From an optimization exercise on the open Yosys and OpenROAD flow, aimed at small area; shortcuts taken in it are not production practice. The RTL was checked by simulation tests, not by an equivalence proof against the original design. Not every run is shown, and edits may drop behaviour that the tests do not exercise.

==> run_1/port_trees.png <==
Drawn at 2 px/um.
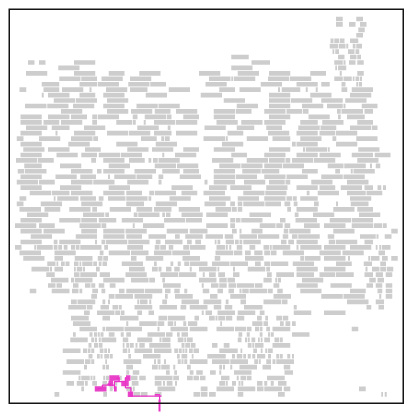
==> run_1/pinout.png <==
Drawn at 2 px/um. Pins as bars across the die edge, other pins in grey.
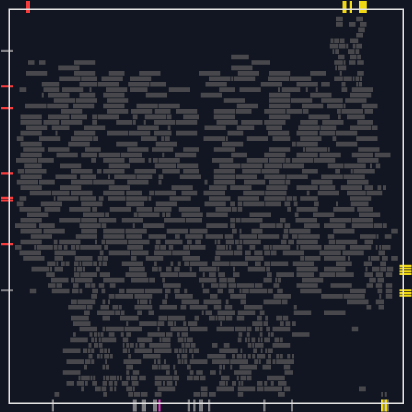
==> run_1/cts.png <==
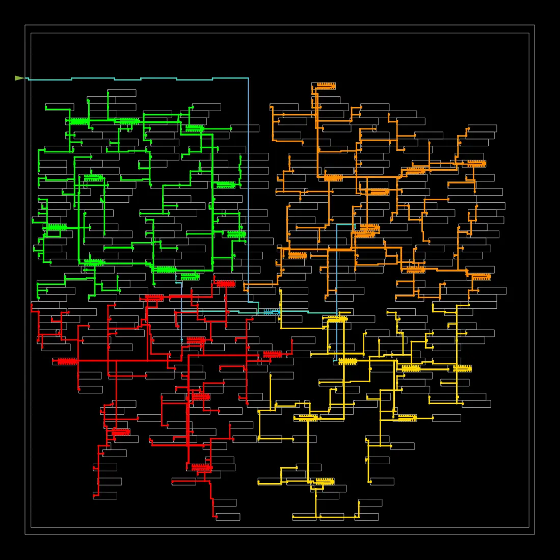
File: run.sh
#!/bin/bash
# synth_recipe.tcl (not shown) runs the flow's synth.tcl, then flattens the netlist and writes it again
# the make line also repeats each setting of config.mk as NAME=value (left out here)
make -C /OpenROAD-flow-scripts/flow DESIGN_CONFIG=/design/flow/config.mk WORK_HOME=/design/flow/orfs CLKGATE_MAP_FILE= SYNTH_SCRIPT=/design/flow/synth_recipe.tcl finish
File: design.v
`timescale 1ns/1ps
module BAUD_GEN #(
    parameter PARA_CLK_FREQ  = 50    
)
(
    input       I_CLK,
    input       I_RESET_N,
    input [3:0] I_BAUD_RATE,
    input       I_BCLK_MODE,      
    input       I_CNT_EN,
    input       I_CNT_LOAD,
    output logic O_BCLK      
);
localparam PARA_BD_9600   = 4'h0;
localparam PARA_BD_19200  = 4'h1;
localparam PARA_BD_38400  = 4'h2;
localparam PARA_BD_115200 = 4'h3;
localparam PARA_CLK_HZ = PARA_CLK_FREQ * 1000000;     
localparam PARA_DIV_9600_X16 = PARA_CLK_HZ / (9600 * 16) -1;
localparam PARA_DIV_19200_X16 = PARA_CLK_HZ / (19200 * 16) -1;
localparam PARA_DIV_38400_X16 = PARA_CLK_HZ / (38400 * 16) -1;
localparam PARA_DIV_115200_X16 = PARA_CLK_HZ / (115200 * 16) -1;
localparam PARA_DIV_9600_X13 = PARA_CLK_HZ / (9600 * 13) -1;
localparam PARA_DIV_19200_X13 = PARA_CLK_HZ / (19200 * 13) -1;
localparam PARA_DIV_38400_X13 = PARA_CLK_HZ / (38400 * 13) -1;
localparam PARA_DIV_115200_X13 = PARA_CLK_HZ / (115200 * 13) -1;
logic [8:0] divisor_x16;
logic [8:0] divisor_x13;
logic [8:0] divisor;
logic [8:0] cnt_reg;
always_comb begin
    casez(I_BAUD_RATE)
        PARA_BD_9600: divisor_x16   = PARA_DIV_9600_X16;
        PARA_BD_19200: divisor_x16  = PARA_DIV_19200_X16;
        PARA_BD_38400: divisor_x16  = PARA_DIV_38400_X16;
        PARA_BD_115200: divisor_x16 = PARA_DIV_115200_X16;
        default: divisor_x16   = 9'dx;
    endcase
end
always_comb begin
    casez(I_BAUD_RATE)
        PARA_BD_9600: divisor_x13   = PARA_DIV_9600_X13;
        PARA_BD_19200: divisor_x13  = PARA_DIV_19200_X13;
        PARA_BD_38400: divisor_x13  = PARA_DIV_38400_X13;
        PARA_BD_115200: divisor_x13 = PARA_DIV_115200_X13;
        default: divisor_x13   = 9'dx;
    endcase
end
always_ff@(posedge I_CLK or negedge I_RESET_N) begin
    if(!I_RESET_N)
       cnt_reg <= '0; 
    else if((I_CNT_LOAD || ~|cnt_reg) && I_CNT_EN)
        cnt_reg <= divisor;
    else if(I_CNT_EN) 
        cnt_reg <= cnt_reg -'d1;
end
assign divisor = (I_BCLK_MODE) ? divisor_x13 : divisor_x16;
assign O_BCLK  = ~|cnt_reg & I_CNT_EN; 
endmodule
`timescale 1ns/1ps
module FIFO_SYNC #(
    parameter PARA_FIFO_DEPTH = 16,
    parameter PARA_DATA_WIDTH = 8                
)
(
    input                              I_CLK,
    input                              I_RESET_N,
    input                              I_WR_EN,
    input                              I_RD_EN,
    input [PARA_DATA_WIDTH-1:0]        I_FIFO_WDATA,
    output logic [PARA_DATA_WIDTH-1:0] O_FIFO_RDATA,
    output logic                       O_FIFO_FULL,
    output logic                       O_FIFO_EMPTY 
); 
localparam PARA_ADDR_WIDTH = $clog2(PARA_FIFO_DEPTH);
logic [PARA_DATA_WIDTH-1:0] mem [0:PARA_FIFO_DEPTH-1];
logic [PARA_ADDR_WIDTH:0] wpointer_reg;
logic [PARA_ADDR_WIDTH:0] rpointer_reg;
always_ff@(posedge I_CLK) begin
    if(I_WR_EN && !O_FIFO_FULL)
      mem[wpointer_reg[PARA_ADDR_WIDTH-1:0]] <= I_FIFO_WDATA;
end
always_ff@(posedge I_CLK or negedge I_RESET_N) begin
    if(!I_RESET_N)
        wpointer_reg <= '0;       
    else if(!O_FIFO_FULL && I_WR_EN)
        wpointer_reg <= wpointer_reg + 'h1;
end
always_ff@(posedge I_CLK or negedge I_RESET_N) begin
    if(!I_RESET_N)
        rpointer_reg <= '0;        
    else if(!O_FIFO_EMPTY && I_RD_EN)
        rpointer_reg <= rpointer_reg + 'h1;
end
always_comb begin
    O_FIFO_EMPTY = ~(wpointer_reg[PARA_ADDR_WIDTH] ^ rpointer_reg[PARA_ADDR_WIDTH]) & (wpointer_reg[PARA_ADDR_WIDTH-1:0] == rpointer_reg[PARA_ADDR_WIDTH-1:0]);
    O_FIFO_FULL = (wpointer_reg[PARA_ADDR_WIDTH] ^ rpointer_reg[PARA_ADDR_WIDTH]) & (wpointer_reg[PARA_ADDR_WIDTH-1:0] == rpointer_reg[PARA_ADDR_WIDTH-1:0]);
    O_FIFO_RDATA = mem[rpointer_reg[PARA_ADDR_WIDTH-1:0]];
end
endmodule
`timescale 1ns/1ps
module HEX_7_SEG(
    input [3:0] I_HEX_IN,
    output logic [7:0] O_SEG_OUT
);
always@(*) begin
    case(I_HEX_IN)
        4'h0: O_SEG_OUT = 8'b1100_0000;  
        4'h1: O_SEG_OUT = 8'b1111_1001;  
        4'h2: O_SEG_OUT = 8'b1010_0100;  
        4'h3: O_SEG_OUT = 8'b1011_0000;  
        4'h4: O_SEG_OUT = 8'b1001_1001;  
        4'h5: O_SEG_OUT = 8'b1001_0010;  
        4'h6: O_SEG_OUT = 8'b1000_0010;  
        4'h7: O_SEG_OUT = 8'b1111_1000;  
        4'h8: O_SEG_OUT = 8'b1000_0000;  
        4'h9: O_SEG_OUT = 8'b1001_0000;  
        4'hA: O_SEG_OUT = 8'b1000_1000;  
        4'hB: O_SEG_OUT = 8'b1000_0011;  
        4'hC: O_SEG_OUT = 8'b1100_0110;  
        4'hD: O_SEG_OUT = 8'b1010_0001;  
        4'hE: O_SEG_OUT = 8'b1000_0110;  
        4'hF: O_SEG_OUT = 8'b1000_1110;  
        default: O_SEG_OUT = 8'b1111_1111;
    endcase
end
endmodule
`timescale 1ns/1ps
module RECEIVER_SHIFT_REG(
    input              I_CLK,
    input              I_RESET_N,
    input              I_BCLK,
    input              I_FIFO_NFULL,
    input              I_RX_IN,
    input              I_PARITY_EN,
    input              I_PARITY_TYPE,  
    output logic       O_PARITY_ERR,
    output logic       O_FIFO_WRITE,
    output logic [7:0] O_RDATA
);
localparam IDLE_STATE       = 3'b000;
localparam START_STATE      = 3'b001;
localparam DATA_STATE       = 3'b010;
localparam PARITY_STATE     = 3'b011;
localparam STOP_STATE       = 3'b100;
localparam WRITE_STATE      = 3'b101;
logic       falling_edge;
logic       falling_edge_reg;
logic [1:0] rx_in_sync;
logic [8:0] shift_reg;
logic       shift_clr;
logic       shift_en;
logic [3:0] baud_cnt_reg;
logic       baud_cnt_clr;
logic [2:0] bit_cnt_reg;
logic       bit_cnt_clr;
logic [2:0] current_state;
logic [2:0] next_state;
always_ff@(posedge I_CLK or negedge I_RESET_N) begin
    if(!I_RESET_N)
        rx_in_sync <= 2'b11;
    else
        rx_in_sync <= {rx_in_sync[0], I_RX_IN};
end
always_ff @(posedge I_CLK or negedge I_RESET_N ) begin 
   if(!I_RESET_N)
        falling_edge_reg <= 1'b1;
    else
        falling_edge_reg <= rx_in_sync[1];
end
always_ff@(posedge I_CLK or negedge I_RESET_N) begin
    if(!I_RESET_N)
        shift_reg <= '0;
    else if(shift_clr || ((current_state == START_STATE) && I_BCLK && ~rx_in_sync[1]))
        shift_reg <= '0;
   else if(shift_en && (baud_cnt_reg == 4'd7) && I_BCLK)
        shift_reg <= {rx_in_sync[1], shift_reg[8:1]};
end
always_ff@(posedge I_CLK or negedge I_RESET_N) begin
    if(!I_RESET_N)
        baud_cnt_reg <= '0;
    else if(baud_cnt_clr)
        baud_cnt_reg <= '0;
    else if(I_BCLK)
        baud_cnt_reg <= baud_cnt_reg + 1'b1;
end
always_ff@(posedge I_CLK or negedge I_RESET_N) begin
    if(!I_RESET_N)
        bit_cnt_reg <= '0;
    else if(bit_cnt_clr)
        bit_cnt_reg <= '0;
    else if(I_BCLK && (baud_cnt_reg == 4'd7))
        bit_cnt_reg <= bit_cnt_reg + 1'b1;
end
always_ff@(posedge I_CLK or negedge I_RESET_N) begin
    if (!I_RESET_N)
        O_PARITY_ERR <= '0;
    else if ((!I_PARITY_EN) | (current_state == IDLE_STATE))
        O_PARITY_ERR <= '0;
    else begin
        if ((I_PARITY_EN) && (current_state == STOP_STATE) && (baud_cnt_reg == 4'd7) && I_BCLK) begin
            if(I_PARITY_TYPE)
                O_PARITY_ERR <= ~(^shift_reg);
            else
                O_PARITY_ERR <= ^shift_reg;
        end
    end
end
always_ff@(posedge I_CLK or negedge I_RESET_N) begin
    if(!I_RESET_N)
        current_state <= IDLE_STATE;
    else
        current_state <= next_state;
end
always_comb begin
    casez(current_state)
        IDLE_STATE:  next_state = (falling_edge && I_FIFO_NFULL) ? START_STATE : current_state;
        START_STATE: begin
            if((baud_cnt_reg == 4'd7) && I_BCLK) begin
                if(~rx_in_sync[1])  
                    next_state = DATA_STATE;
                else
                    next_state = IDLE_STATE;  
            end  
            else
                next_state = current_state;
        end 
        DATA_STATE:  begin
            if ((bit_cnt_reg == 7) && (baud_cnt_reg == 4'd7) && I_BCLK) 
                next_state = I_PARITY_EN ? PARITY_STATE : STOP_STATE; 
            else
                next_state = current_state;
                     end
        PARITY_STATE: next_state = ((baud_cnt_reg == 4'd7) && I_BCLK) ? STOP_STATE : current_state; 
        STOP_STATE: begin
            if((baud_cnt_reg == 4'd7) && I_BCLK) begin
                if(rx_in_sync[1])
                    next_state = WRITE_STATE;
                else
                    next_state = IDLE_STATE;  
            end  
            else
                next_state = current_state;
        end 
        WRITE_STATE: next_state = IDLE_STATE;
        default: next_state = 3'bxx;
    endcase
end
always_comb begin
    casez(current_state)
        IDLE_STATE: begin
            shift_en        = 1'b0;
            bit_cnt_clr     = 1'b1; 
            baud_cnt_clr    = 1'b1; 
            shift_clr       = 1'b1;
            O_FIFO_WRITE    = 1'b0;
        end 
        START_STATE: begin         
            shift_en        = 1'b0;
            bit_cnt_clr     = 1'b1; 
            baud_cnt_clr    = 1'b0; 
            shift_clr       = 1'b0;
            O_FIFO_WRITE    = 1'b0;
        end
        DATA_STATE: begin
            shift_en        = 1'b1;
            bit_cnt_clr     = 1'b0; 
            baud_cnt_clr    = 1'b0; 
            shift_clr       = 1'b0;
            O_FIFO_WRITE    = 1'b0;
        end
        PARITY_STATE: begin
            shift_en        = 1'b1;
            bit_cnt_clr     = 1'b0; 
            baud_cnt_clr    = 1'b0; 
            shift_clr       = 1'b0;
            O_FIFO_WRITE    = 1'b0;
        end
        STOP_STATE: begin
            shift_en        = 1'b0;
            bit_cnt_clr     = 1'b1; 
            baud_cnt_clr    = 1'b0; 
            shift_clr       = 1'b0;
            O_FIFO_WRITE    = 1'b0;
        end
        WRITE_STATE: begin
            shift_en        = 1'b0;
            bit_cnt_clr     = 1'b1; 
            baud_cnt_clr    = 1'b1; 
            shift_clr       = 1'b0;
            O_FIFO_WRITE    = ~O_PARITY_ERR;
        end
        default: begin
            shift_en        = 1'bx;
            bit_cnt_clr     = 1'bx; 
            baud_cnt_clr    = 1'bx; 
            shift_clr       = 1'bx;
            O_FIFO_WRITE    = 1'bx;
        end
    endcase
end
assign falling_edge = ~rx_in_sync[1] & falling_edge_reg;
assign O_RDATA      = I_PARITY_EN ? shift_reg[7:0] : shift_reg[8:1];
endmodule
`timescale 1ns/1ps
module TRANS_SHIFT_REG(
    input        I_CLK,
    input        I_BCLK,
    input        I_RESET_N,
    input [7:0]  I_TDATA,  
    input        I_FIFO_NEMPTY,
    input        I_PARITY_TYPE,  
    input        I_PARITY_EN,
    output logic O_FIFO_READ,        
    output logic O_TX_OUT
);
localparam IDLE_STATE    = 3'b000;
localparam LOAD_STATE    = 3'b001;
localparam START_STATE   = 3'b010;
localparam DATA_STATE    = 3'b011;
localparam PARITY_STATE  = 3'b100;
localparam STOP_STATE    = 3'b101;
logic [7:0] shift_reg;
logic       shift_clr;
logic       shift_en;
logic       shift_load;
logic [3:0] baud_cnt_reg;
logic       baud_cnt_clr;
logic [2:0] bit_cnt_reg;
logic       bit_cnt_clr;
logic [2:0] current_state;
logic [2:0] next_state;
logic       parity_bit;
logic [7:0] parity_data;
always_ff@(posedge I_CLK or negedge I_RESET_N) begin
    if(!I_RESET_N)
        shift_reg <= '0;
    else if(shift_clr)
        shift_reg <= '0;
    else if(shift_load)
        shift_reg <= I_TDATA;
    else if(shift_en && (baud_cnt_reg == 4'd15) && I_BCLK)
        shift_reg <= {1'b1, shift_reg[7:1]};
end
always_ff@(posedge I_CLK or negedge I_RESET_N) begin
    if(!I_RESET_N)
        baud_cnt_reg <= '0;
    else if(baud_cnt_clr)
        baud_cnt_reg <= '0;
    else if(I_BCLK)
        baud_cnt_reg <= baud_cnt_reg + 1'b1;
end
always_ff@(posedge I_CLK or negedge I_RESET_N) begin
    if(!I_RESET_N)
        bit_cnt_reg <= '0;
    else if(bit_cnt_clr)
        bit_cnt_reg <= '0;
    else if(I_BCLK && (baud_cnt_reg == 4'd15))
        bit_cnt_reg <= bit_cnt_reg + 1'b1;
end
always_ff@(posedge I_CLK or negedge I_RESET_N) begin
    if(!I_RESET_N)
        parity_data <= '0;
    else if(shift_load)
        parity_data <= I_TDATA;
end
always_comb begin
    if(I_PARITY_EN) begin
        if(I_PARITY_TYPE)  
            parity_bit = ~(^parity_data);
        else  
            parity_bit = ^parity_data;
    end
    else
        parity_bit = 1'b1;  
end
always_ff@(posedge I_CLK or negedge I_RESET_N) begin
    if(!I_RESET_N)
        current_state <= IDLE_STATE;
    else
        current_state <= next_state;
end
always_comb begin
    casez(current_state)
        IDLE_STATE:  next_state = I_FIFO_NEMPTY ? LOAD_STATE : current_state;
        LOAD_STATE:  next_state = START_STATE;
        START_STATE: next_state = (I_BCLK && (baud_cnt_reg == 4'd15)) ? DATA_STATE : current_state;
        DATA_STATE:  begin 
                        if (I_BCLK && (baud_cnt_reg == 4'd15) && (bit_cnt_reg == 3'd7))
                            next_state = I_PARITY_EN ? PARITY_STATE : STOP_STATE;
                        else
                            next_state = current_state;
                     end
        PARITY_STATE: next_state = (I_BCLK && (baud_cnt_reg == 4'd15)) ? STOP_STATE : current_state;
        STOP_STATE:   next_state = (I_BCLK && (baud_cnt_reg == 4'd15)) ? IDLE_STATE : current_state;
        default: next_state = 3'bxx;
    endcase
end
always_comb begin
    casez(current_state)
        IDLE_STATE: begin
            shift_en        = 1'b0;
            bit_cnt_clr     = 1'b1; 
            baud_cnt_clr    = 1'b1; 
            shift_load      = 1'b0; 
            shift_clr       = 1'b1;
            O_FIFO_READ     = 1'b0;
            O_TX_OUT        = 1'b1; 
        end 
        LOAD_STATE: begin         
            shift_en        = 1'b0;
            bit_cnt_clr     = 1'b1; 
            baud_cnt_clr    = 1'b0; 
            shift_load      = 1'b1; 
            shift_clr       = 1'b0;
            O_FIFO_READ     = 1'b1;
            O_TX_OUT        = 1'b1;
        end
        START_STATE: begin         
            shift_en        = 1'b0;
            bit_cnt_clr     = 1'b1; 
            baud_cnt_clr    = 1'b0; 
            shift_load      = 1'b0; 
            shift_clr       = 1'b0;
            O_FIFO_READ     = 1'b0;
            O_TX_OUT        = 1'b0;
        end
        DATA_STATE: begin
            shift_en        = 1'b1;
            bit_cnt_clr     = 1'b0; 
            baud_cnt_clr    = 1'b0; 
            shift_load      = 1'b0; 
            shift_clr       = 1'b0;
            O_FIFO_READ     = 1'b0;
            O_TX_OUT        = shift_reg[0];
        end
        PARITY_STATE: begin
            shift_en        = 1'b0;
            bit_cnt_clr     = 1'b0; 
            baud_cnt_clr    = 1'b0; 
            shift_load      = 1'b0; 
            shift_clr       = 1'b0;
            O_FIFO_READ     = 1'b0;
            O_TX_OUT        = parity_bit;
        end
        STOP_STATE: begin
            shift_en        = 1'b0;
            bit_cnt_clr     = 1'b1; 
            baud_cnt_clr    = 1'b0; 
            shift_load      = 1'b0;
            shift_clr       = 1'b0;
            O_FIFO_READ     = 1'b0;
            O_TX_OUT        = 1'b1; 
        end
        default: begin
            shift_en        = 1'bx;
            bit_cnt_clr     = 1'bx; 
            baud_cnt_clr    = 1'bx; 
            shift_load      = 1'bx; 
            shift_clr       = 1'bx;
            O_FIFO_READ     = 1'bx;
            O_TX_OUT        = 1'bx;
        end
    endcase
end
endmodule
`timescale 1ns/1ps
module UART_TOP(
    input                I_CLK,
    input                I_RESET_N,
    input [3:0]          I_BAUD_RATE,
    input                I_BCLK_MODE,  
    input                I_CNT_EN,   
    input                I_CNT_LOAD,   
    input                I_PARITY_TYPE, 
    input                I_PARITY_EN,
    input                I_WR_EN,       
    input                I_RD_EN,       
    input [7:0]          I_WDATA,
    input                I_RX_IN,
    output logic        O_TX_OUT,
    output logic        O_RX_FULL,
    output logic        O_TX_EMPTY,
    output logic [15:0] O_RDATA,
    output logic        O_PARITY_ERR,
    output logic        O_RX_EMPTY
);
    logic [7:0] rdata_out;
    logic       bclk;
    logic       rsr_fifo_nfull;
    logic       rsr_write;
    logic [7:0] rsr_data;
    logic       tsr_fifo_nempty;
    logic       tsr_read;
    logic [7:0] tsr_data;
    logic       parity_error;
    logic       rsr_fifo_empty;
BAUD_GEN baud_gen(
    .I_CLK       ( I_CLK),
    .I_RESET_N   ( I_RESET_N),
    .I_BAUD_RATE ( I_BAUD_RATE),
    .I_BCLK_MODE ( I_BCLK_MODE),
    .I_CNT_EN    ( I_CNT_EN),
    .I_CNT_LOAD  ( I_CNT_LOAD),
    .O_BCLK      ( bclk)
);
RECEIVER_SHIFT_REG receiver_shift_reg(
    .I_CLK         ( I_CLK),
    .I_RESET_N     ( I_RESET_N),
    .I_BCLK        ( bclk),
    .I_FIFO_NFULL  ( ~rsr_fifo_nfull),
    .I_RX_IN       ( I_RX_IN),
    .I_PARITY_EN   ( I_PARITY_EN),
    .I_PARITY_TYPE ( I_PARITY_TYPE),
    .O_PARITY_ERR  ( parity_error),
    .O_FIFO_WRITE  ( rsr_write),
    .O_RDATA       ( rsr_data)
);
FIFO_SYNC fifo_sync_rsr(
    .I_CLK        ( I_CLK),
    .I_RESET_N    ( I_RESET_N),
    .I_WR_EN      ( rsr_write),
    .I_RD_EN      ( I_RD_EN),
    .I_FIFO_WDATA ( rsr_data),
    .O_FIFO_RDATA ( rdata_out),
    .O_FIFO_FULL  ( rsr_fifo_nfull),
    .O_FIFO_EMPTY ( rsr_fifo_empty)
);
TRANS_SHIFT_REG trans_shift_reg(
    .I_CLK         ( I_CLK),
    .I_BCLK        ( bclk),
    .I_RESET_N     ( I_RESET_N),
    .I_TDATA       ( tsr_data),
    .I_FIFO_NEMPTY ( ~tsr_fifo_nempty),
    .I_PARITY_EN   ( I_PARITY_EN),
    .I_PARITY_TYPE ( I_PARITY_TYPE),
    .O_FIFO_READ   ( tsr_read),
    .O_TX_OUT      ( O_TX_OUT)
);
FIFO_SYNC fifo_sync_tsr(
    .I_CLK        ( I_CLK),
    .I_RESET_N    ( I_RESET_N),
    .I_WR_EN      ( I_WR_EN),
    .I_RD_EN      ( tsr_read),
    .I_FIFO_WDATA ( I_WDATA),
    .O_FIFO_RDATA ( tsr_data),
    .O_FIFO_FULL  ( ),
    .O_FIFO_EMPTY ( tsr_fifo_nempty)
);
HEX_7_SEG hex_7_seg_0(
    .I_HEX_IN  ( rdata_out[3:0]),
    .O_SEG_OUT ( O_RDATA[7:0])  
);
HEX_7_SEG hex_7_seg_1(
    .I_HEX_IN  ( rdata_out[7:4]),
    .O_SEG_OUT ( O_RDATA[15:8])  
);
assign O_TX_EMPTY   = tsr_fifo_nempty;
assign O_RX_FULL    = rsr_fifo_nfull;
assign O_PARITY_ERR = parity_error;
assign O_RX_EMPTY   = rsr_fifo_empty;
endmodule
File: constraint.sdc
create_clock -name core_clock -period 20.0 [get_ports {I_CLK}]
set_input_delay 4.0000 -clock core_clock [delete_from_list [all_inputs] [get_ports {I_CLK}]]
set_output_delay 4.0000 -clock core_clock [all_outputs]
set_load 0.01 [all_outputs]
File: config.mk
export PLATFORM = sky130hd
export DESIGN_NAME = UART_TOP
export DESIGN_NICKNAME = UART_TOP
export VERILOG_FILES = /design/flow/design.v
export SDC_FILE = /design/flow/constraint.sdc
export NUM_CORES = 4
export LEC_CHECK = 0
export CAP_MARGIN = 20
export CORE_MARGIN = 2
export CORE_UTILIZATION = 40
export SLEW_MARGIN = 20
==> flow_metrics.py, run 1 <==
metrics = {
    "detailed_routing": {
        "drtIter0Drc": 534,
        "vias": 7780,
        "ant_nets": 0,
        "drtPass1Iterations": 6,
        "drt-wirelength-per-cell_um": 19.42,
        "top_layer_used": "met4",
    },
    "die": {
        "initial_utilization": 0.4047,
        "core-area_mm2": 0.03652,
        "die-area_mm2": 0.03851,
        "die_h_um": 196.2,
        "dieWidth_um": 196.2,
        "fp-row-count": 70,
    },
    "global_route": {
        "grt-ovfl-total": 0,
        "use_met1": 0.1959,
        "met3_usage": 0.02321,
        "grt_pass1_wl_um": 44770,
        "busiest_layer": "met2",
        "antenna_found_initial": 0,
    },
    "final_layout": {
        "clkbuf_count": 49,
        "multi_input_area_share": 0.2881,
        "fillerInstances": 3124,
        "seq_area_mm2": 0.009646,
        "fin_util": 0.4582,
        "antenna_cells": 0,
        "clk_share": 0.06325,
        "stdcell_count": 1453,
        "mostFrequentLayoutCells": "edfxtp_1, dfrtp_1, mux4_2, clkdlybuf4s50_1, clkbuf_16",
        "multi_input_area_mm2": 0.004822,
        "synthToLayoutAreaGrowth_pct": 13.21,
        "sh_seq_area": 0.5764,
    },
    "clocking": {
        "cts_tree": "yes",
        "cts-root-buf": "clkbuf_16",
        "hold_buffers": 0,
        "path_clk_slew_ps": 50,
        "cts_resized": 0,
        "clock-sinks": 334,
    },
    "placement": {
        "dpl.hpwl_um": 18500,
        "port_buffers": 40,
        "dpl-instance-area_mm2": 0.01566,
        "place_congestion": 0.8154,
        "placed_cells": 1389,
    },
    "critical_path": {
        "end_kind": "primary output",
        "path_max_fanout": 2,
        "cpLargestDelayFamily": "buffers and inverters",
        "cpPeakStageDelay_ps": 510,
        "crit_buf_inv": 2,
        "critical_path_depth": 7,
        "critPathLaunch": "I_PARITY_TYPE",
        "cp-start-kind": "input pin",
        "worstPathCellList": "clkdlybuf4s50_1, xor2_1, xnor2_1, xnor2_1, a31oi_1, a221o_1, clkdlybuf4s50_1",
        "rr_worst_depth": 6,
    },
    "timing": {
        "slew_headroom": 0.3161,
        "rsz0062_at_grt": "no",
        "finClkSkew_ps": 20.53,
        "worst_slew_pin_slew_ps": 1021,
        "setup_ws_ps": 10170,
    },
    "synthesis": {
        "ys_top_cells_by_count": "edfxtp_1, dfrtp_1, mux4_2",
        "synth_seq_area_share": 0.6524,
        "synth_edf_count": 256,
        "synth.area.mux_share": 0.1326,
        "netlist_area_mm2": 0.01478,
        "synth-compound-area-share": 0.06594,
        "yosys.area_share.adder": 0.02455,
        "ys_warn_count": 5,
    },
    "status": {
        "outcome": "complete, no violations",
    },
    "min_path": {
        "hold_start": "receiver_shift_reg.rx_in_sync[0]$_DFF_PN1_",
        "min_path_type": "flip-flop to flip-flop",
        "whs_path_depth": 0,
    },
    "run": {
        "maxCapViolations": 0,
    },
}
## Picture notes: port_trees.png
| colour | port | bits | direction | end cells | buffers | wire |
|---|---|---|---|---|---|---|
| magenta | I_BCLK_MODE | 1 | input | 9 | 1 | 57.9 um |

## Picture notes: pinout.png
| colour | port | pins | direction | edge |
|---|---|---|---|---|
| yellow | O_RDATA | 16 | output | 7 top, 7 right, 2 bottom |
| magenta | I_BCLK_MODE | 1 | input | bottom |
| red | I_WDATA | 8 | input | 6 left, 2 top |
all pins by edge: 19 bottom, 9 top, 8 left, 7 right

## Picture notes: cts.png
clock buffer count from CTS: 36
seq_cells: 334
CTS H-tree lvls: 2

==> run 2: a larger rewrite; changed files in full <==
==> design.v <==
`timescale 1ns/1ps
module BAUD_GEN (
    input        I_CLK,
    input        I_RESET_N,
    input  [3:0] I_BAUD_RATE,
    input        I_BCLK_MODE,
    input        I_CNT_EN,
    input        I_CNT_LOAD,
    output logic O_BCLK
);
logic [8:0] cnt_reg;
logic [8:0] divisor;
always_comb begin
    case ({I_BCLK_MODE, I_BAUD_RATE[1:0]})
        3'b000: divisor = 9'b011100001;  
        3'b001: divisor = 9'b100101010;  
        3'b010: divisor = 9'b010101110;  
        3'b011: divisor = 9'b011000101;  
        3'b100: divisor = 9'b000101011;  
        3'b101: divisor = 9'b010101111;  
        3'b110: divisor = 9'b010010011;  
        default: divisor = 9'b110110011;  
    endcase
end
wire zero = ~|cnt_reg;
always_ff @(posedge I_CLK or negedge I_RESET_N) begin
    if (!I_RESET_N)
        cnt_reg <= '0;
    else if (I_CNT_EN)
        cnt_reg <= (I_CNT_LOAD | zero) ? divisor : {cnt_reg[7:0], ~(cnt_reg[8] ^ cnt_reg[3])};
end
assign O_BCLK = zero & I_CNT_EN;
endmodule
`timescale 1ns/1ps
module FIFO_SYNC (
    input              I_CLK,
    input              I_RESET_N,
    input              I_WR_EN,
    input              I_RD_EN,
    input        [7:0] I_FIFO_WDATA,
    output logic [7:0] O_FIFO_RDATA,
    output logic       O_FIFO_FULL,
    output logic       O_FIFO_EMPTY
);
logic [7:0] mem [0:15];
logic [4:0] last;
logic [7:0] lvl1 [0:3];
wire push = I_WR_EN & ~O_FIFO_FULL;
wire pop  = I_RD_EN & ~O_FIFO_EMPTY;
always_ff @(posedge I_CLK) begin
    if (push) begin
        mem[0] <= I_FIFO_WDATA;
        for (int i = 1; i < 16; i++)
            mem[i] <= mem[i-1];
    end
end
always_ff @(posedge I_CLK or negedge I_RESET_N) begin
    if (!I_RESET_N)
        last <= 5'b11111;
    else if (push & ~pop)
        last <= last + 5'd1;
    else if (pop & ~push)
        last <= last - 5'd1;
end
assign O_FIFO_EMPTY = last[4];
assign O_FIFO_FULL  = ~last[4] & (&last[3:0]);
always_comb begin
    for (int g = 0; g < 4; g++)
        lvl1[g] = last[1] ? (last[0] ? mem[4*g+3] : mem[4*g+2])
                          : (last[0] ? mem[4*g+1] : mem[4*g]);
    O_FIFO_RDATA = last[3] ? (last[2] ? lvl1[3] : lvl1[2])
                           : (last[2] ? lvl1[1] : lvl1[0]);
end
endmodule
`timescale 1ns/1ps
module HEX_7_SEG (
    input        [3:0] I_HEX_IN,
    output logic [7:0] O_SEG_OUT
);
wire [3:0] h = I_HEX_IN;
assign O_SEG_OUT[0] = ~((~h[2] & ~h[0]) | (h[3] & ~h[2] & ~h[1]) | (h[3] & ~h[0]) | (~h[3] & h[1]) | (h[2] & h[1]) | (~h[3] & h[2] & h[0]));
assign O_SEG_OUT[1] = (~h[3] & h[2] & ~h[1] & h[0]) | (h[3] & h[2] & ~h[0]) | (h[2] & h[1] & ~h[0]) | (h[3] & h[1] & h[0]);
assign O_SEG_OUT[2] = (h[3] & h[2] & h[1]) | (~h[3] & ~h[2] & h[1] & ~h[0]) | (h[3] & h[2] & ~h[0]);
assign O_SEG_OUT[3] = ~((~h[2] & h[1] & h[0]) | (h[2] & ~h[1] & h[0]) | (h[2] & h[1] & ~h[0]) | (~h[3] & ~h[2] & ~h[0]) | (h[3] & ~h[1]));
assign O_SEG_OUT[4] = (~h[3] & h[0]) | (~h[2] & ~h[1] & h[0]) | (~h[3] & h[2] & ~h[1]);
assign O_SEG_OUT[5] = ~((~h[1] & ~h[0]) | (h[2] & ~h[0]) | (h[3] & h[1]) | (h[3] & ~h[2]) | (~h[3] & h[2] & ~h[1]));
assign O_SEG_OUT[6] = (~h[3] & ~h[2] & ~h[1]) | (h[3] & h[2] & ~h[1] & ~h[0]) | (~h[3] & h[2] & h[1] & h[0]);
assign O_SEG_OUT[7] = 1'b1;
endmodule
`timescale 1ns/1ps
module RECEIVER_SHIFT_REG (
    input              I_CLK,
    input              I_RESET_N,
    input              I_BCLK,
    input              I_FIFO_NFULL,
    input              I_RX_IN,
    input              I_PARITY_EN,
    input              I_PARITY_TYPE,
    output logic       O_PARITY_ERR,
    output logic       O_FIFO_WRITE,
    output logic [7:0] O_RDATA
);
localparam [3:0] P_IDLE   = 4'd0;
localparam [3:0] P_START  = 4'd1;
localparam [3:0] P_D7     = 4'd9;
localparam [3:0] P_PARITY = 4'd10;
localparam [3:0] P_STOP   = 4'd11;
localparam [3:0] P_WRITE  = 4'd12;
logic [1:0] rx_in_sync;
logic       falling_edge_reg;
logic [3:0] pos;
logic [3:0] baud_cnt;
logic [8:0] shift_reg;
logic       par_acc;
wire rx       = rx_in_sync[1];
wire sample   = I_BCLK & (baud_cnt == 4'd7);
wire shifting = (pos >= 4'd2) & (pos <= P_PARITY);
always_ff @(posedge I_CLK or negedge I_RESET_N) begin
    if (!I_RESET_N) begin
        rx_in_sync       <= 2'b11;
        falling_edge_reg <= 1'b1;
    end else begin
        rx_in_sync       <= {rx_in_sync[0], I_RX_IN};
        falling_edge_reg <= rx;
    end
end
always_ff @(posedge I_CLK or negedge I_RESET_N) begin
    if (!I_RESET_N)
        pos <= P_IDLE;
    else begin
        case (pos)
            P_IDLE:  if (~rx & falling_edge_reg & I_FIFO_NFULL) pos <= P_START;
            P_START: if (sample) pos <= rx ? P_IDLE : pos + 4'd1;
            P_D7:    if (sample) pos <= I_PARITY_EN ? P_PARITY : P_STOP;
            P_STOP:  if (sample) pos <= rx ? P_WRITE : P_IDLE;
            P_WRITE: pos <= P_IDLE;
            default: if (sample) pos <= pos + 4'd1;
        endcase
    end
end
always_ff @(posedge I_CLK) begin
    if ((pos == P_IDLE) | (pos == P_WRITE))
        baud_cnt <= '0;
    else if (I_BCLK)
        baud_cnt <= baud_cnt + 4'd1;
end
always_ff @(posedge I_CLK) begin
    if (shifting & sample) begin
        shift_reg <= {rx, shift_reg[8:1]};
        par_acc   <= par_acc ^ rx;
    end else if (pos == P_IDLE) begin
        shift_reg[8] <= 1'b0;
        par_acc      <= 1'b0;
    end
end
always_ff @(posedge I_CLK or negedge I_RESET_N) begin
    if (!I_RESET_N)
        O_PARITY_ERR <= 1'b0;
    else if (~I_PARITY_EN | (pos == P_IDLE))
        O_PARITY_ERR <= 1'b0;
    else if ((pos == P_STOP) & sample)
        O_PARITY_ERR <= par_acc ^ I_PARITY_TYPE;
end
assign O_FIFO_WRITE = (pos == P_WRITE) & ~O_PARITY_ERR;
assign O_RDATA      = I_PARITY_EN ? shift_reg[7:0] : shift_reg[8:1];
endmodule
`timescale 1ns/1ps
module TRANS_SHIFT_REG (
    input        I_CLK,
    input        I_BCLK,
    input        I_RESET_N,
    input  [7:0] I_TDATA,
    input        I_FIFO_NEMPTY,
    input        I_PARITY_TYPE,
    input        I_PARITY_EN,
    output logic O_FIFO_READ,
    output logic O_TX_OUT
);
localparam [3:0] P_IDLE   = 4'd0;
localparam [3:0] P_LOAD   = 4'd1;
localparam [3:0] P_START  = 4'd2;
localparam [3:0] P_D7     = 4'd10;
localparam [3:0] P_PARITY = 4'd11;
localparam [3:0] P_STOP   = 4'd12;
logic [3:0] pos;
logic [3:0] baud_cnt;
logic [7:0] shift_reg;
wire tick    = I_BCLK & (baud_cnt == 4'd15);
wire in_data = (pos >= 4'd3) & (pos <= P_D7);
always_ff @(posedge I_CLK or negedge I_RESET_N) begin
    if (!I_RESET_N)
        pos <= P_IDLE;
    else begin
        case (pos)
            P_IDLE:   if (I_FIFO_NEMPTY) pos <= P_LOAD;
            P_LOAD:   pos <= P_START;
            P_D7:     if (tick) pos <= I_PARITY_EN ? P_PARITY : P_STOP;
            P_STOP:   if (tick) pos <= P_IDLE;
            default:  if (tick) pos <= pos + 4'd1;
        endcase
    end
end
always_ff @(posedge I_CLK) begin
    if (pos == P_IDLE)
        baud_cnt <= '0;
    else if (I_BCLK)
        baud_cnt <= baud_cnt + 4'd1;
end
always_ff @(posedge I_CLK) begin
    if (pos == P_LOAD)
        shift_reg <= I_TDATA;
    else if (in_data & tick)
        shift_reg <= {shift_reg[7] ^ shift_reg[0], shift_reg[7:1]};
end
assign O_FIFO_READ = (pos == P_LOAD);
always_comb begin
    if (pos == P_START)
        O_TX_OUT = 1'b0;
    else if (in_data)
        O_TX_OUT = shift_reg[0];
    else if (pos == P_PARITY)
        O_TX_OUT = ~I_PARITY_EN | (shift_reg[6] ^ I_PARITY_TYPE);
    else
        O_TX_OUT = 1'b1;
end
endmodule
`timescale 1ns/1ps
module UART_TOP(
    input                I_CLK,
    input                I_RESET_N,
    input [3:0]          I_BAUD_RATE,
    input                I_BCLK_MODE,  
    input                I_CNT_EN,   
    input                I_CNT_LOAD,   
    input                I_PARITY_TYPE, 
    input                I_PARITY_EN,
    input                I_WR_EN,       
    input                I_RD_EN,       
    input [7:0]          I_WDATA,
    input                I_RX_IN,
    output logic        O_TX_OUT,
    output logic        O_RX_FULL,
    output logic        O_TX_EMPTY,
    output logic [15:0] O_RDATA,
    output logic        O_PARITY_ERR,
    output logic        O_RX_EMPTY
);
    logic [7:0] rdata_out;
    logic       bclk;
    logic       rsr_fifo_nfull;
    logic       rsr_write;
    logic [7:0] rsr_data;
    logic       tsr_fifo_nempty;
    logic       tsr_read;
    logic [7:0] tsr_data;
    logic       parity_error;
    logic       rsr_fifo_empty;
BAUD_GEN baud_gen(
    .I_CLK       ( I_CLK),
    .I_RESET_N   ( I_RESET_N),
    .I_BAUD_RATE ( I_BAUD_RATE),
    .I_BCLK_MODE ( I_BCLK_MODE),
    .I_CNT_EN    ( I_CNT_EN),
    .I_CNT_LOAD  ( I_CNT_LOAD),
    .O_BCLK      ( bclk)
);
RECEIVER_SHIFT_REG receiver_shift_reg(
    .I_CLK         ( I_CLK),
    .I_RESET_N     ( I_RESET_N),
    .I_BCLK        ( bclk),
    .I_FIFO_NFULL  ( ~rsr_fifo_nfull),
    .I_RX_IN       ( I_RX_IN),
    .I_PARITY_EN   ( I_PARITY_EN),
    .I_PARITY_TYPE ( I_PARITY_TYPE),
    .O_PARITY_ERR  ( parity_error),
    .O_FIFO_WRITE  ( rsr_write),
    .O_RDATA       ( rsr_data)
);
FIFO_SYNC fifo_sync_rsr(
    .I_CLK        ( I_CLK),
    .I_RESET_N    ( I_RESET_N),
    .I_WR_EN      ( rsr_write),
    .I_RD_EN      ( I_RD_EN),
    .I_FIFO_WDATA ( rsr_data),
    .O_FIFO_RDATA ( rdata_out),
    .O_FIFO_FULL  ( rsr_fifo_nfull),
    .O_FIFO_EMPTY ( rsr_fifo_empty)
);
TRANS_SHIFT_REG trans_shift_reg(
    .I_CLK         ( I_CLK),
    .I_BCLK        ( bclk),
    .I_RESET_N     ( I_RESET_N),
    .I_TDATA       ( tsr_data),
    .I_FIFO_NEMPTY ( ~tsr_fifo_nempty),
    .I_PARITY_EN   ( I_PARITY_EN),
    .I_PARITY_TYPE ( I_PARITY_TYPE),
    .O_FIFO_READ   ( tsr_read),
    .O_TX_OUT      ( O_TX_OUT)
);
FIFO_SYNC fifo_sync_tsr(
    .I_CLK        ( I_CLK),
    .I_RESET_N    ( I_RESET_N),
    .I_WR_EN      ( I_WR_EN),
    .I_RD_EN      ( tsr_read),
    .I_FIFO_WDATA ( I_WDATA),
    .O_FIFO_RDATA ( tsr_data),
    .O_FIFO_FULL  ( ),
    .O_FIFO_EMPTY ( tsr_fifo_nempty)
);
HEX_7_SEG hex_7_seg_0(
    .I_HEX_IN  ( rdata_out[3:0]),
    .O_SEG_OUT ( O_RDATA[7:0])  
);
HEX_7_SEG hex_7_seg_1(
    .I_HEX_IN  ( rdata_out[7:4]),
    .O_SEG_OUT ( O_RDATA[15:8])  
);
assign O_TX_EMPTY   = tsr_fifo_nempty;
assign O_RX_FULL    = rsr_fifo_nfull;
assign O_PARITY_ERR = parity_error;
assign O_RX_EMPTY   = rsr_fifo_empty;
endmodule
==> config.mk <==
export PLATFORM = sky130hd
export DESIGN_NAME = UART_TOP
export DESIGN_NICKNAME = UART_TOP
export VERILOG_FILES = /design/flow/design.v
export SDC_FILE = /design/flow/constraint.sdc
export NUM_CORES = 4
export LEC_CHECK = 0
export CAP_MARGIN = 20
export CORE_MARGIN = 2
export CORE_UTILIZATION = 40
export CTS_CLUSTER_DIAMETER = 200
export CTS_CLUSTER_SIZE = 30
export SLEW_MARGIN = 20
==> run_2/port_trees.png <==
Drawn at 2 px/um.
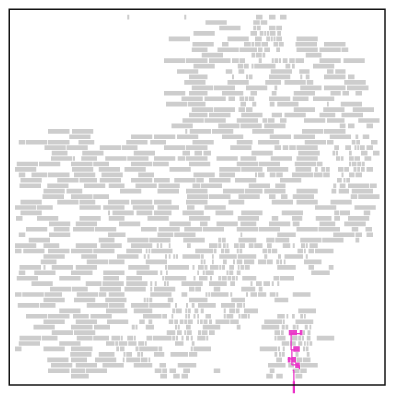
| colour | port | bits | direction | end cells | buffers | wire |
|---|---|---|---|---|---|---|
| magenta | I_BCLK_MODE | 1 | input | 7 | 1 | 38.4 um |

==> run_2/cts.png <==
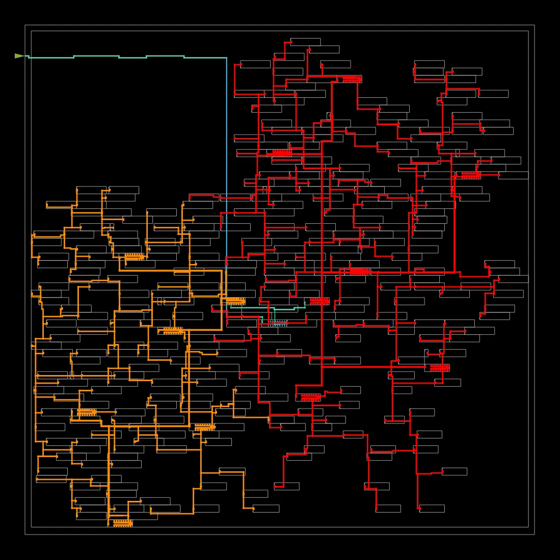
Root Driver: clkbuf_16
seq_cells: 313
clock buffer count from CTS: 14

==> run_2/blocks.png <==
Drawn at 3 px/um. Other sequential cells in the stronger grey, the rest of the logic in the fainter grey.
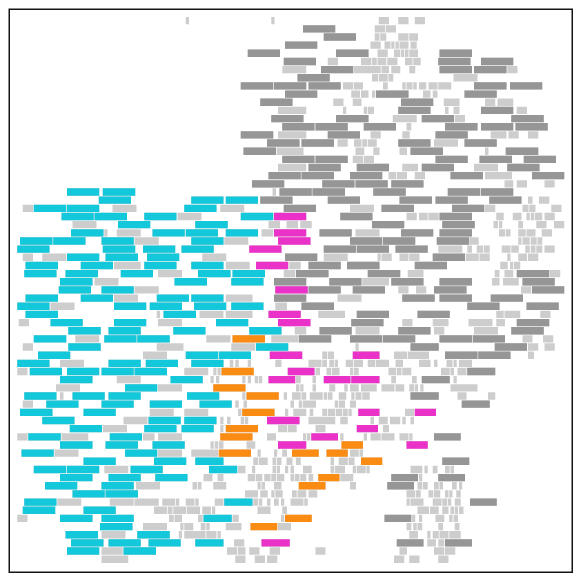
| colour | scope | placed flops |
|---|---|---|
| orange | trans_shift_reg | 16 |
| magenta | receiver_shift_reg | 22 |
| cyan | fifo_sync_tsr | 133 |
not coloured: 142

==> run 2 against run 1 <==
Against the previous run:
- critical endpoint unchanged
- register-to-register slack got worse by 1000 ps
- wire length fell by 24%
- cell count fell by 12%
- critical path type unchanged
- first-iteration DRC count rose by 14%
- highest routed layer unchanged
==> flow_metrics.py, run 2 <==
metrics = {
    "placement": {
        "place_congestion": 0.7506,
        "placed_cells": 1255,
        "dpl-instance-area_mm2": 0.01417,
        "dpl.hpwl_um": 13050,
        "port_buffers": 38,
    },
    "global_route": {
        "grtUsageMet2": 0.1859,
        "use_met1": 0.1892,
        "busiest_layer": "met1",
        "grt-ovfl-total": 0,
        "antenna_found_initial": 0,
        "grt_pass1_wl_um": 35570,
    },
    "final_layout": {
        "synthToLayoutAreaGrowth_pct": 8.868,
        "fin_util": 0.4389,
        "fillerInstances": 2915,
        "antenna_cells": 0,
        "multi_input_area_share": 0.2695,
        "multi_input_area_mm2": 0.003938,
        "stdcell_count": 1279,
        "seq_area_mm2": 0.009180,
        "clkbuf_count": 23,
        "clk_share": 0.02912,
        "mostFrequentLayoutCells": "edfxtp_1, nand2_1, mux4_2, clkdlybuf4s50_1, mux2i_1",
    },
    "status": {
        "outcome": "complete, no violations",
    },
    "clocking": {
        "hold_buffers": 0,
        "path_clk_slew_ps": 110,
        "cts_tree": "yes",
        "htreeDepth": 1,
        "cts_resized": 0,
    },
    "synthesis": {
        "ys_warn_count": 6,
        "synth_top_family_by_area": "multiplexers",
        "netlist_area_mm2": 0.01342,
        "ys_top_cells_by_count": "edfxtp_1, nand2_1, mux4_2",
        "yosys.area_share.adder": 0.02145,
        "synth-compound-area-share": 0.06593,
        "synth_seq_area_share": 0.6842,
    },
    "critical_path": {
        "cpLargestDelayFamily": "buffers and inverters",
        "critPathLaunch": "I_PARITY_EN",
        "crit_buf_inv": 2,
        "path_max_fanout": 13,
        "cp-start-kind": "input pin",
        "cpPeakStageDelay_ps": 710,
        "critical_path_depth": 5,
        "cp_slowest_cell": "clkdlybuf4s50_1",
    },
    "min_path": {
        "min_path_type": "flip-flop to flip-flop",
        "whs_path_depth": 0,
    },
    "die": {
        "die_h_um": 187.2,
        "die-area_mm2": 0.03503,
        "dieWidth_um": 187.2,
        "core-area_mm2": 0.03328,
    },
    "timing": {
        "slew_headroom": 0.3677,
        "worst_slew_pin_slew_ps": 948.4,
        "rsz0062_at_grt": "no",
        "setup_ws_ps": 10020,
    },
    "detailed_routing": {
        "drtIter0Drc": 608,
        "top_layer_used": "met4",
        "ant_nets": 0,
        "drt-wirelength-per-cell_um": 16.87,
    },
    "run": {
        "maxCapViolations": 0,
    },
}
--- run 3 (diff from run 2) ---
==> flow/run.sh (new file) <==
#!/bin/bash
# The standard layout (standard.sh: the ORFS flow with its standard
# synthesis), with two changes in how the layout is made:
#  - port buffering uses the smallest buffer (buf_1) rather than the one
#    buffer_ports picks by default (clkdlybuf4s50_1);
#  - clock tree synthesis clusters up to 30 sinks per leaf buffer within a
#    200 um diameter and inserts no dummy loads.
# make's full output goes to flow_make.log; each ORFS step writes its own log
# under orfs/logs/.
set -euo pipefail
export BUFFER_PORTS_ARGS="-buffer_cell sky130_fd_sc_hd__buf_1"
export CTS_ARGS="-sink_clustering_enable -repair_clock_nets -sink_clustering_size 30 -sink_clustering_max_diameter 200 -dont_use_dummy_load"
bash standard.sh finish > flow_make.log 2>&1
==> standard.sh (new file) <==
#!/bin/bash
# synth_recipe.tcl (not shown) runs the flow's synth.tcl, then flattens the netlist and writes it again
# the make line also repeats each setting of config.mk as NAME=value (left out here)
make -C /OpenROAD-flow-scripts/flow DESIGN_CONFIG=/design/flow/config.mk WORK_HOME=/design/flow/orfs CLKGATE_MAP_FILE= SYNTH_SCRIPT=/design/flow/synth_recipe.tcl "${@:-finish}"
--- a/config.mk
+++ b/config.mk
@@ -8,6 +8,4 @@
 export CAP_MARGIN = 20
 export CORE_MARGIN = 2
 export CORE_UTILIZATION = 40
-export CTS_CLUSTER_DIAMETER = 200
-export CTS_CLUSTER_SIZE = 30
 export SLEW_MARGIN = 20
removed: run.sh
==> run_3/blocks.png <==
Drawn at 3 px/um. Other sequential cells in the stronger grey, the rest of the logic in the fainter grey.
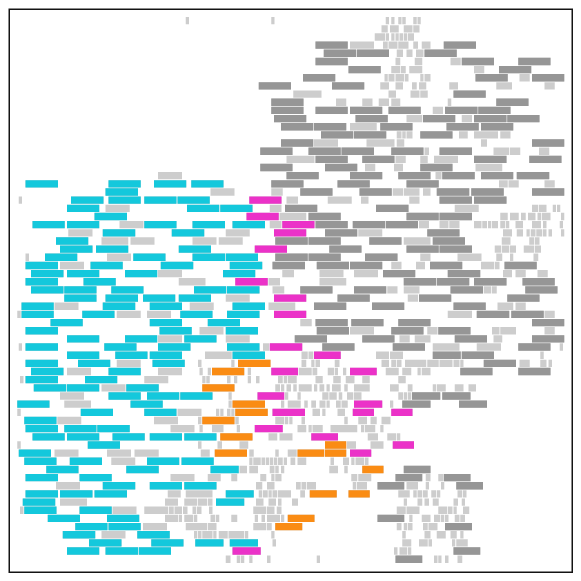
| colour | scope | placed flops |
|---|---|---|
| cyan | fifo_sync_tsr | 133 |
| magenta | receiver_shift_reg | 22 |
| orange | trans_shift_reg | 16 |

==> run_3/cts.png <==
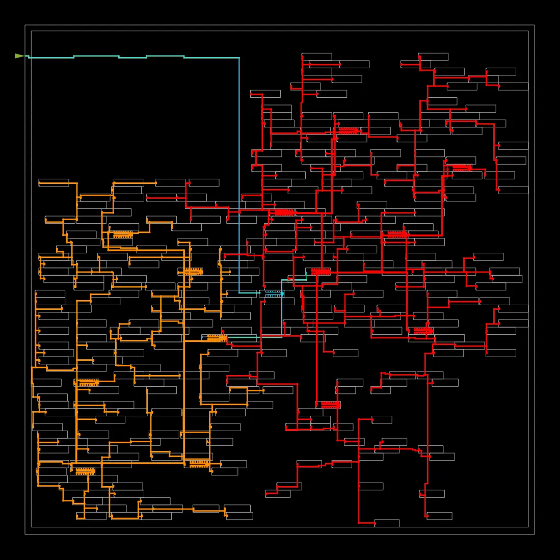
CTS H-tree lvls: 1
clock sinks: 313

==> run_3/port_trees.png <==
Drawn at 2 px/um.
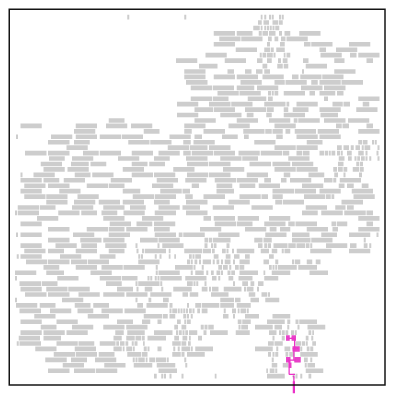
| colour | port | bits | direction | end cells | buffers | wire |
|---|---|---|---|---|---|---|
| magenta | I_BCLK_MODE | 1 | input | 7 | 1 | 34.7 um |

==> run 3 against run 2 <==
Against the previous run:
- global-route usage increased by 0.14 points
- wire length increased by 0.48%
- clock skew increased by 23 ps
- count of clock-buffer cells in the layout decreased by 9
- cell count decreased by 0.86%
==> flow_metrics.py, run 3 <==
metrics = {
    "detailed_routing": {
        "drcViolationCount": 0,
        "routed_wl_um": 21680,
        "top_layer_used": "met4",
        "met3WireLength_um": 561,
        "m1WireLength_um": 10770,
        "viasPerCell": 5.312,
        "drtPass1Iterations": 5,
        "drtIter0Drc": 474,
        "ant_nets": 0,
        "dr_wl_met2_um": 9882,
        "drt-wirelength-per-cell_um": 17.10,
        "vias": 6735,
    },
    "clocking": {
        "clock_path_buffers": 3,
        "path_clk_slew_ps": 110,
        "cts_tree": "yes",
        "cts_resized": 0,
        "cts_setup_buffers": 0,
        "cts-root-buf": "clkbuf_16",
        "cts_buffers": 14,
        "hold_buffers": 0,
        "worst_skew_pair.late_latency_ps": 480,
    },
    "global_route": {
        "antenna_found_initial": 0,
        "busiest_layer": "met2",
        "use_met1": 0.1844,
        "met3_usage": 0.01445,
        "grtUsageMet2": 0.1946,
        "grt-ovfl-total": 0,
        "grt_start_max_net_pins": 94,
        "first_global_vias": 6614,
        "grt_util_all_layers": 0.1238,
        "grt_pass1_wl_um": 35710,
    },
    "final_layout": {
        "multi_input_area_mm2": 0.003938,
        "nNonClkInverters": 18,
        "clkbuf_count": 14,
        "mostFrequentLayoutCells": "edfxtp_1, nand2_1, mux4_2, mux2i_1, buf_1",
        "clk_share": 0.02452,
        "seq_cells": 313,
        "final_common_cell": "edfxtp_1",
        "buf_share": 0.01349,
        "antenna_cells": 0,
        "multi_input_gates": 431,
        "finalInstanceArea_mm2": 0.01429,
        "nets": 865,
        "seq_area_mm2": 0.009180,
        "multi_input_area_share": 0.2756,
        "dominant_cells": "flip-flops and latches",
        "drive_gt1_frac": 0.1390,
        "n_all_buffers": 44,
        "fillerInstances": 2967,
        "sh_seq_area": 0.6425,
        "stdcell_count": 1268,
        "fin_util": 0.4293,
        "synthToLayoutAreaGrowth_pct": 6.490,
    },
    "placement": {
        "dp_slack_ps": 10880,
        "dpl-instance-area_mm2": 0.01393,
        "dpl.hpwl_um": 13270,
        "place_congestion": 0.7762,
        "port_buffers": 38,
        "placed_cells": 1254,
    },
    "synthesis": {
        "synth_area_leaders": "edfxtp_1, mux4_2, dfrtp_1, mux2i_1, dfstp_2",
        "synthSimpleGateAreaFrac": 0.05520,
        "synth.most_common_cell": "edfxtp_1",
        "yosys.area_share.adder": 0.02145,
        "syn_avg_cell_area_um2": 16.69,
        "synth_top_area_frac": 0.6132,
        "synth.area.mux_share": 0.1325,
        "ys_warn_count": 6,
        "synth_edf_count": 274,
        "synth_seq_area_share": 0.6842,
        "ys_types": 65,
        "synth_top_family_by_area": "multiplexers",
        "synth-compound-area-share": 0.06593,
        "yosys.area.top_type": "edfxtp_1",
        "synthXorXnorAreaFrac": 0.01632,
        "yosys_most_used_dff": "edfxtp_1",
        "ys_top_cells_by_count": "edfxtp_1, nand2_1, mux4_2",
        "synth_cells": 804,
        "ys_ff_latch": 313,
        "netlist_area_mm2": 0.01342,
        "async_flop_share": 0.09904,
    },
    "timing": {
        "rsz0062_at_grt": "no",
        "worst_hold_slack_ps": 394.2,
        "period_share": 0.4539,
        "hold_viol": 0,
        "max_freq_mhz": 110.2,
        "setup_ws_ps": 10920,
        "setup_viol": 0,
        "worst_slew_pin_slew_ps": 955.3,
        "finClkSkew_ps": 47.44,
        "slew_headroom": 0.3631,
        "setup_tns_ps": 0,
        "min_period_ps": 9077,
        "drv_slew": 0,
    },
    "critical_path": {
        "critPathLaunch": "I_PARITY_EN",
        "path_max_fanout": 13,
        "cp-start-kind": "input pin",
        "reg2reg_setup_slack_ps": 16130,
        "crit_path_frequent_cell": "buf_1",
        "end_kind": "primary output",
        "cpPeakStageDelay_ps": 520,
        "r2r-start": "fifo_sync_rsr.last[0]$_DFFE_PN1P_",
        "cpLargestDelayFamily": "buffers and inverters",
        "cp_slowest_cell": "buf_1",
        "crit_path_end": "O_TX_OUT",
        "crit_buf_inv": 2,
        "path_class": "input pin to primary output",
        "worstPathCellList": "buf_1, nand3_1, nor2_1, a221oi_1, buf_1",
        "arrival_ps": 5080,
        "critPathRequiredTime_ps": 16000,
        "rr_worst_depth": 13,
        "critical_path_depth": 5,
        "reg2reg_to": "fifo_sync_rsr.last[4]$_DFFE_PN1P_",
    },
    "die": {
        "num_io_pins": 43,
        "initial_utilization": 0.4032,
        "dieWidth_um": 187.2,
        "fp-row-count": 67,
        "die-area_mm2": 0.03503,
        "taps": 448,
        "die_h_um": 187.2,
        "core-area_mm2": 0.03328,
    },
    "min_path": {
        "hold_start": "fifo_sync_tsr.mem[11][7]$_DFFE_PP_",
        "whs_path_depth": 0,
        "min_path_type": "flip-flop to flip-flop",
        "hold_end": "fifo_sync_tsr.mem[12][7]$_DFFE_PP_",
    },
    "status": {
        "outcome": "complete, no violations",
    },
    "run": {
        "maxCapViolations": 0,
    },
}
--- run 4 (diff from run 3) ---
--- a/design.v
+++ b/design.v
@@ -43,8 +43,8 @@
     output logic       O_FIFO_EMPTY
 );
 logic [7:0] mem [0:15];
-logic [4:0] last;
-logic [7:0] lvl1 [0:3];
+logic [4:0] last_n;    
+wire  [4:0] last = ~last_n;
 wire push = I_WR_EN & ~O_FIFO_FULL;
 wire pop  = I_RD_EN & ~O_FIFO_EMPTY;
 always_ff @(posedge I_CLK) begin
@@ -56,20 +56,18 @@
 end
 always_ff @(posedge I_CLK or negedge I_RESET_N) begin
     if (!I_RESET_N)
-        last <= 5'b11111;
+        last_n <= 5'b00000;
     else if (push & ~pop)
-        last <= last + 5'd1;
+        last_n <= last_n - 5'd1;
     else if (pop & ~push)
-        last <= last - 5'd1;
+        last_n <= last_n + 5'd1;
 end
 assign O_FIFO_EMPTY = last[4];
 assign O_FIFO_FULL  = ~last[4] & (&last[3:0]);
 always_comb begin
-    for (int g = 0; g < 4; g++)
-        lvl1[g] = last[1] ? (last[0] ? mem[4*g+3] : mem[4*g+2])
-                          : (last[0] ? mem[4*g+1] : mem[4*g]);
-    O_FIFO_RDATA = last[3] ? (last[2] ? lvl1[3] : lvl1[2])
-                           : (last[2] ? lvl1[1] : lvl1[0]);
+    O_FIFO_RDATA = '0;
+    for (int i = 0; i < 16; i++)
+        O_FIFO_RDATA = O_FIFO_RDATA | ({8{last[3:0] == i}} & mem[i]);
 end
 endmodule
 `timescale 1ns/1ps
==> flow/run.sh (replaced) <==
#!/bin/bash
# The standard layout (standard.sh), with these changes in how the layout
# is made:
#  - synthesis: flow/synth_area.tcl sources synth_recipe.tcl unchanged but has
#    Yosys's abc pass use the area-oriented ABC script flow/area.abc, and
#    ADDER_MAP_FILE is left empty so adders are mapped by ABC with the rest
#    of the logic instead of as separate half/full-adder cells. Registers are
#    mapped and named as in the standard synthesis.
#  - port buffering uses the smallest buffer (buf_1);
#  - clock tree synthesis clusters up to 30 sinks per leaf buffer within a
#    200 um diameter and inserts no dummy loads.
# make's full output goes to flow_make.log; each ORFS step (Yosys, OpenROAD)
# writes its own log under orfs/logs/.
set -euo pipefail
HERE=$(pwd)
export FLOW_SYNTH_TCL="$HERE/synth_recipe.tcl"
export FLOW_ABC_SCRIPT="$HERE/flow/area.abc"
export BUFFER_PORTS_ARGS="-buffer_cell sky130_fd_sc_hd__buf_1"
export CTS_ARGS="-sink_clustering_enable -repair_clock_nets -sink_clustering_size 30 -sink_clustering_max_diameter 200 -dont_use_dummy_load"
bash standard.sh SYNTH_SCRIPT="$HERE/flow/synth_area.tcl" ADDER_MAP_FILE= finish > flow_make.log 2>&1
==> flow/area.abc (new file) <==
strash
if -K 4 -a
mfs2 -a
strash
dc2
dch -f
amap -F 8 -A 8
==> flow/synth_area.tcl (new file) <==
# The standard synthesis (synth_recipe.tcl, sourced unchanged), except
# that Yosys's abc pass maps the combinational logic with the area-oriented
# ABC script flow/area.abc instead of ORFS's speed script. Registers are
# mapped by dfflibmap as in the standard synthesis and keep their names.
proc abc {args} {
  set i [lsearch $args -script]
  if {$i >= 0} { lset args [expr {$i + 1}] $::env(FLOW_ABC_SCRIPT) }
  yosys abc {*}$args
}
source $::env(FLOW_SYNTH_TCL)
==> run_4/port_trees.png <==
Drawn at 3 px/um.
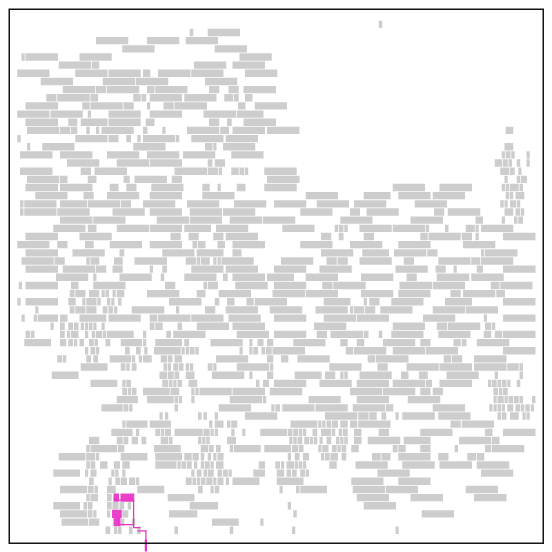
| colour | port | bits | direction | end cells | buffers | wire |
|---|---|---|---|---|---|---|
| magenta | I_BCLK_MODE | 1 | input | 5 | 1 | 33.6 um |

==> run_4/gates.png <==
Drawn at 4 px/um.
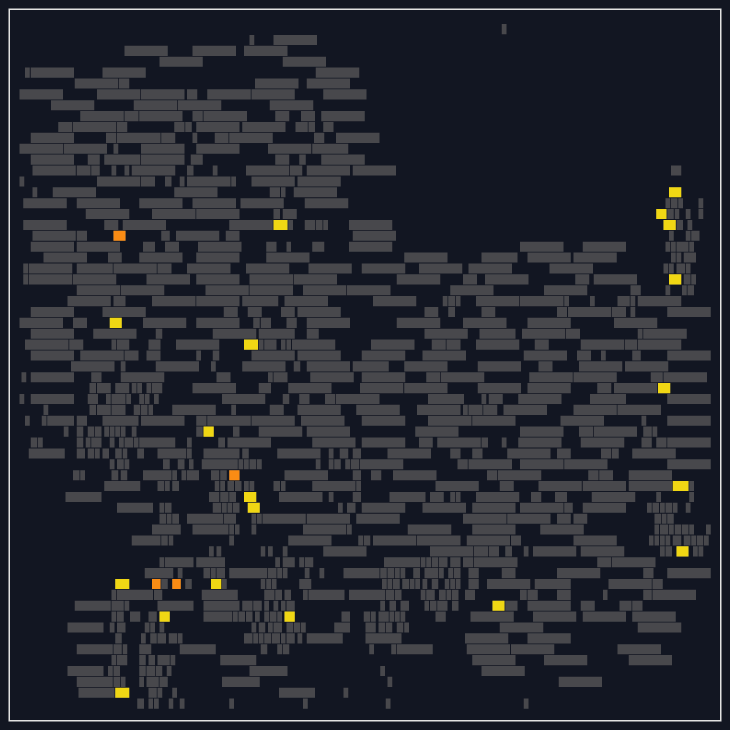
| colour | family | cells |
|---|---|---|
| orange | and/or cells | 4 |
| yellow | non-inverting ao/oa cells | 19 |

==> run_4/blocks.png <==
Drawn at 3 px/um. Other sequential cells in the stronger grey, the rest of the logic in the fainter grey.
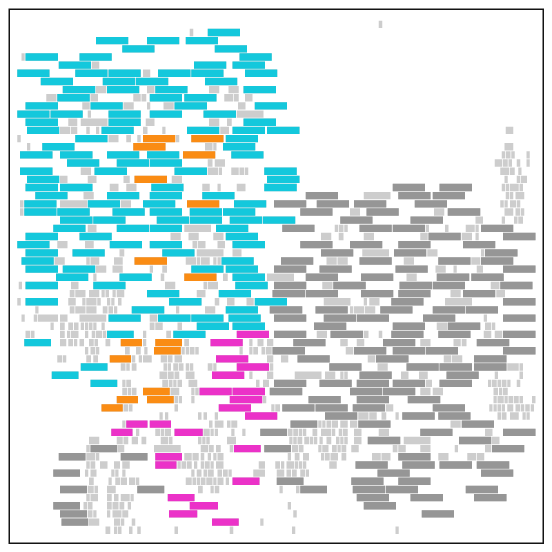
| colour | scope | placed flops |
|---|---|---|
| cyan | fifo_sync_tsr | 133 |
| orange | trans_shift_reg | 16 |
| magenta | receiver_shift_reg | 22 |

==> run 4 against run 3 <==
Against the previous run:
- still clean on timing, DRC and antenna
- critical path depth grew 2
- final area shrank 7.5%
- synthesized cell count grew 1.6%
- die area shrank 10%
- cell count grew 0.79%
- critical endpoint unchanged
==> flow_metrics.py, run 4 <==
metrics = {
    "global_route": {
        "grt-ovfl-total": 0,
        "first_global_vias": 7059,
        "use_met1": 0.2338,
        "grtUsageMet2": 0.2678,
        "grt_util_all_layers": 0.1645,
        "grt_start_max_net_pins": 83,
        "busiest_layer": "met2",
        "met3_usage": 0.02164,
    },
    "min_path": {
        "whs_path_depth": 0,
        "hold_end": "receiver_shift_reg.rx_in_sync[1]$_DFF_PN1_",
        "hold_start": "receiver_shift_reg.rx_in_sync[0]$_DFF_PN1_",
        "min_path_type": "flip-flop to flip-flop",
    },
    "synthesis": {
        "synthSimpleGateAreaFrac": 0.07347,
        "synth_edf_count": 274,
        "synth.most_common_cell": "edfxtp_1",
        "synth_cells": 817,
        "synth_top_family_by_area": "compound AO/OA/AOI/OAI gates",
        "yosys.area.top_type": "edfxtp_1",
        "ys_ff_latch": 313,
        "async_flop_share": 0.09904,
        "syn_avg_cell_area_um2": 14.74,
        "netlist_area_mm2": 0.01204,
        "synthXorXnorAreaFrac": 0,
        "synth.area.mux_share": 0,
        "ys_warn_count": 5,
        "yosys_most_used_dff": "edfxtp_1",
        "synth_area_leaders": "edfxtp_1, dfrtp_1, a222oi_1, nor2_1, clkinv_1",
    },
    "die": {
        "dieWidth_um": 177.5,
        "die-area_mm2": 0.03150,
        "core-area_mm2": 0.02964,
        "taps": 390,
        "fp-row-count": 63,
        "initial_utilization": 0.4062,
    },
    "clocking": {
        "cts_resized": 0,
        "hold_buffers": 0,
        "cts_buffers": 14,
        "worst_skew_pair.late_latency_ps": 510,
        "cts_setup_buffers": 0,
        "clock_path_buffers": 3,
        "cts-root-buf": "clkbuf_16",
        "clock-sinks": 313,
    },
    "critical_path": {
        "cpLargestDelayFamily": "buffers and inverters",
        "arrival_ps": 5750,
        "cp_slowest_cell": "or4_1",
        "cp-start-kind": "input pin",
        "path_max_fanout": 12,
        "path_class": "input pin to primary output",
        "crit_buf_inv": 3,
        "worstPathCellList": "buf_1, clkinv_1, nor2_1, a21oi_1, or4_1, o21a_1, buf_1",
        "end_kind": "primary output",
        "crit_path_end": "O_TX_OUT",
        "crit_path_frequent_cell": "buf_1",
        "r2r-start": "trans_shift_reg.pos[1]$_DFFE_PN0P_",
    },
    "detailed_routing": {
        "drt-wirelength-per-cell_um": 20.35,
        "dr_wl_met2_um": 12330,
        "drtPass1Iterations": 6,
        "vias": 7456,
        "ant_nets": 0,
        "drtIter0Drc": 860,
        "drcViolationCount": 0,
        "met3WireLength_um": 1735,
        "top_layer_used": "met4",
        "viasPerCell": 5.834,
    },
    "placement": {
        "port_buffers": 38,
        "placed_cells": 1264,
        "dp_slack_ps": 10250,
        "place_congestion": 0.8157,
    },
    "timing": {
        "worst_slew_pin_slew_ps": 1081,
        "max_freq_mhz": 102.6,
        "worst_hold_slack_ps": 361.7,
        "min_period_ps": 9749,
        "slew_headroom": 0.2769,
        "setup_ws_ps": 10250,
        "setup_viol": 0,
    },
    "final_layout": {
        "multi_input_area_share": 0.2016,
        "finalInstanceArea_mm2": 0.01322,
        "final_common_cell": "edfxtp_1",
        "seq_cells": 313,
        "dominant_cells": "flip-flops and latches",
        "multi_input_gates": 436,
        "fillerInstances": 2696,
        "sh_seq_area": 0.6936,
        "buf_share": 0.02225,
        "drive_gt1_frac": 0.05293,
    },
    "status": {
        "outcome": "complete, no violations",
    },
}
--- run 5 (diff from run 4) ---
--- a/design.v
+++ b/design.v
@@ -100,10 +100,11 @@
 );
 localparam [3:0] P_IDLE   = 4'd0;
 localparam [3:0] P_START  = 4'd1;
-localparam [3:0] P_D7     = 4'd9;
-localparam [3:0] P_PARITY = 4'd10;
-localparam [3:0] P_STOP   = 4'd11;
-localparam [3:0] P_WRITE  = 4'd12;
+localparam [3:0] P_PARITY = 4'd2;
+localparam [3:0] P_STOP   = 4'd3;
+localparam [3:0] P_WRITE  = 4'd4;
+localparam [3:0] P_D0     = 4'd8;    
+localparam [3:0] P_D7     = 4'd15;
 logic [1:0] rx_in_sync;
 logic       falling_edge_reg;
 logic [3:0] pos;
@@ -112,7 +113,7 @@
 logic       par_acc;
 wire rx       = rx_in_sync[1];
 wire sample   = I_BCLK & (baud_cnt == 4'd7);
-wire shifting = (pos >= 4'd2) & (pos <= P_PARITY);
+wire shifting = pos[3] | (pos == P_PARITY);
 always_ff @(posedge I_CLK or negedge I_RESET_N) begin
     if (!I_RESET_N) begin
         rx_in_sync       <= 2'b11;
@@ -128,9 +129,10 @@
     else begin
         case (pos)
             P_IDLE:  if (~rx & falling_edge_reg & I_FIFO_NFULL) pos <= P_START;
-            P_START: if (sample) pos <= rx ? P_IDLE : pos + 4'd1;
+            P_START: if (sample) pos <= rx ? P_IDLE : P_D0;
             P_D7:    if (sample) pos <= I_PARITY_EN ? P_PARITY : P_STOP;
             P_STOP:  if (sample) pos <= rx ? P_WRITE : P_IDLE;
+            P_PARITY: if (sample) pos <= P_STOP;
             P_WRITE: pos <= P_IDLE;
             default: if (sample) pos <= pos + 4'd1;
         endcase
@@ -177,14 +179,15 @@
 localparam [3:0] P_IDLE   = 4'd0;
 localparam [3:0] P_LOAD   = 4'd1;
 localparam [3:0] P_START  = 4'd2;
-localparam [3:0] P_D7     = 4'd10;
-localparam [3:0] P_PARITY = 4'd11;
-localparam [3:0] P_STOP   = 4'd12;
+localparam [3:0] P_PARITY = 4'd3;
+localparam [3:0] P_STOP   = 4'd4;
+localparam [3:0] P_D0     = 4'd8;    
+localparam [3:0] P_D7     = 4'd15;
 logic [3:0] pos;
 logic [3:0] baud_cnt;
 logic [7:0] shift_reg;
 wire tick    = I_BCLK & (baud_cnt == 4'd15);
-wire in_data = (pos >= 4'd3) & (pos <= P_D7);
+wire in_data = pos[3];
 always_ff @(posedge I_CLK or negedge I_RESET_N) begin
     if (!I_RESET_N)
         pos <= P_IDLE;
@@ -192,6 +195,8 @@
         case (pos)
             P_IDLE:   if (I_FIFO_NEMPTY) pos <= P_LOAD;
             P_LOAD:   pos <= P_START;
+            P_START:  if (tick) pos <= P_D0;
+            P_PARITY: if (tick) pos <= P_STOP;
             P_D7:     if (tick) pos <= I_PARITY_EN ? P_PARITY : P_STOP;
             P_STOP:   if (tick) pos <= P_IDLE;
             default:  if (tick) pos <= pos + 4'd1;
==> flow/area.abc (replaced) <==
strash
&get -n
&deepsyn -I 4 -J 50
&put
if -K 4 -a
mfs2 -a
strash
dc2
dch -f
amap -F 8 -A 8
==> run_5/port_trees.png <==
Drawn at 3 px/um.
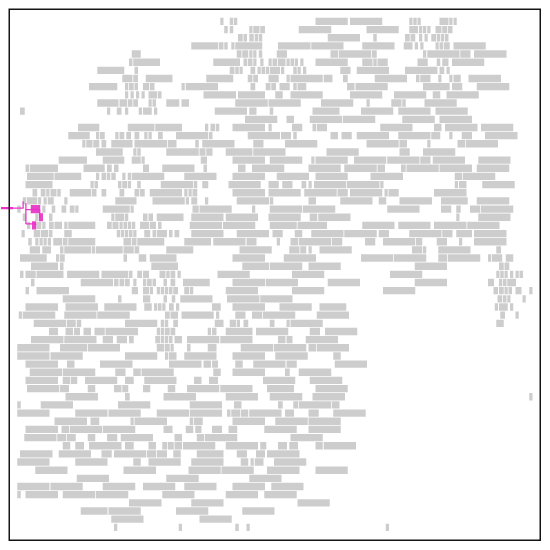
Port Buf Inserts: 38
# IOs: 43

==> run_5/cts.png <==
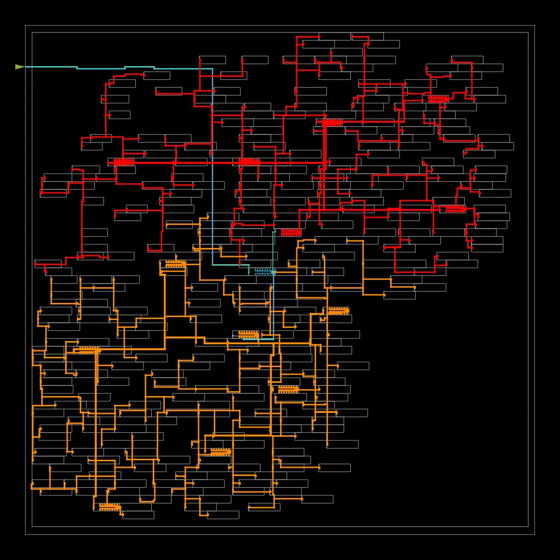

==> run_5/blocks.png <==
Drawn at 3 px/um. Other sequential cells in the stronger grey, the rest of the logic in the fainter grey.
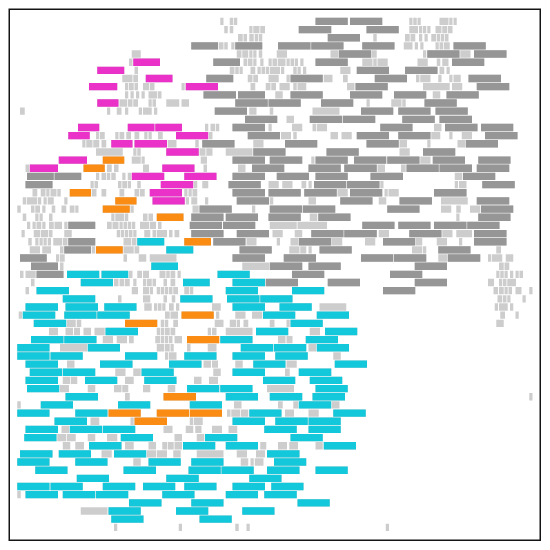
post-route insts no fill: 1256
die area: 0.03116 mm^2
Final Util: 0.4443

==> run 5 against run 4 <==
Against the previous run:
- count of clock-buffer cells in the layout unchanged
- synthesized cell count decreased by 2.9%
- non-clock buffer count increased by 2
- clock skew increased by 2.6 ps
- critical path depth decreased by 1
- core utilization decreased by 0.16 points
==> flow_metrics.py, run 5 <==
metrics = {
    "status": {
        "outcome": "complete, no violations",
    },
    "global_route": {
        "grt_start_max_net_pins": 72,
        "grtUsageMet2": 0.2471,
        "use_met1": 0.2431,
        "grt_pass1_wl_um": 38970,
        "antenna_found_initial": 0,
        "grt_util_all_layers": 0.1608,
    },
    "detailed_routing": {
        "top_layer_used": "met4",
        "met3WireLength_um": 2105,
        "drt-wirelength-per-cell_um": 20.23,
        "dr_wl_met2_um": 11540,
        "m1WireLength_um": 11460,
        "drcViolationCount": 0,
        "vias": 7260,
        "ant_nets": 0,
    },
    "synthesis": {
        "synth-compound-area-share": 0.1383,
        "synthSimpleGateAreaFrac": 0.06894,
        "ys_types": 42,
        "syn_avg_cell_area_um2": 15.01,
        "yosys.area.top_type": "edfxtp_1",
        "synth_top_family_by_area": "compound AO/OA/AOI/OAI gates",
        "synth_seq_area_share": 0.7700,
        "netlist_area_mm2": 0.01191,
        "synth_top_area_frac": 0.6911,
        "synth_area_leaders": "edfxtp_1, dfrtp_1, a222oi_1, a22oi_1, clkinv_1",
        "ys_warn_count": 5,
    },
    "die": {
        "taps": 390,
        "core-area_mm2": 0.02948,
        "fp-row-count": 63,
    },
    "clocking": {
        "cts_tree": "yes",
        "htreeDepth": 1,
        "path_clk_slew_ps": 110,
        "cts_resized": 0,
        "hold_buffers": 0,
        "cts_setup_buffers": 0,
        "clock_path_buffers": 3,
        "cts_buffers": 14,
        "worst_skew_pair.late_latency_ps": 510,
        "clock-sinks": 313,
        "cts-root-buf": "clkbuf_16",
    },
    "placement": {
        "dpl-instance-area_mm2": 0.01273,
        "dpl.hpwl_um": 16040,
    },
    "timing": {
        "hold_viol": 0,
        "max_freq_mhz": 107.4,
        "period_share": 0.4657,
        "setup_viol": 0,
        "setup_tns_ps": 0,
        "min_period_ps": 9314,
        "worst_hold_slack_ps": 363.8,
        "finClkSkew_ps": 46.79,
        "slew_headroom": 0.2692,
        "setup_ws_ps": 10690,
    },
    "critical_path": {
        "cpPeakStageDelay_ps": 480,
        "crit_path_end": "O_TX_OUT",
        "r2r-start": "fifo_sync_tsr.last_n[3]$_DFFE_PN0P_",
        "arrival_ps": 5310,
        "rr_worst_depth": 11,
        "end_kind": "primary output",
        "path_max_fanout": 14,
        "critPathLaunch": "I_PARITY_EN",
        "reg2reg_setup_slack_ps": 16390,
        "critical_path_depth": 6,
        "crit_buf_inv": 2,
    },
    "final_layout": {
        "nets": 890,
        "n_all_buffers": 60,
        "clkbuf_count": 14,
        "multi_input_area_mm2": 0.002529,
        "sh_seq_area": 0.6999,
        "seq_cells": 313,
        "synthToLayoutAreaGrowth_pct": 10.02,
        "dominant_cells": "flip-flops and latches",
        "buf_share": 0.02360,
        "fillerInstances": 2655,
    },
    "min_path": {
        "hold_end": "receiver_shift_reg.rx_in_sync[1]$_DFF_PN1_",
    },
}
--- run 6 (diff from run 5) ---
==> flow/run.sh (replaced) <==
#!/bin/bash
# The standard layout (standard.sh), with these changes in how the layout
# is made:
#  - synthesis: flow/synth_area.tcl sources synth_recipe.tcl unchanged but has
#    Yosys's abc pass use the area-oriented ABC script flow/area.abc, and
#    ADDER_MAP_FILE is left empty so adders are mapped by ABC with the rest
#    of the logic instead of as separate half/full-adder cells. Registers are
#    mapped and named as in the standard synthesis.
#  - port buffering uses the smallest buffer (buf_1);
#  - clock tree synthesis clusters up to 30 sinks per leaf buffer
#    (clkbuf_16) within a 200 um diameter, uses clkbuf_4 for the root and
#    the branches above the leaf buffers, and inserts no dummy loads.
# make's full output goes to flow_make.log; each ORFS step (Yosys, OpenROAD)
# writes its own log under orfs/logs/.
set -euo pipefail
HERE=$(pwd)
export FLOW_SYNTH_TCL="$HERE/synth_recipe.tcl"
export FLOW_ABC_SCRIPT="$HERE/flow/area.abc"
export BUFFER_PORTS_ARGS="-buffer_cell sky130_fd_sc_hd__buf_1"
export CTS_ARGS="-sink_clustering_enable -repair_clock_nets -sink_clustering_size 30 -sink_clustering_max_diameter 200 -dont_use_dummy_load -root_buf sky130_fd_sc_hd__clkbuf_4 -tree_buf sky130_fd_sc_hd__clkbuf_4 -sink_clustering_buffer sky130_fd_sc_hd__clkbuf_16 -buf_list {sky130_fd_sc_hd__clkbuf_4 sky130_fd_sc_hd__clkbuf_16}"
bash standard.sh SYNTH_SCRIPT="$HERE/flow/synth_area.tcl" ADDER_MAP_FILE= finish > flow_make.log 2>&1
==> run_6/pinout.png <==
Drawn at 2 px/um. Pins as bars across the die edge, other pins in grey.
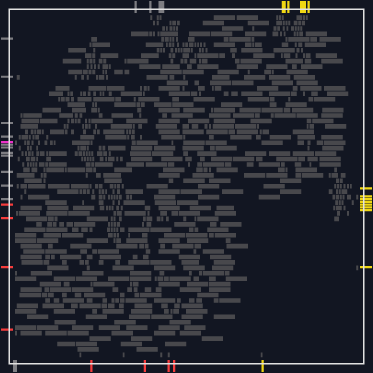
| colour | port | pins | direction | edge |
|---|---|---|---|---|
| red | I_WDATA | 8 | input | 4 left, 4 bottom |
| magenta | I_BCLK_MODE | 1 | input | left |
| yellow | O_RDATA | 16 | output | 8 right, 7 top, 1 bottom |

==> run_6/blocks.png <==
Drawn at 3 px/um. Other sequential cells in the stronger grey, the rest of the logic in the fainter grey.
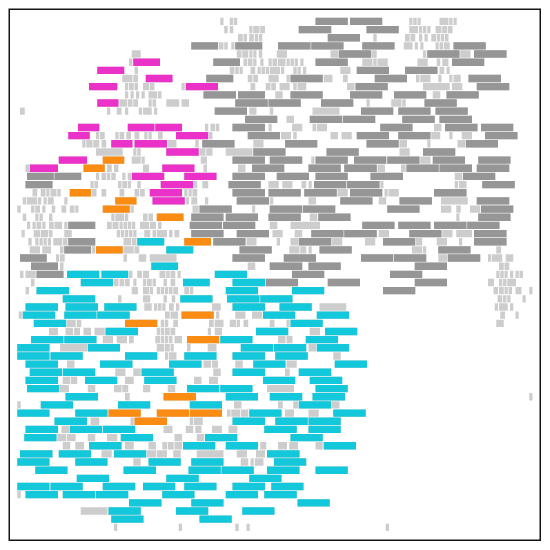
| colour | scope | placed flops |
|---|---|---|
| magenta | receiver_shift_reg | 22 |
| cyan | fifo_sync_tsr | 133 |
| orange | trans_shift_reg | 16 |
not coloured: 142

==> run_6/gates.png <==
Drawn at 4 px/um.
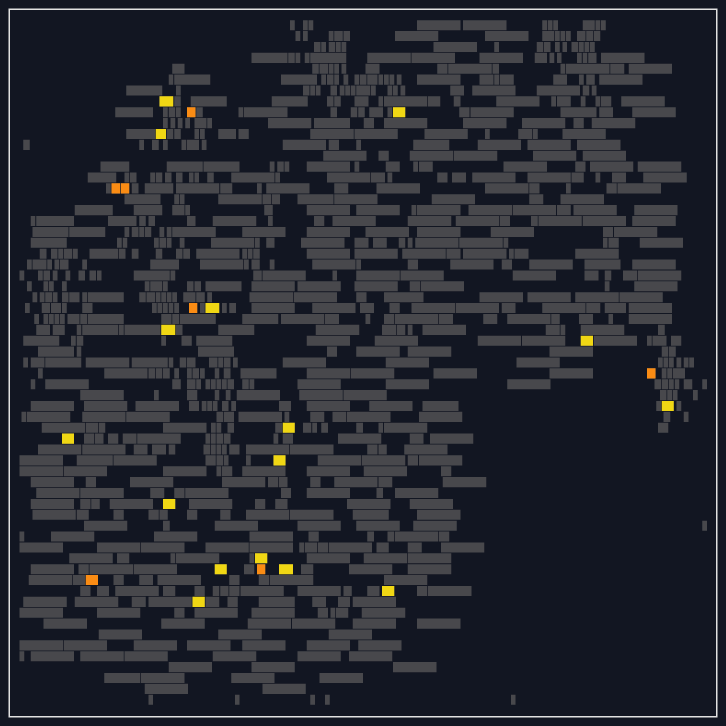
| colour | family | cells |
|---|---|---|
| yellow | non-inverting ao/oa cells | 16 |
| orange | and/or cells | 7 |

==> run 6 against run 5 <==
Against the previous run:
- final area shrank 0.38%
- largest cell class unchanged
- via count grew 0.14%
- sequential share of layout area increased by 0.27 points
- still clean
- global-route usage about the same
- worst setup slack worse by 1.5 ps
==> flow_metrics.py, run 6 <==
metrics = {
    "timing": {
        "worst_slew_pin_slew_ps": 1108,
        "rsz0062_at_grt": "no",
        "setup_ws_ps": 10680,
        "setup_tns_ps": 0,
        "period_share": 0.4658,
        "slew_headroom": 0.2598,
        "setup_viol": 0,
        "max_freq_mhz": 107.4,
        "drv_slew": 0,
        "min_period_ps": 9315,
    },
    "global_route": {
        "grt-ovfl-total": 0,
        "antenna_found_initial": 1,
        "first_global_vias": 6751,
        "grt_pass1_wl_um": 38990,
        "met3_usage": 0.02821,
        "grt_util_all_layers": 0.1610,
    },
    "min_path": {
        "min_path_type": "flip-flop to flip-flop",
        "hold_end": "receiver_shift_reg.rx_in_sync[1]$_DFF_PN1_",
        "whs_path_depth": 0,
    },
    "synthesis": {
        "yosys_most_used_dff": "edfxtp_1",
        "synth_cells": 793,
        "yosys.area_share.adder": 0,
        "ys_top_cells_by_count": "edfxtp_1, clkinv_1, nand2_1",
        "ys_ff_latch": 313,
        "synth_area_leaders": "edfxtp_1, dfrtp_1, a222oi_1, a22oi_1, clkinv_1",
        "ys_types": 42,
        "synthXorXnorAreaFrac": 0,
        "synth-compound-area-share": 0.1383,
        "synthSimpleGateAreaFrac": 0.06894,
        "syn_avg_cell_area_um2": 15.01,
        "netlist_area_mm2": 0.01191,
        "async_flop_share": 0.09904,
        "synth_edf_count": 274,
    },
    "clocking": {
        "cts_resized": 0,
        "cts_buffers": 14,
        "clock-sinks": 313,
        "htreeDepth": 1,
        "cts-root-buf": "clkbuf_4",
        "cts_setup_buffers": 0,
        "hold_buffers": 0,
    },
    "final_layout": {
        "synthToLayoutAreaGrowth_pct": 9.595,
        "multi_input_area_share": 0.1938,
        "multi_input_area_mm2": 0.002529,
        "buf_share": 0.02369,
        "nets": 890,
        "fin_util": 0.4426,
        "drive_gt1_frac": 0.05543,
        "nNonClkInverters": 67,
        "clk_share": 0.02282,
        "seq_cells": 313,
        "clkbuf_count": 14,
        "n_all_buffers": 60,
        "antenna_cells": 1,
        "multi_input_gates": 412,
        "dominant_cells": "flip-flops and latches",
        "seq_area_mm2": 0.009168,
        "stdcell_count": 1257,
        "sh_seq_area": 0.7026,
    },
    "placement": {
        "port_buffers": 38,
        "dpl-instance-area_mm2": 0.01273,
        "dpl.hpwl_um": 16040,
        "dp_slack_ps": 10650,
    },
    "die": {
        "core-area_mm2": 0.02948,
        "dieWidth_um": 176.5,
        "num_io_pins": 43,
    },
    "critical_path": {
        "end_kind": "primary output",
        "worstPathCellList": "buf_1, o21ai_0, a21oi_1, nor2_1, o32a_1, buf_1",
        "reg2reg_to": "fifo_sync_tsr.last_n[3]$_DFFE_PN0P_",
        "critPathRequiredTime_ps": 16000,
        "critical_path_depth": 6,
        "crit_path_frequent_cell": "buf_1",
        "crit_path_end": "O_TX_OUT",
        "path_class": "input pin to primary output",
        "critPathLaunch": "I_PARITY_EN",
        "cp-start-kind": "input pin",
        "cpLargestDelayFamily": "buffers and inverters",
        "rr_worst_depth": 11,
    },
    "run": {
        "maxCapViolations": 0,
    },
    "detailed_routing": {
        "routed_wl_um": 25430,
        "vias": 7270,
        "ant_nets": 0,
        "m1WireLength_um": 11540,
        "drtIter0Drc": 1048,
        "drtPass1Iterations": 7,
        "dr_wl_met2_um": 11560,
    },
    "status": {
        "outcome": "complete, no violations",
    },
}
--- run 7 (diff from run 6) ---
--- a/design.v
+++ b/design.v
@@ -8,28 +8,29 @@
     input        I_CNT_LOAD,
     output logic O_BCLK
 );
+localparam logic [8:0] END_STATE = 9'b000000000;
 logic [8:0] cnt_reg;
 logic [8:0] divisor;
 always_comb begin
     case ({I_BCLK_MODE, I_BAUD_RATE[1:0]})
-        3'b000: divisor = 9'b011100001;  
-        3'b001: divisor = 9'b100101010;  
-        3'b010: divisor = 9'b010101110;  
-        3'b011: divisor = 9'b011000101;  
-        3'b100: divisor = 9'b000101011;  
-        3'b101: divisor = 9'b010101111;  
-        3'b110: divisor = 9'b010010011;  
-        default: divisor = 9'b110110011;  
+        3'b000: divisor = 9'b000110111;  
+        3'b001: divisor = 9'b101001001;  
+        3'b010: divisor = 9'b000101101;  
+        3'b011: divisor = 9'b010011001;  
+        3'b100: divisor = 9'b001110110;  
+        3'b101: divisor = 9'b101001101;  
+        3'b110: divisor = 9'b100010001;  
+        default: divisor = 9'b000010010;  
     endcase
 end
-wire zero = ~|cnt_reg;
+wire at_end = (cnt_reg == END_STATE);
 always_ff @(posedge I_CLK or negedge I_RESET_N) begin
     if (!I_RESET_N)
-        cnt_reg <= '0;
+        cnt_reg <= END_STATE;
     else if (I_CNT_EN)
-        cnt_reg <= (I_CNT_LOAD | zero) ? divisor : {cnt_reg[7:0], ~(cnt_reg[8] ^ cnt_reg[3])};
+        cnt_reg <= (I_CNT_LOAD | at_end) ? divisor : {cnt_reg[7:0], ~(cnt_reg[4] ^ cnt_reg[8])};
 end
-assign O_BCLK = zero & I_CNT_EN;
+assign O_BCLK = at_end & I_CNT_EN;
 endmodule
 `timescale 1ns/1ps
 module FIFO_SYNC (
==> run_7/gates.png <==
Drawn at 4 px/um.
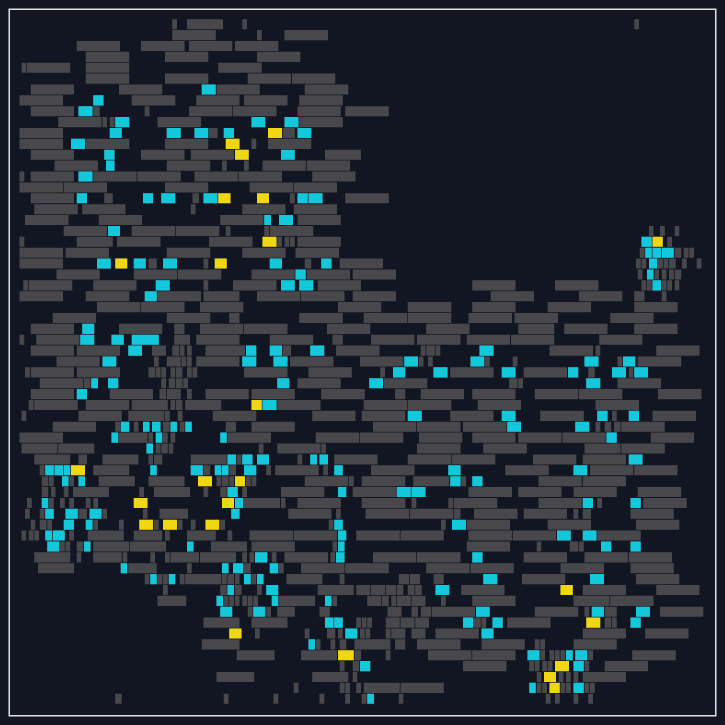
multi-input combinational area share: 0.1955
commonest non-fill, non-tap cell in the layout: edfxtp_1

==> run_7/pinout.png <==
Drawn at 2 px/um. Pins as bars across the die edge, other pins in grey.
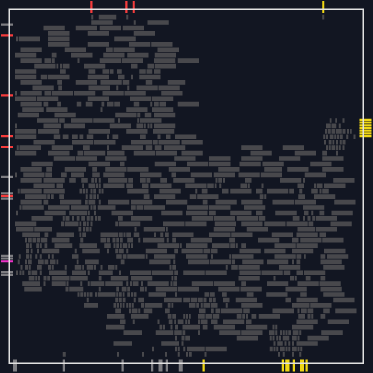
| colour | port | pins | direction | edge |
|---|---|---|---|---|
| yellow | O_RDATA | 16 | output | 8 bottom, 7 right, 1 top |
| magenta | I_BCLK_MODE | 1 | input | left |
| red | I_WDATA | 8 | input | 5 left, 3 top |
all pins by edge: 18 bottom, 14 left, 7 right, 4 top

==> run_7/blocks.png <==
Drawn at 3 px/um. Other sequential cells in the stronger grey, the rest of the logic in the fainter grey.
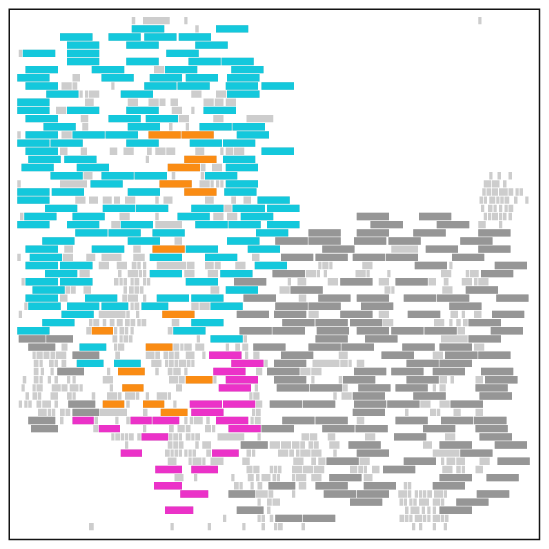
die area: 0.03107 mm^2
post-route insts no fill: 1231
Final Util: 0.4419

==> run 7 against run 6 <==
Against the previous run:
- final area is 0.41% lower
- critical path depth is the same
- synthesized cell count decreased by 2.0%
- core utilization is 0.064 points lower
- flip-flop and latch count stayed put
- global-route usage grew 0.15 points
- maximum frequency shrank 2.3%
==> flow_metrics.py, run 7 <==
metrics = {
    "status": {
        "outcome": "complete, no violations",
    },
    "die": {
        "initial_utilization": 0.4038,
        "core-area_mm2": 0.02940,
        "die_h_um": 176.3,
        "fp-row-count": 63,
        "dieWidth_um": 176.3,
        "taps": 390,
        "num_io_pins": 43,
    },
    "final_layout": {
        "n_all_buffers": 50,
        "mostFrequentLayoutCells": "edfxtp_1, nor2_1, clkinv_1, nand2_1, a222oi_1",
        "synthToLayoutAreaGrowth_pct": 9.454,
        "dominant_cells": "flip-flops and latches",
        "multi_input_area_mm2": 0.002540,
        "fillerInstances": 2615,
        "clkbuf_count": 14,
        "antenna_cells": 1,
        "drive_gt1_frac": 0.05476,
        "finalInstanceArea_mm2": 0.01299,
        "seq_area_mm2": 0.009168,
        "buf_share": 0.01984,
        "clk_share": 0.02292,
        "nets": 864,
        "multi_input_gates": 399,
        "nNonClkInverters": 64,
        "seq_cells": 313,
        "sh_seq_area": 0.7055,
    },
    "detailed_routing": {
        "m1WireLength_um": 11060,
        "vias": 7176,
        "top_layer_used": "met4",
        "drcViolationCount": 0,
        "ant_nets": 0,
        "met3WireLength_um": 1905,
        "viasPerCell": 5.829,
        "dr_wl_met2_um": 11830,
        "routed_wl_um": 25360,
        "drt-wirelength-per-cell_um": 20.60,
        "drtIter0Drc": 972,
        "drtPass1Iterations": 6,
    },
    "clocking": {
        "cts-root-buf": "clkbuf_4",
        "cts_tree": "yes",
        "path_clk_slew_ps": 110,
        "cts_resized": 0,
        "cts_buffers": 14,
        "clock-sinks": 313,
        "htreeDepth": 1,
        "cts_setup_buffers": 0,
        "clock_path_buffers": 3,
        "hold_buffers": 0,
        "worst_skew_pair.late_latency_ps": 730,
    },
    "timing": {
        "setup_viol": 0,
        "max_freq_mhz": 104.9,
        "min_period_ps": 9535,
        "setup_ws_ps": 10460,
        "finClkSkew_ps": 144.4,
        "setup_tns_ps": 0,
        "worst_slew_pin_slew_ps": 1085,
        "worst_hold_slack_ps": 334.4,
        "rsz0062_at_grt": "no",
        "hold_viol": 0,
        "period_share": 0.4768,
        "slew_headroom": 0.2767,
        "drv_slew": 0,
    },
    "global_route": {
        "busiest_layer": "met2",
        "first_global_vias": 6821,
        "met3_usage": 0.03187,
        "grtUsageMet2": 0.2546,
        "grt_pass1_wl_um": 39110,
        "grt_start_max_net_pins": 94,
        "antenna_found_initial": 1,
        "grt-ovfl-total": 0,
        "use_met1": 0.2336,
        "grt_util_all_layers": 0.1625,
    },
    "critical_path": {
        "path_max_fanout": 11,
        "cpLargestDelayFamily": "buffers and inverters",
        "r2r-start": "receiver_shift_reg.pos[1]$_DFFE_PN0P_",
        "reg2reg_to": "fifo_sync_rsr.last_n[4]$_DFFE_PN0P_",
        "worstPathCellList": "buf_1, clkinv_1, a221oi_1, o211ai_1, o21a_1, buf_1",
        "crit_path_frequent_cell": "buf_1",
        "cp-start-kind": "input pin",
        "critPathRequiredTime_ps": 16000,
        "critical_path_depth": 6,
        "crit_buf_inv": 3,
        "critPathLaunch": "I_PARITY_EN",
        "crit_path_end": "O_TX_OUT",
        "cpPeakStageDelay_ps": 420,
        "arrival_ps": 5540,
        "path_class": "input pin to primary output",
        "rr_worst_depth": 10,
        "cp_slowest_cell": "clkinv_1",
        "end_kind": "primary output",
        "reg2reg_setup_slack_ps": 15980,
    },
    "synthesis": {
        "ys_warn_count": 5,
        "ys_top_cells_by_count": "edfxtp_1, nor2_1, clkinv_1",
        "yosys_most_used_dff": "edfxtp_1",
        "ys_ff_latch": 313,
        "async_flop_share": 0.09904,
        "yosys.area.top_type": "edfxtp_1",
        "synth.area.mux_share": 0,
        "synth_top_family_by_area": "compound AO/OA/AOI/OAI gates",
        "synth.most_common_cell": "edfxtp_1",
        "synthXorXnorAreaFrac": 0,
        "synthSimpleGateAreaFrac": 0.07177,
        "yosys.area_share.adder": 0,
        "synth_area_leaders": "edfxtp_1, dfrtp_1, a222oi_1, nor2_1, clkinv_1",
        "synth_top_area_frac": 0.6931,
        "synth_seq_area_share": 0.7722,
        "synth_edf_count": 274,
        "netlist_area_mm2": 0.01187,
        "synth-compound-area-share": 0.1342,
        "syn_avg_cell_area_um2": 15.28,
        "ys_types": 40,
        "synth_cells": 777,
    },
    "min_path": {
        "min_path_type": "flip-flop to flip-flop",
        "hold_start": "fifo_sync_rsr.mem[10][6]$_DFFE_PP_",
        "whs_path_depth": 0,
        "hold_end": "fifo_sync_rsr.mem[11][6]$_DFFE_PP_",
    },
    "placement": {
        "place_congestion": 0.8500,
        "dp_slack_ps": 10370,
        "dpl.hpwl_um": 15750,
        "placed_cells": 1216,
        "dpl-instance-area_mm2": 0.01269,
        "port_buffers": 38,
    },
    "run": {
        "maxCapViolations": 0,
    },
}
--- run 8 (diff from run 7) ---
--- a/design.v
+++ b/design.v
@@ -110,7 +110,7 @@
 logic       falling_edge_reg;
 logic [3:0] pos;
 logic [3:0] baud_cnt;
-logic [8:0] shift_reg;
+logic [8:0] shift_reg_n;    
 logic       par_acc;
 wire rx       = rx_in_sync[1];
 wire sample   = I_BCLK & (baud_cnt == 4'd7);
@@ -147,10 +147,10 @@
 end
 always_ff @(posedge I_CLK) begin
     if (shifting & sample) begin
-        shift_reg <= {rx, shift_reg[8:1]};
+        shift_reg_n <= {~rx, shift_reg_n[8:1]};
         par_acc   <= par_acc ^ rx;
     end else if (pos == P_IDLE) begin
-        shift_reg[8] <= 1'b0;
+        shift_reg_n[8] <= 1'b1;
         par_acc      <= 1'b0;
     end
 end
@@ -163,7 +163,7 @@
         O_PARITY_ERR <= par_acc ^ I_PARITY_TYPE;
 end
 assign O_FIFO_WRITE = (pos == P_WRITE) & ~O_PARITY_ERR;
-assign O_RDATA      = I_PARITY_EN ? shift_reg[7:0] : shift_reg[8:1];
+assign O_RDATA      = ~(I_PARITY_EN ? shift_reg_n[7:0] : shift_reg_n[8:1]);
 endmodule
 `timescale 1ns/1ps
 module TRANS_SHIFT_REG (
==> run_8/blocks.png <==
Drawn at 3 px/um. Other sequential cells in the stronger grey, the rest of the logic in the fainter grey.
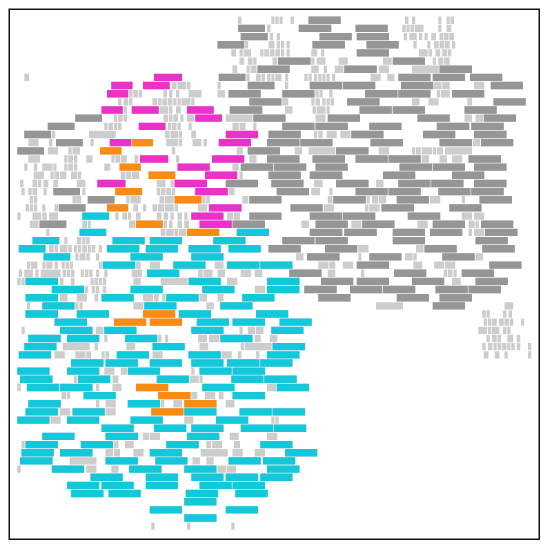
Final Util: 0.4368
die area: 0.03103 mm^2

==> run_8/port_trees.png <==
Drawn at 3 px/um.
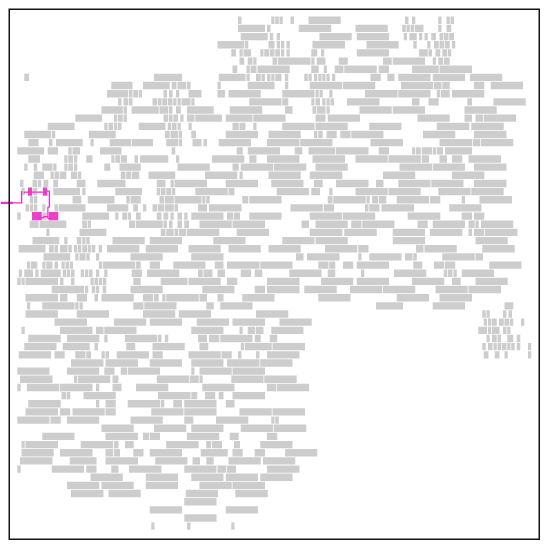

==> run_8/gates.png <==
Drawn at 4 px/um.
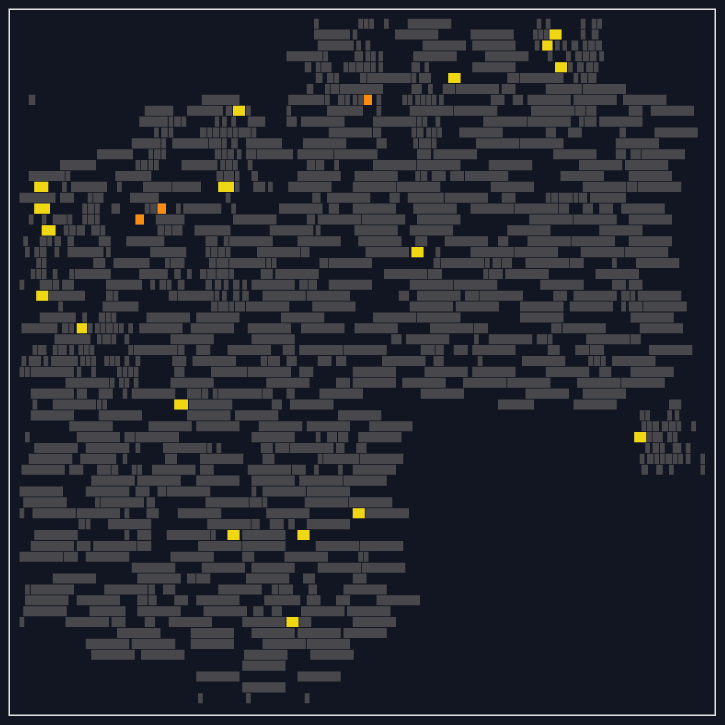
| colour | family | cells |
|---|---|---|
| orange | and/or cells | 3 |
| yellow | non-inverting ao/oa cells | 18 |

==> run 8 against run 7 <==
Against the previous run:
- core utilization shrank 0.51 points
- still clean
- die area decreased by 0.15%
- final area fell by 1.2%
- critical path type unchanged
- global-route usage fell by 0.68 points
- synthesized cell count up 1.0%
- count of clock-buffer cells in the layout unchanged
- clock skew fell by 11 ps
==> flow_metrics.py, run 8 <==
metrics = {
    "status": {
        "outcome": "complete, no violations",
    },
    "die": {
        "num_io_pins": 43,
        "fp-row-count": 63,
        "die_h_um": 176.1,
        "taps": 390,
        "core-area_mm2": 0.02940,
        "dieWidth_um": 176.1,
        "initial_utilization": 0.4031,
    },
    "min_path": {
        "whs_path_depth": 0,
        "min_path_type": "flip-flop to flip-flop",
        "hold_end": "fifo_sync_rsr.mem[5][7]$_DFFE_PP_",
        "hold_start": "fifo_sync_rsr.mem[4][7]$_DFFE_PP_",
    },
    "synthesis": {
        "ys_top_cells_by_count": "edfxtp_1, nor2_1, clkinv_1, nand2_1, a222oi_1",
        "synth_top_area_frac": 0.6942,
        "synth_area_leaders": "edfxtp_1, dfrtp_1, a222oi_1, nor2_1, clkinv_1",
        "synthSimpleGateAreaFrac": 0.07147,
        "synth_edf_count": 274,
        "yosys.area.top_type": "edfxtp_1",
        "ys_ff_latch": 313,
        "ys_warn_count": 5,
        "synth.area.mux_share": 0,
        "ys_types": 44,
        "synth_cells": 785,
        "yosys.area_share.adder": 0,
        "yosys_most_used_dff": "edfxtp_1",
        "synth_seq_area_share": 0.7735,
        "netlist_area_mm2": 0.01185,
        "synth_top_family_by_area": "compound AO/OA/AOI/OAI gates",
        "synthXorXnorAreaFrac": 0,
        "synth-compound-area-share": 0.1342,
        "syn_avg_cell_area_um2": 15.10,
        "async_flop_share": 0.09904,
        "synth.most_common_cell": "edfxtp_1",
    },
    "critical_path": {
        "cp_slowest_cell": "clkinv_1",
        "critical_path_depth": 7,
        "crit_path_end": "O_TX_OUT",
        "cpPeakStageDelay_ps": 410,
        "arrival_ps": 5490,
        "crit_buf_inv": 3,
        "reg2reg_setup_slack_ps": 16310,
        "r2r-start": "receiver_shift_reg.pos[1]$_DFFE_PN0P_",
        "rr_worst_depth": 5,
        "critPathRequiredTime_ps": 16000,
        "path_max_fanout": 13,
        "cp-start-kind": "input pin",
        "reg2reg_to": "fifo_sync_rsr.mem[6][3]$_DFFE_PP_",
        "critPathLaunch": "I_PARITY_EN",
        "crit_path_frequent_cell": "buf_1",
        "path_class": "input pin to primary output",
        "cpLargestDelayFamily": "buffers and inverters",
        "worstPathCellList": "buf_1, clkinv_1, a221oi_1, nor2_1, nor3_1, a21oi_1, buf_1",
        "end_kind": "primary output",
    },
    "global_route": {
        "antenna_found_initial": 1,
        "grtUsageMet2": 0.2400,
        "first_global_vias": 6674,
        "grt-ovfl-total": 0,
        "use_met1": 0.2344,
        "grt_start_max_net_pins": 73,
        "grt_pass1_wl_um": 37790,
        "met3_usage": 0.02110,
        "grt_util_all_layers": 0.1557,
        "busiest_layer": "met2",
    },
    "timing": {
        "setup_viol": 0,
        "rsz0062_at_grt": "no",
        "min_period_ps": 9487,
        "slew_headroom": 0.2190,
        "drv_slew": 0,
        "worst_hold_slack_ps": 354.2,
        "finClkSkew_ps": 133.2,
        "worst_slew_pin_slew_ps": 1167,
        "setup_tns_ps": 0,
        "period_share": 0.4744,
        "setup_ws_ps": 10510,
        "max_freq_mhz": 105.4,
        "hold_viol": 0,
    },
    "final_layout": {
        "nNonClkInverters": 61,
        "nets": 867,
        "drive_gt1_frac": 0.03203,
        "clkbuf_count": 14,
        "multi_input_area_mm2": 0.002462,
        "clk_share": 0.02319,
        "multi_input_area_share": 0.1917,
        "stdcell_count": 1234,
        "mostFrequentLayoutCells": "edfxtp_1, nor2_1, clkinv_1, nand2_1, a222oi_1",
        "seq_area_mm2": 0.009168,
        "antenna_cells": 1,
        "n_all_buffers": 45,
        "buf_share": 0.01529,
        "final_common_cell": "edfxtp_1",
        "dominant_cells": "flip-flops and latches",
        "synthToLayoutAreaGrowth_pct": 8.361,
        "fillerInstances": 2638,
        "multi_input_gates": 410,
        "sh_seq_area": 0.7138,
        "finalInstanceArea_mm2": 0.01284,
        "seq_cells": 313,
    },
    "detailed_routing": {
        "drtIter0Drc": 1028,
        "vias": 7129,
        "routed_wl_um": 24440,
        "drtPass1Iterations": 8,
        "drcViolationCount": 0,
        "drt-wirelength-per-cell_um": 19.81,
        "top_layer_used": "met4",
        "ant_nets": 0,
        "viasPerCell": 5.777,
        "dr_wl_met2_um": 11160,
        "met3WireLength_um": 1781,
        "m1WireLength_um": 11070,
    },
    "clocking": {
        "worst_skew_pair.late_latency_ps": 720,
        "cts_resized": 0,
        "cts-root-buf": "clkbuf_4",
        "clock_path_buffers": 3,
        "clock-sinks": 313,
        "path_clk_slew_ps": 110,
        "cts_buffers": 14,
        "hold_buffers": 0,
        "cts_tree": "yes",
        "cts_setup_buffers": 0,
        "htreeDepth": 1,
    },
    "placement": {
        "place_congestion": 0.8141,
        "placed_cells": 1219,
        "dpl.hpwl_um": 15380,
        "dpl-instance-area_mm2": 0.01254,
        "dp_slack_ps": 10490,
        "port_buffers": 38,
    },
    "run": {
        "maxCapViolations": 0,
    },
}

==> port drivers added, routing unchanged <==
In the flow no input, the clock included, has a driving cell. The finished layouts below were timed again as built, in two steps. Step 1: set_driving_cell puts a clkbuf_16 on I_CLK and a buf_2 on each other input, an assumption about the parent block. Step 2, shift: input delay + t, output delay - t, t = (earliest + latest rising clock arrival at the registers) / 2. This alone moves slack from input paths to output paths. Slacks: ideal ports / drivers / drivers and shift; pairs: ideal ports / drivers.
run | t, ns | slack for setup (ns) | latest minus earliest clock arrival (ns) | worst data-port slew with drivers (ns) | cell pins on the clock port's net
run 1 | 0.552 | 10.166 / 10.144 / 10.144 | 0.021 / 0.021 | 0.05 | 1
run 2 | 0.538 | 10.021 / 9.999 / 9.999 | 0.035 / 0.035 | 0.04 | 1
run 3 | 0.514 | 10.923 / 10.896 / 10.896 | 0.063 / 0.063 | 0.04 | 1
run 4 | 0.532 | 10.251 / 10.201 / 10.201 | 0.044 / 0.045 | 0.05 | 1
run 5 | 0.531 | 10.686 / 10.659 / 10.659 | 0.049 / 0.048 | 0.05 | 1
run 6 | 0.700 | 10.685 / 10.658 / 10.658 | 0.057 / 0.057 | 0.05 | 1
run 7 | 0.703 | 10.465 / 10.440 / 10.440 | 0.148 / 0.148 | 0.03 | 1
run 8 | 0.698 | 10.513 / 10.459 / 10.459 | 0.135 / 0.135 | 0.05 | 1
After both steps every run listed still meets setup and hold. The setup slack of run 8, which loses most, moves by -0.054 ns with the drivers and by -0.054 ns with both steps.
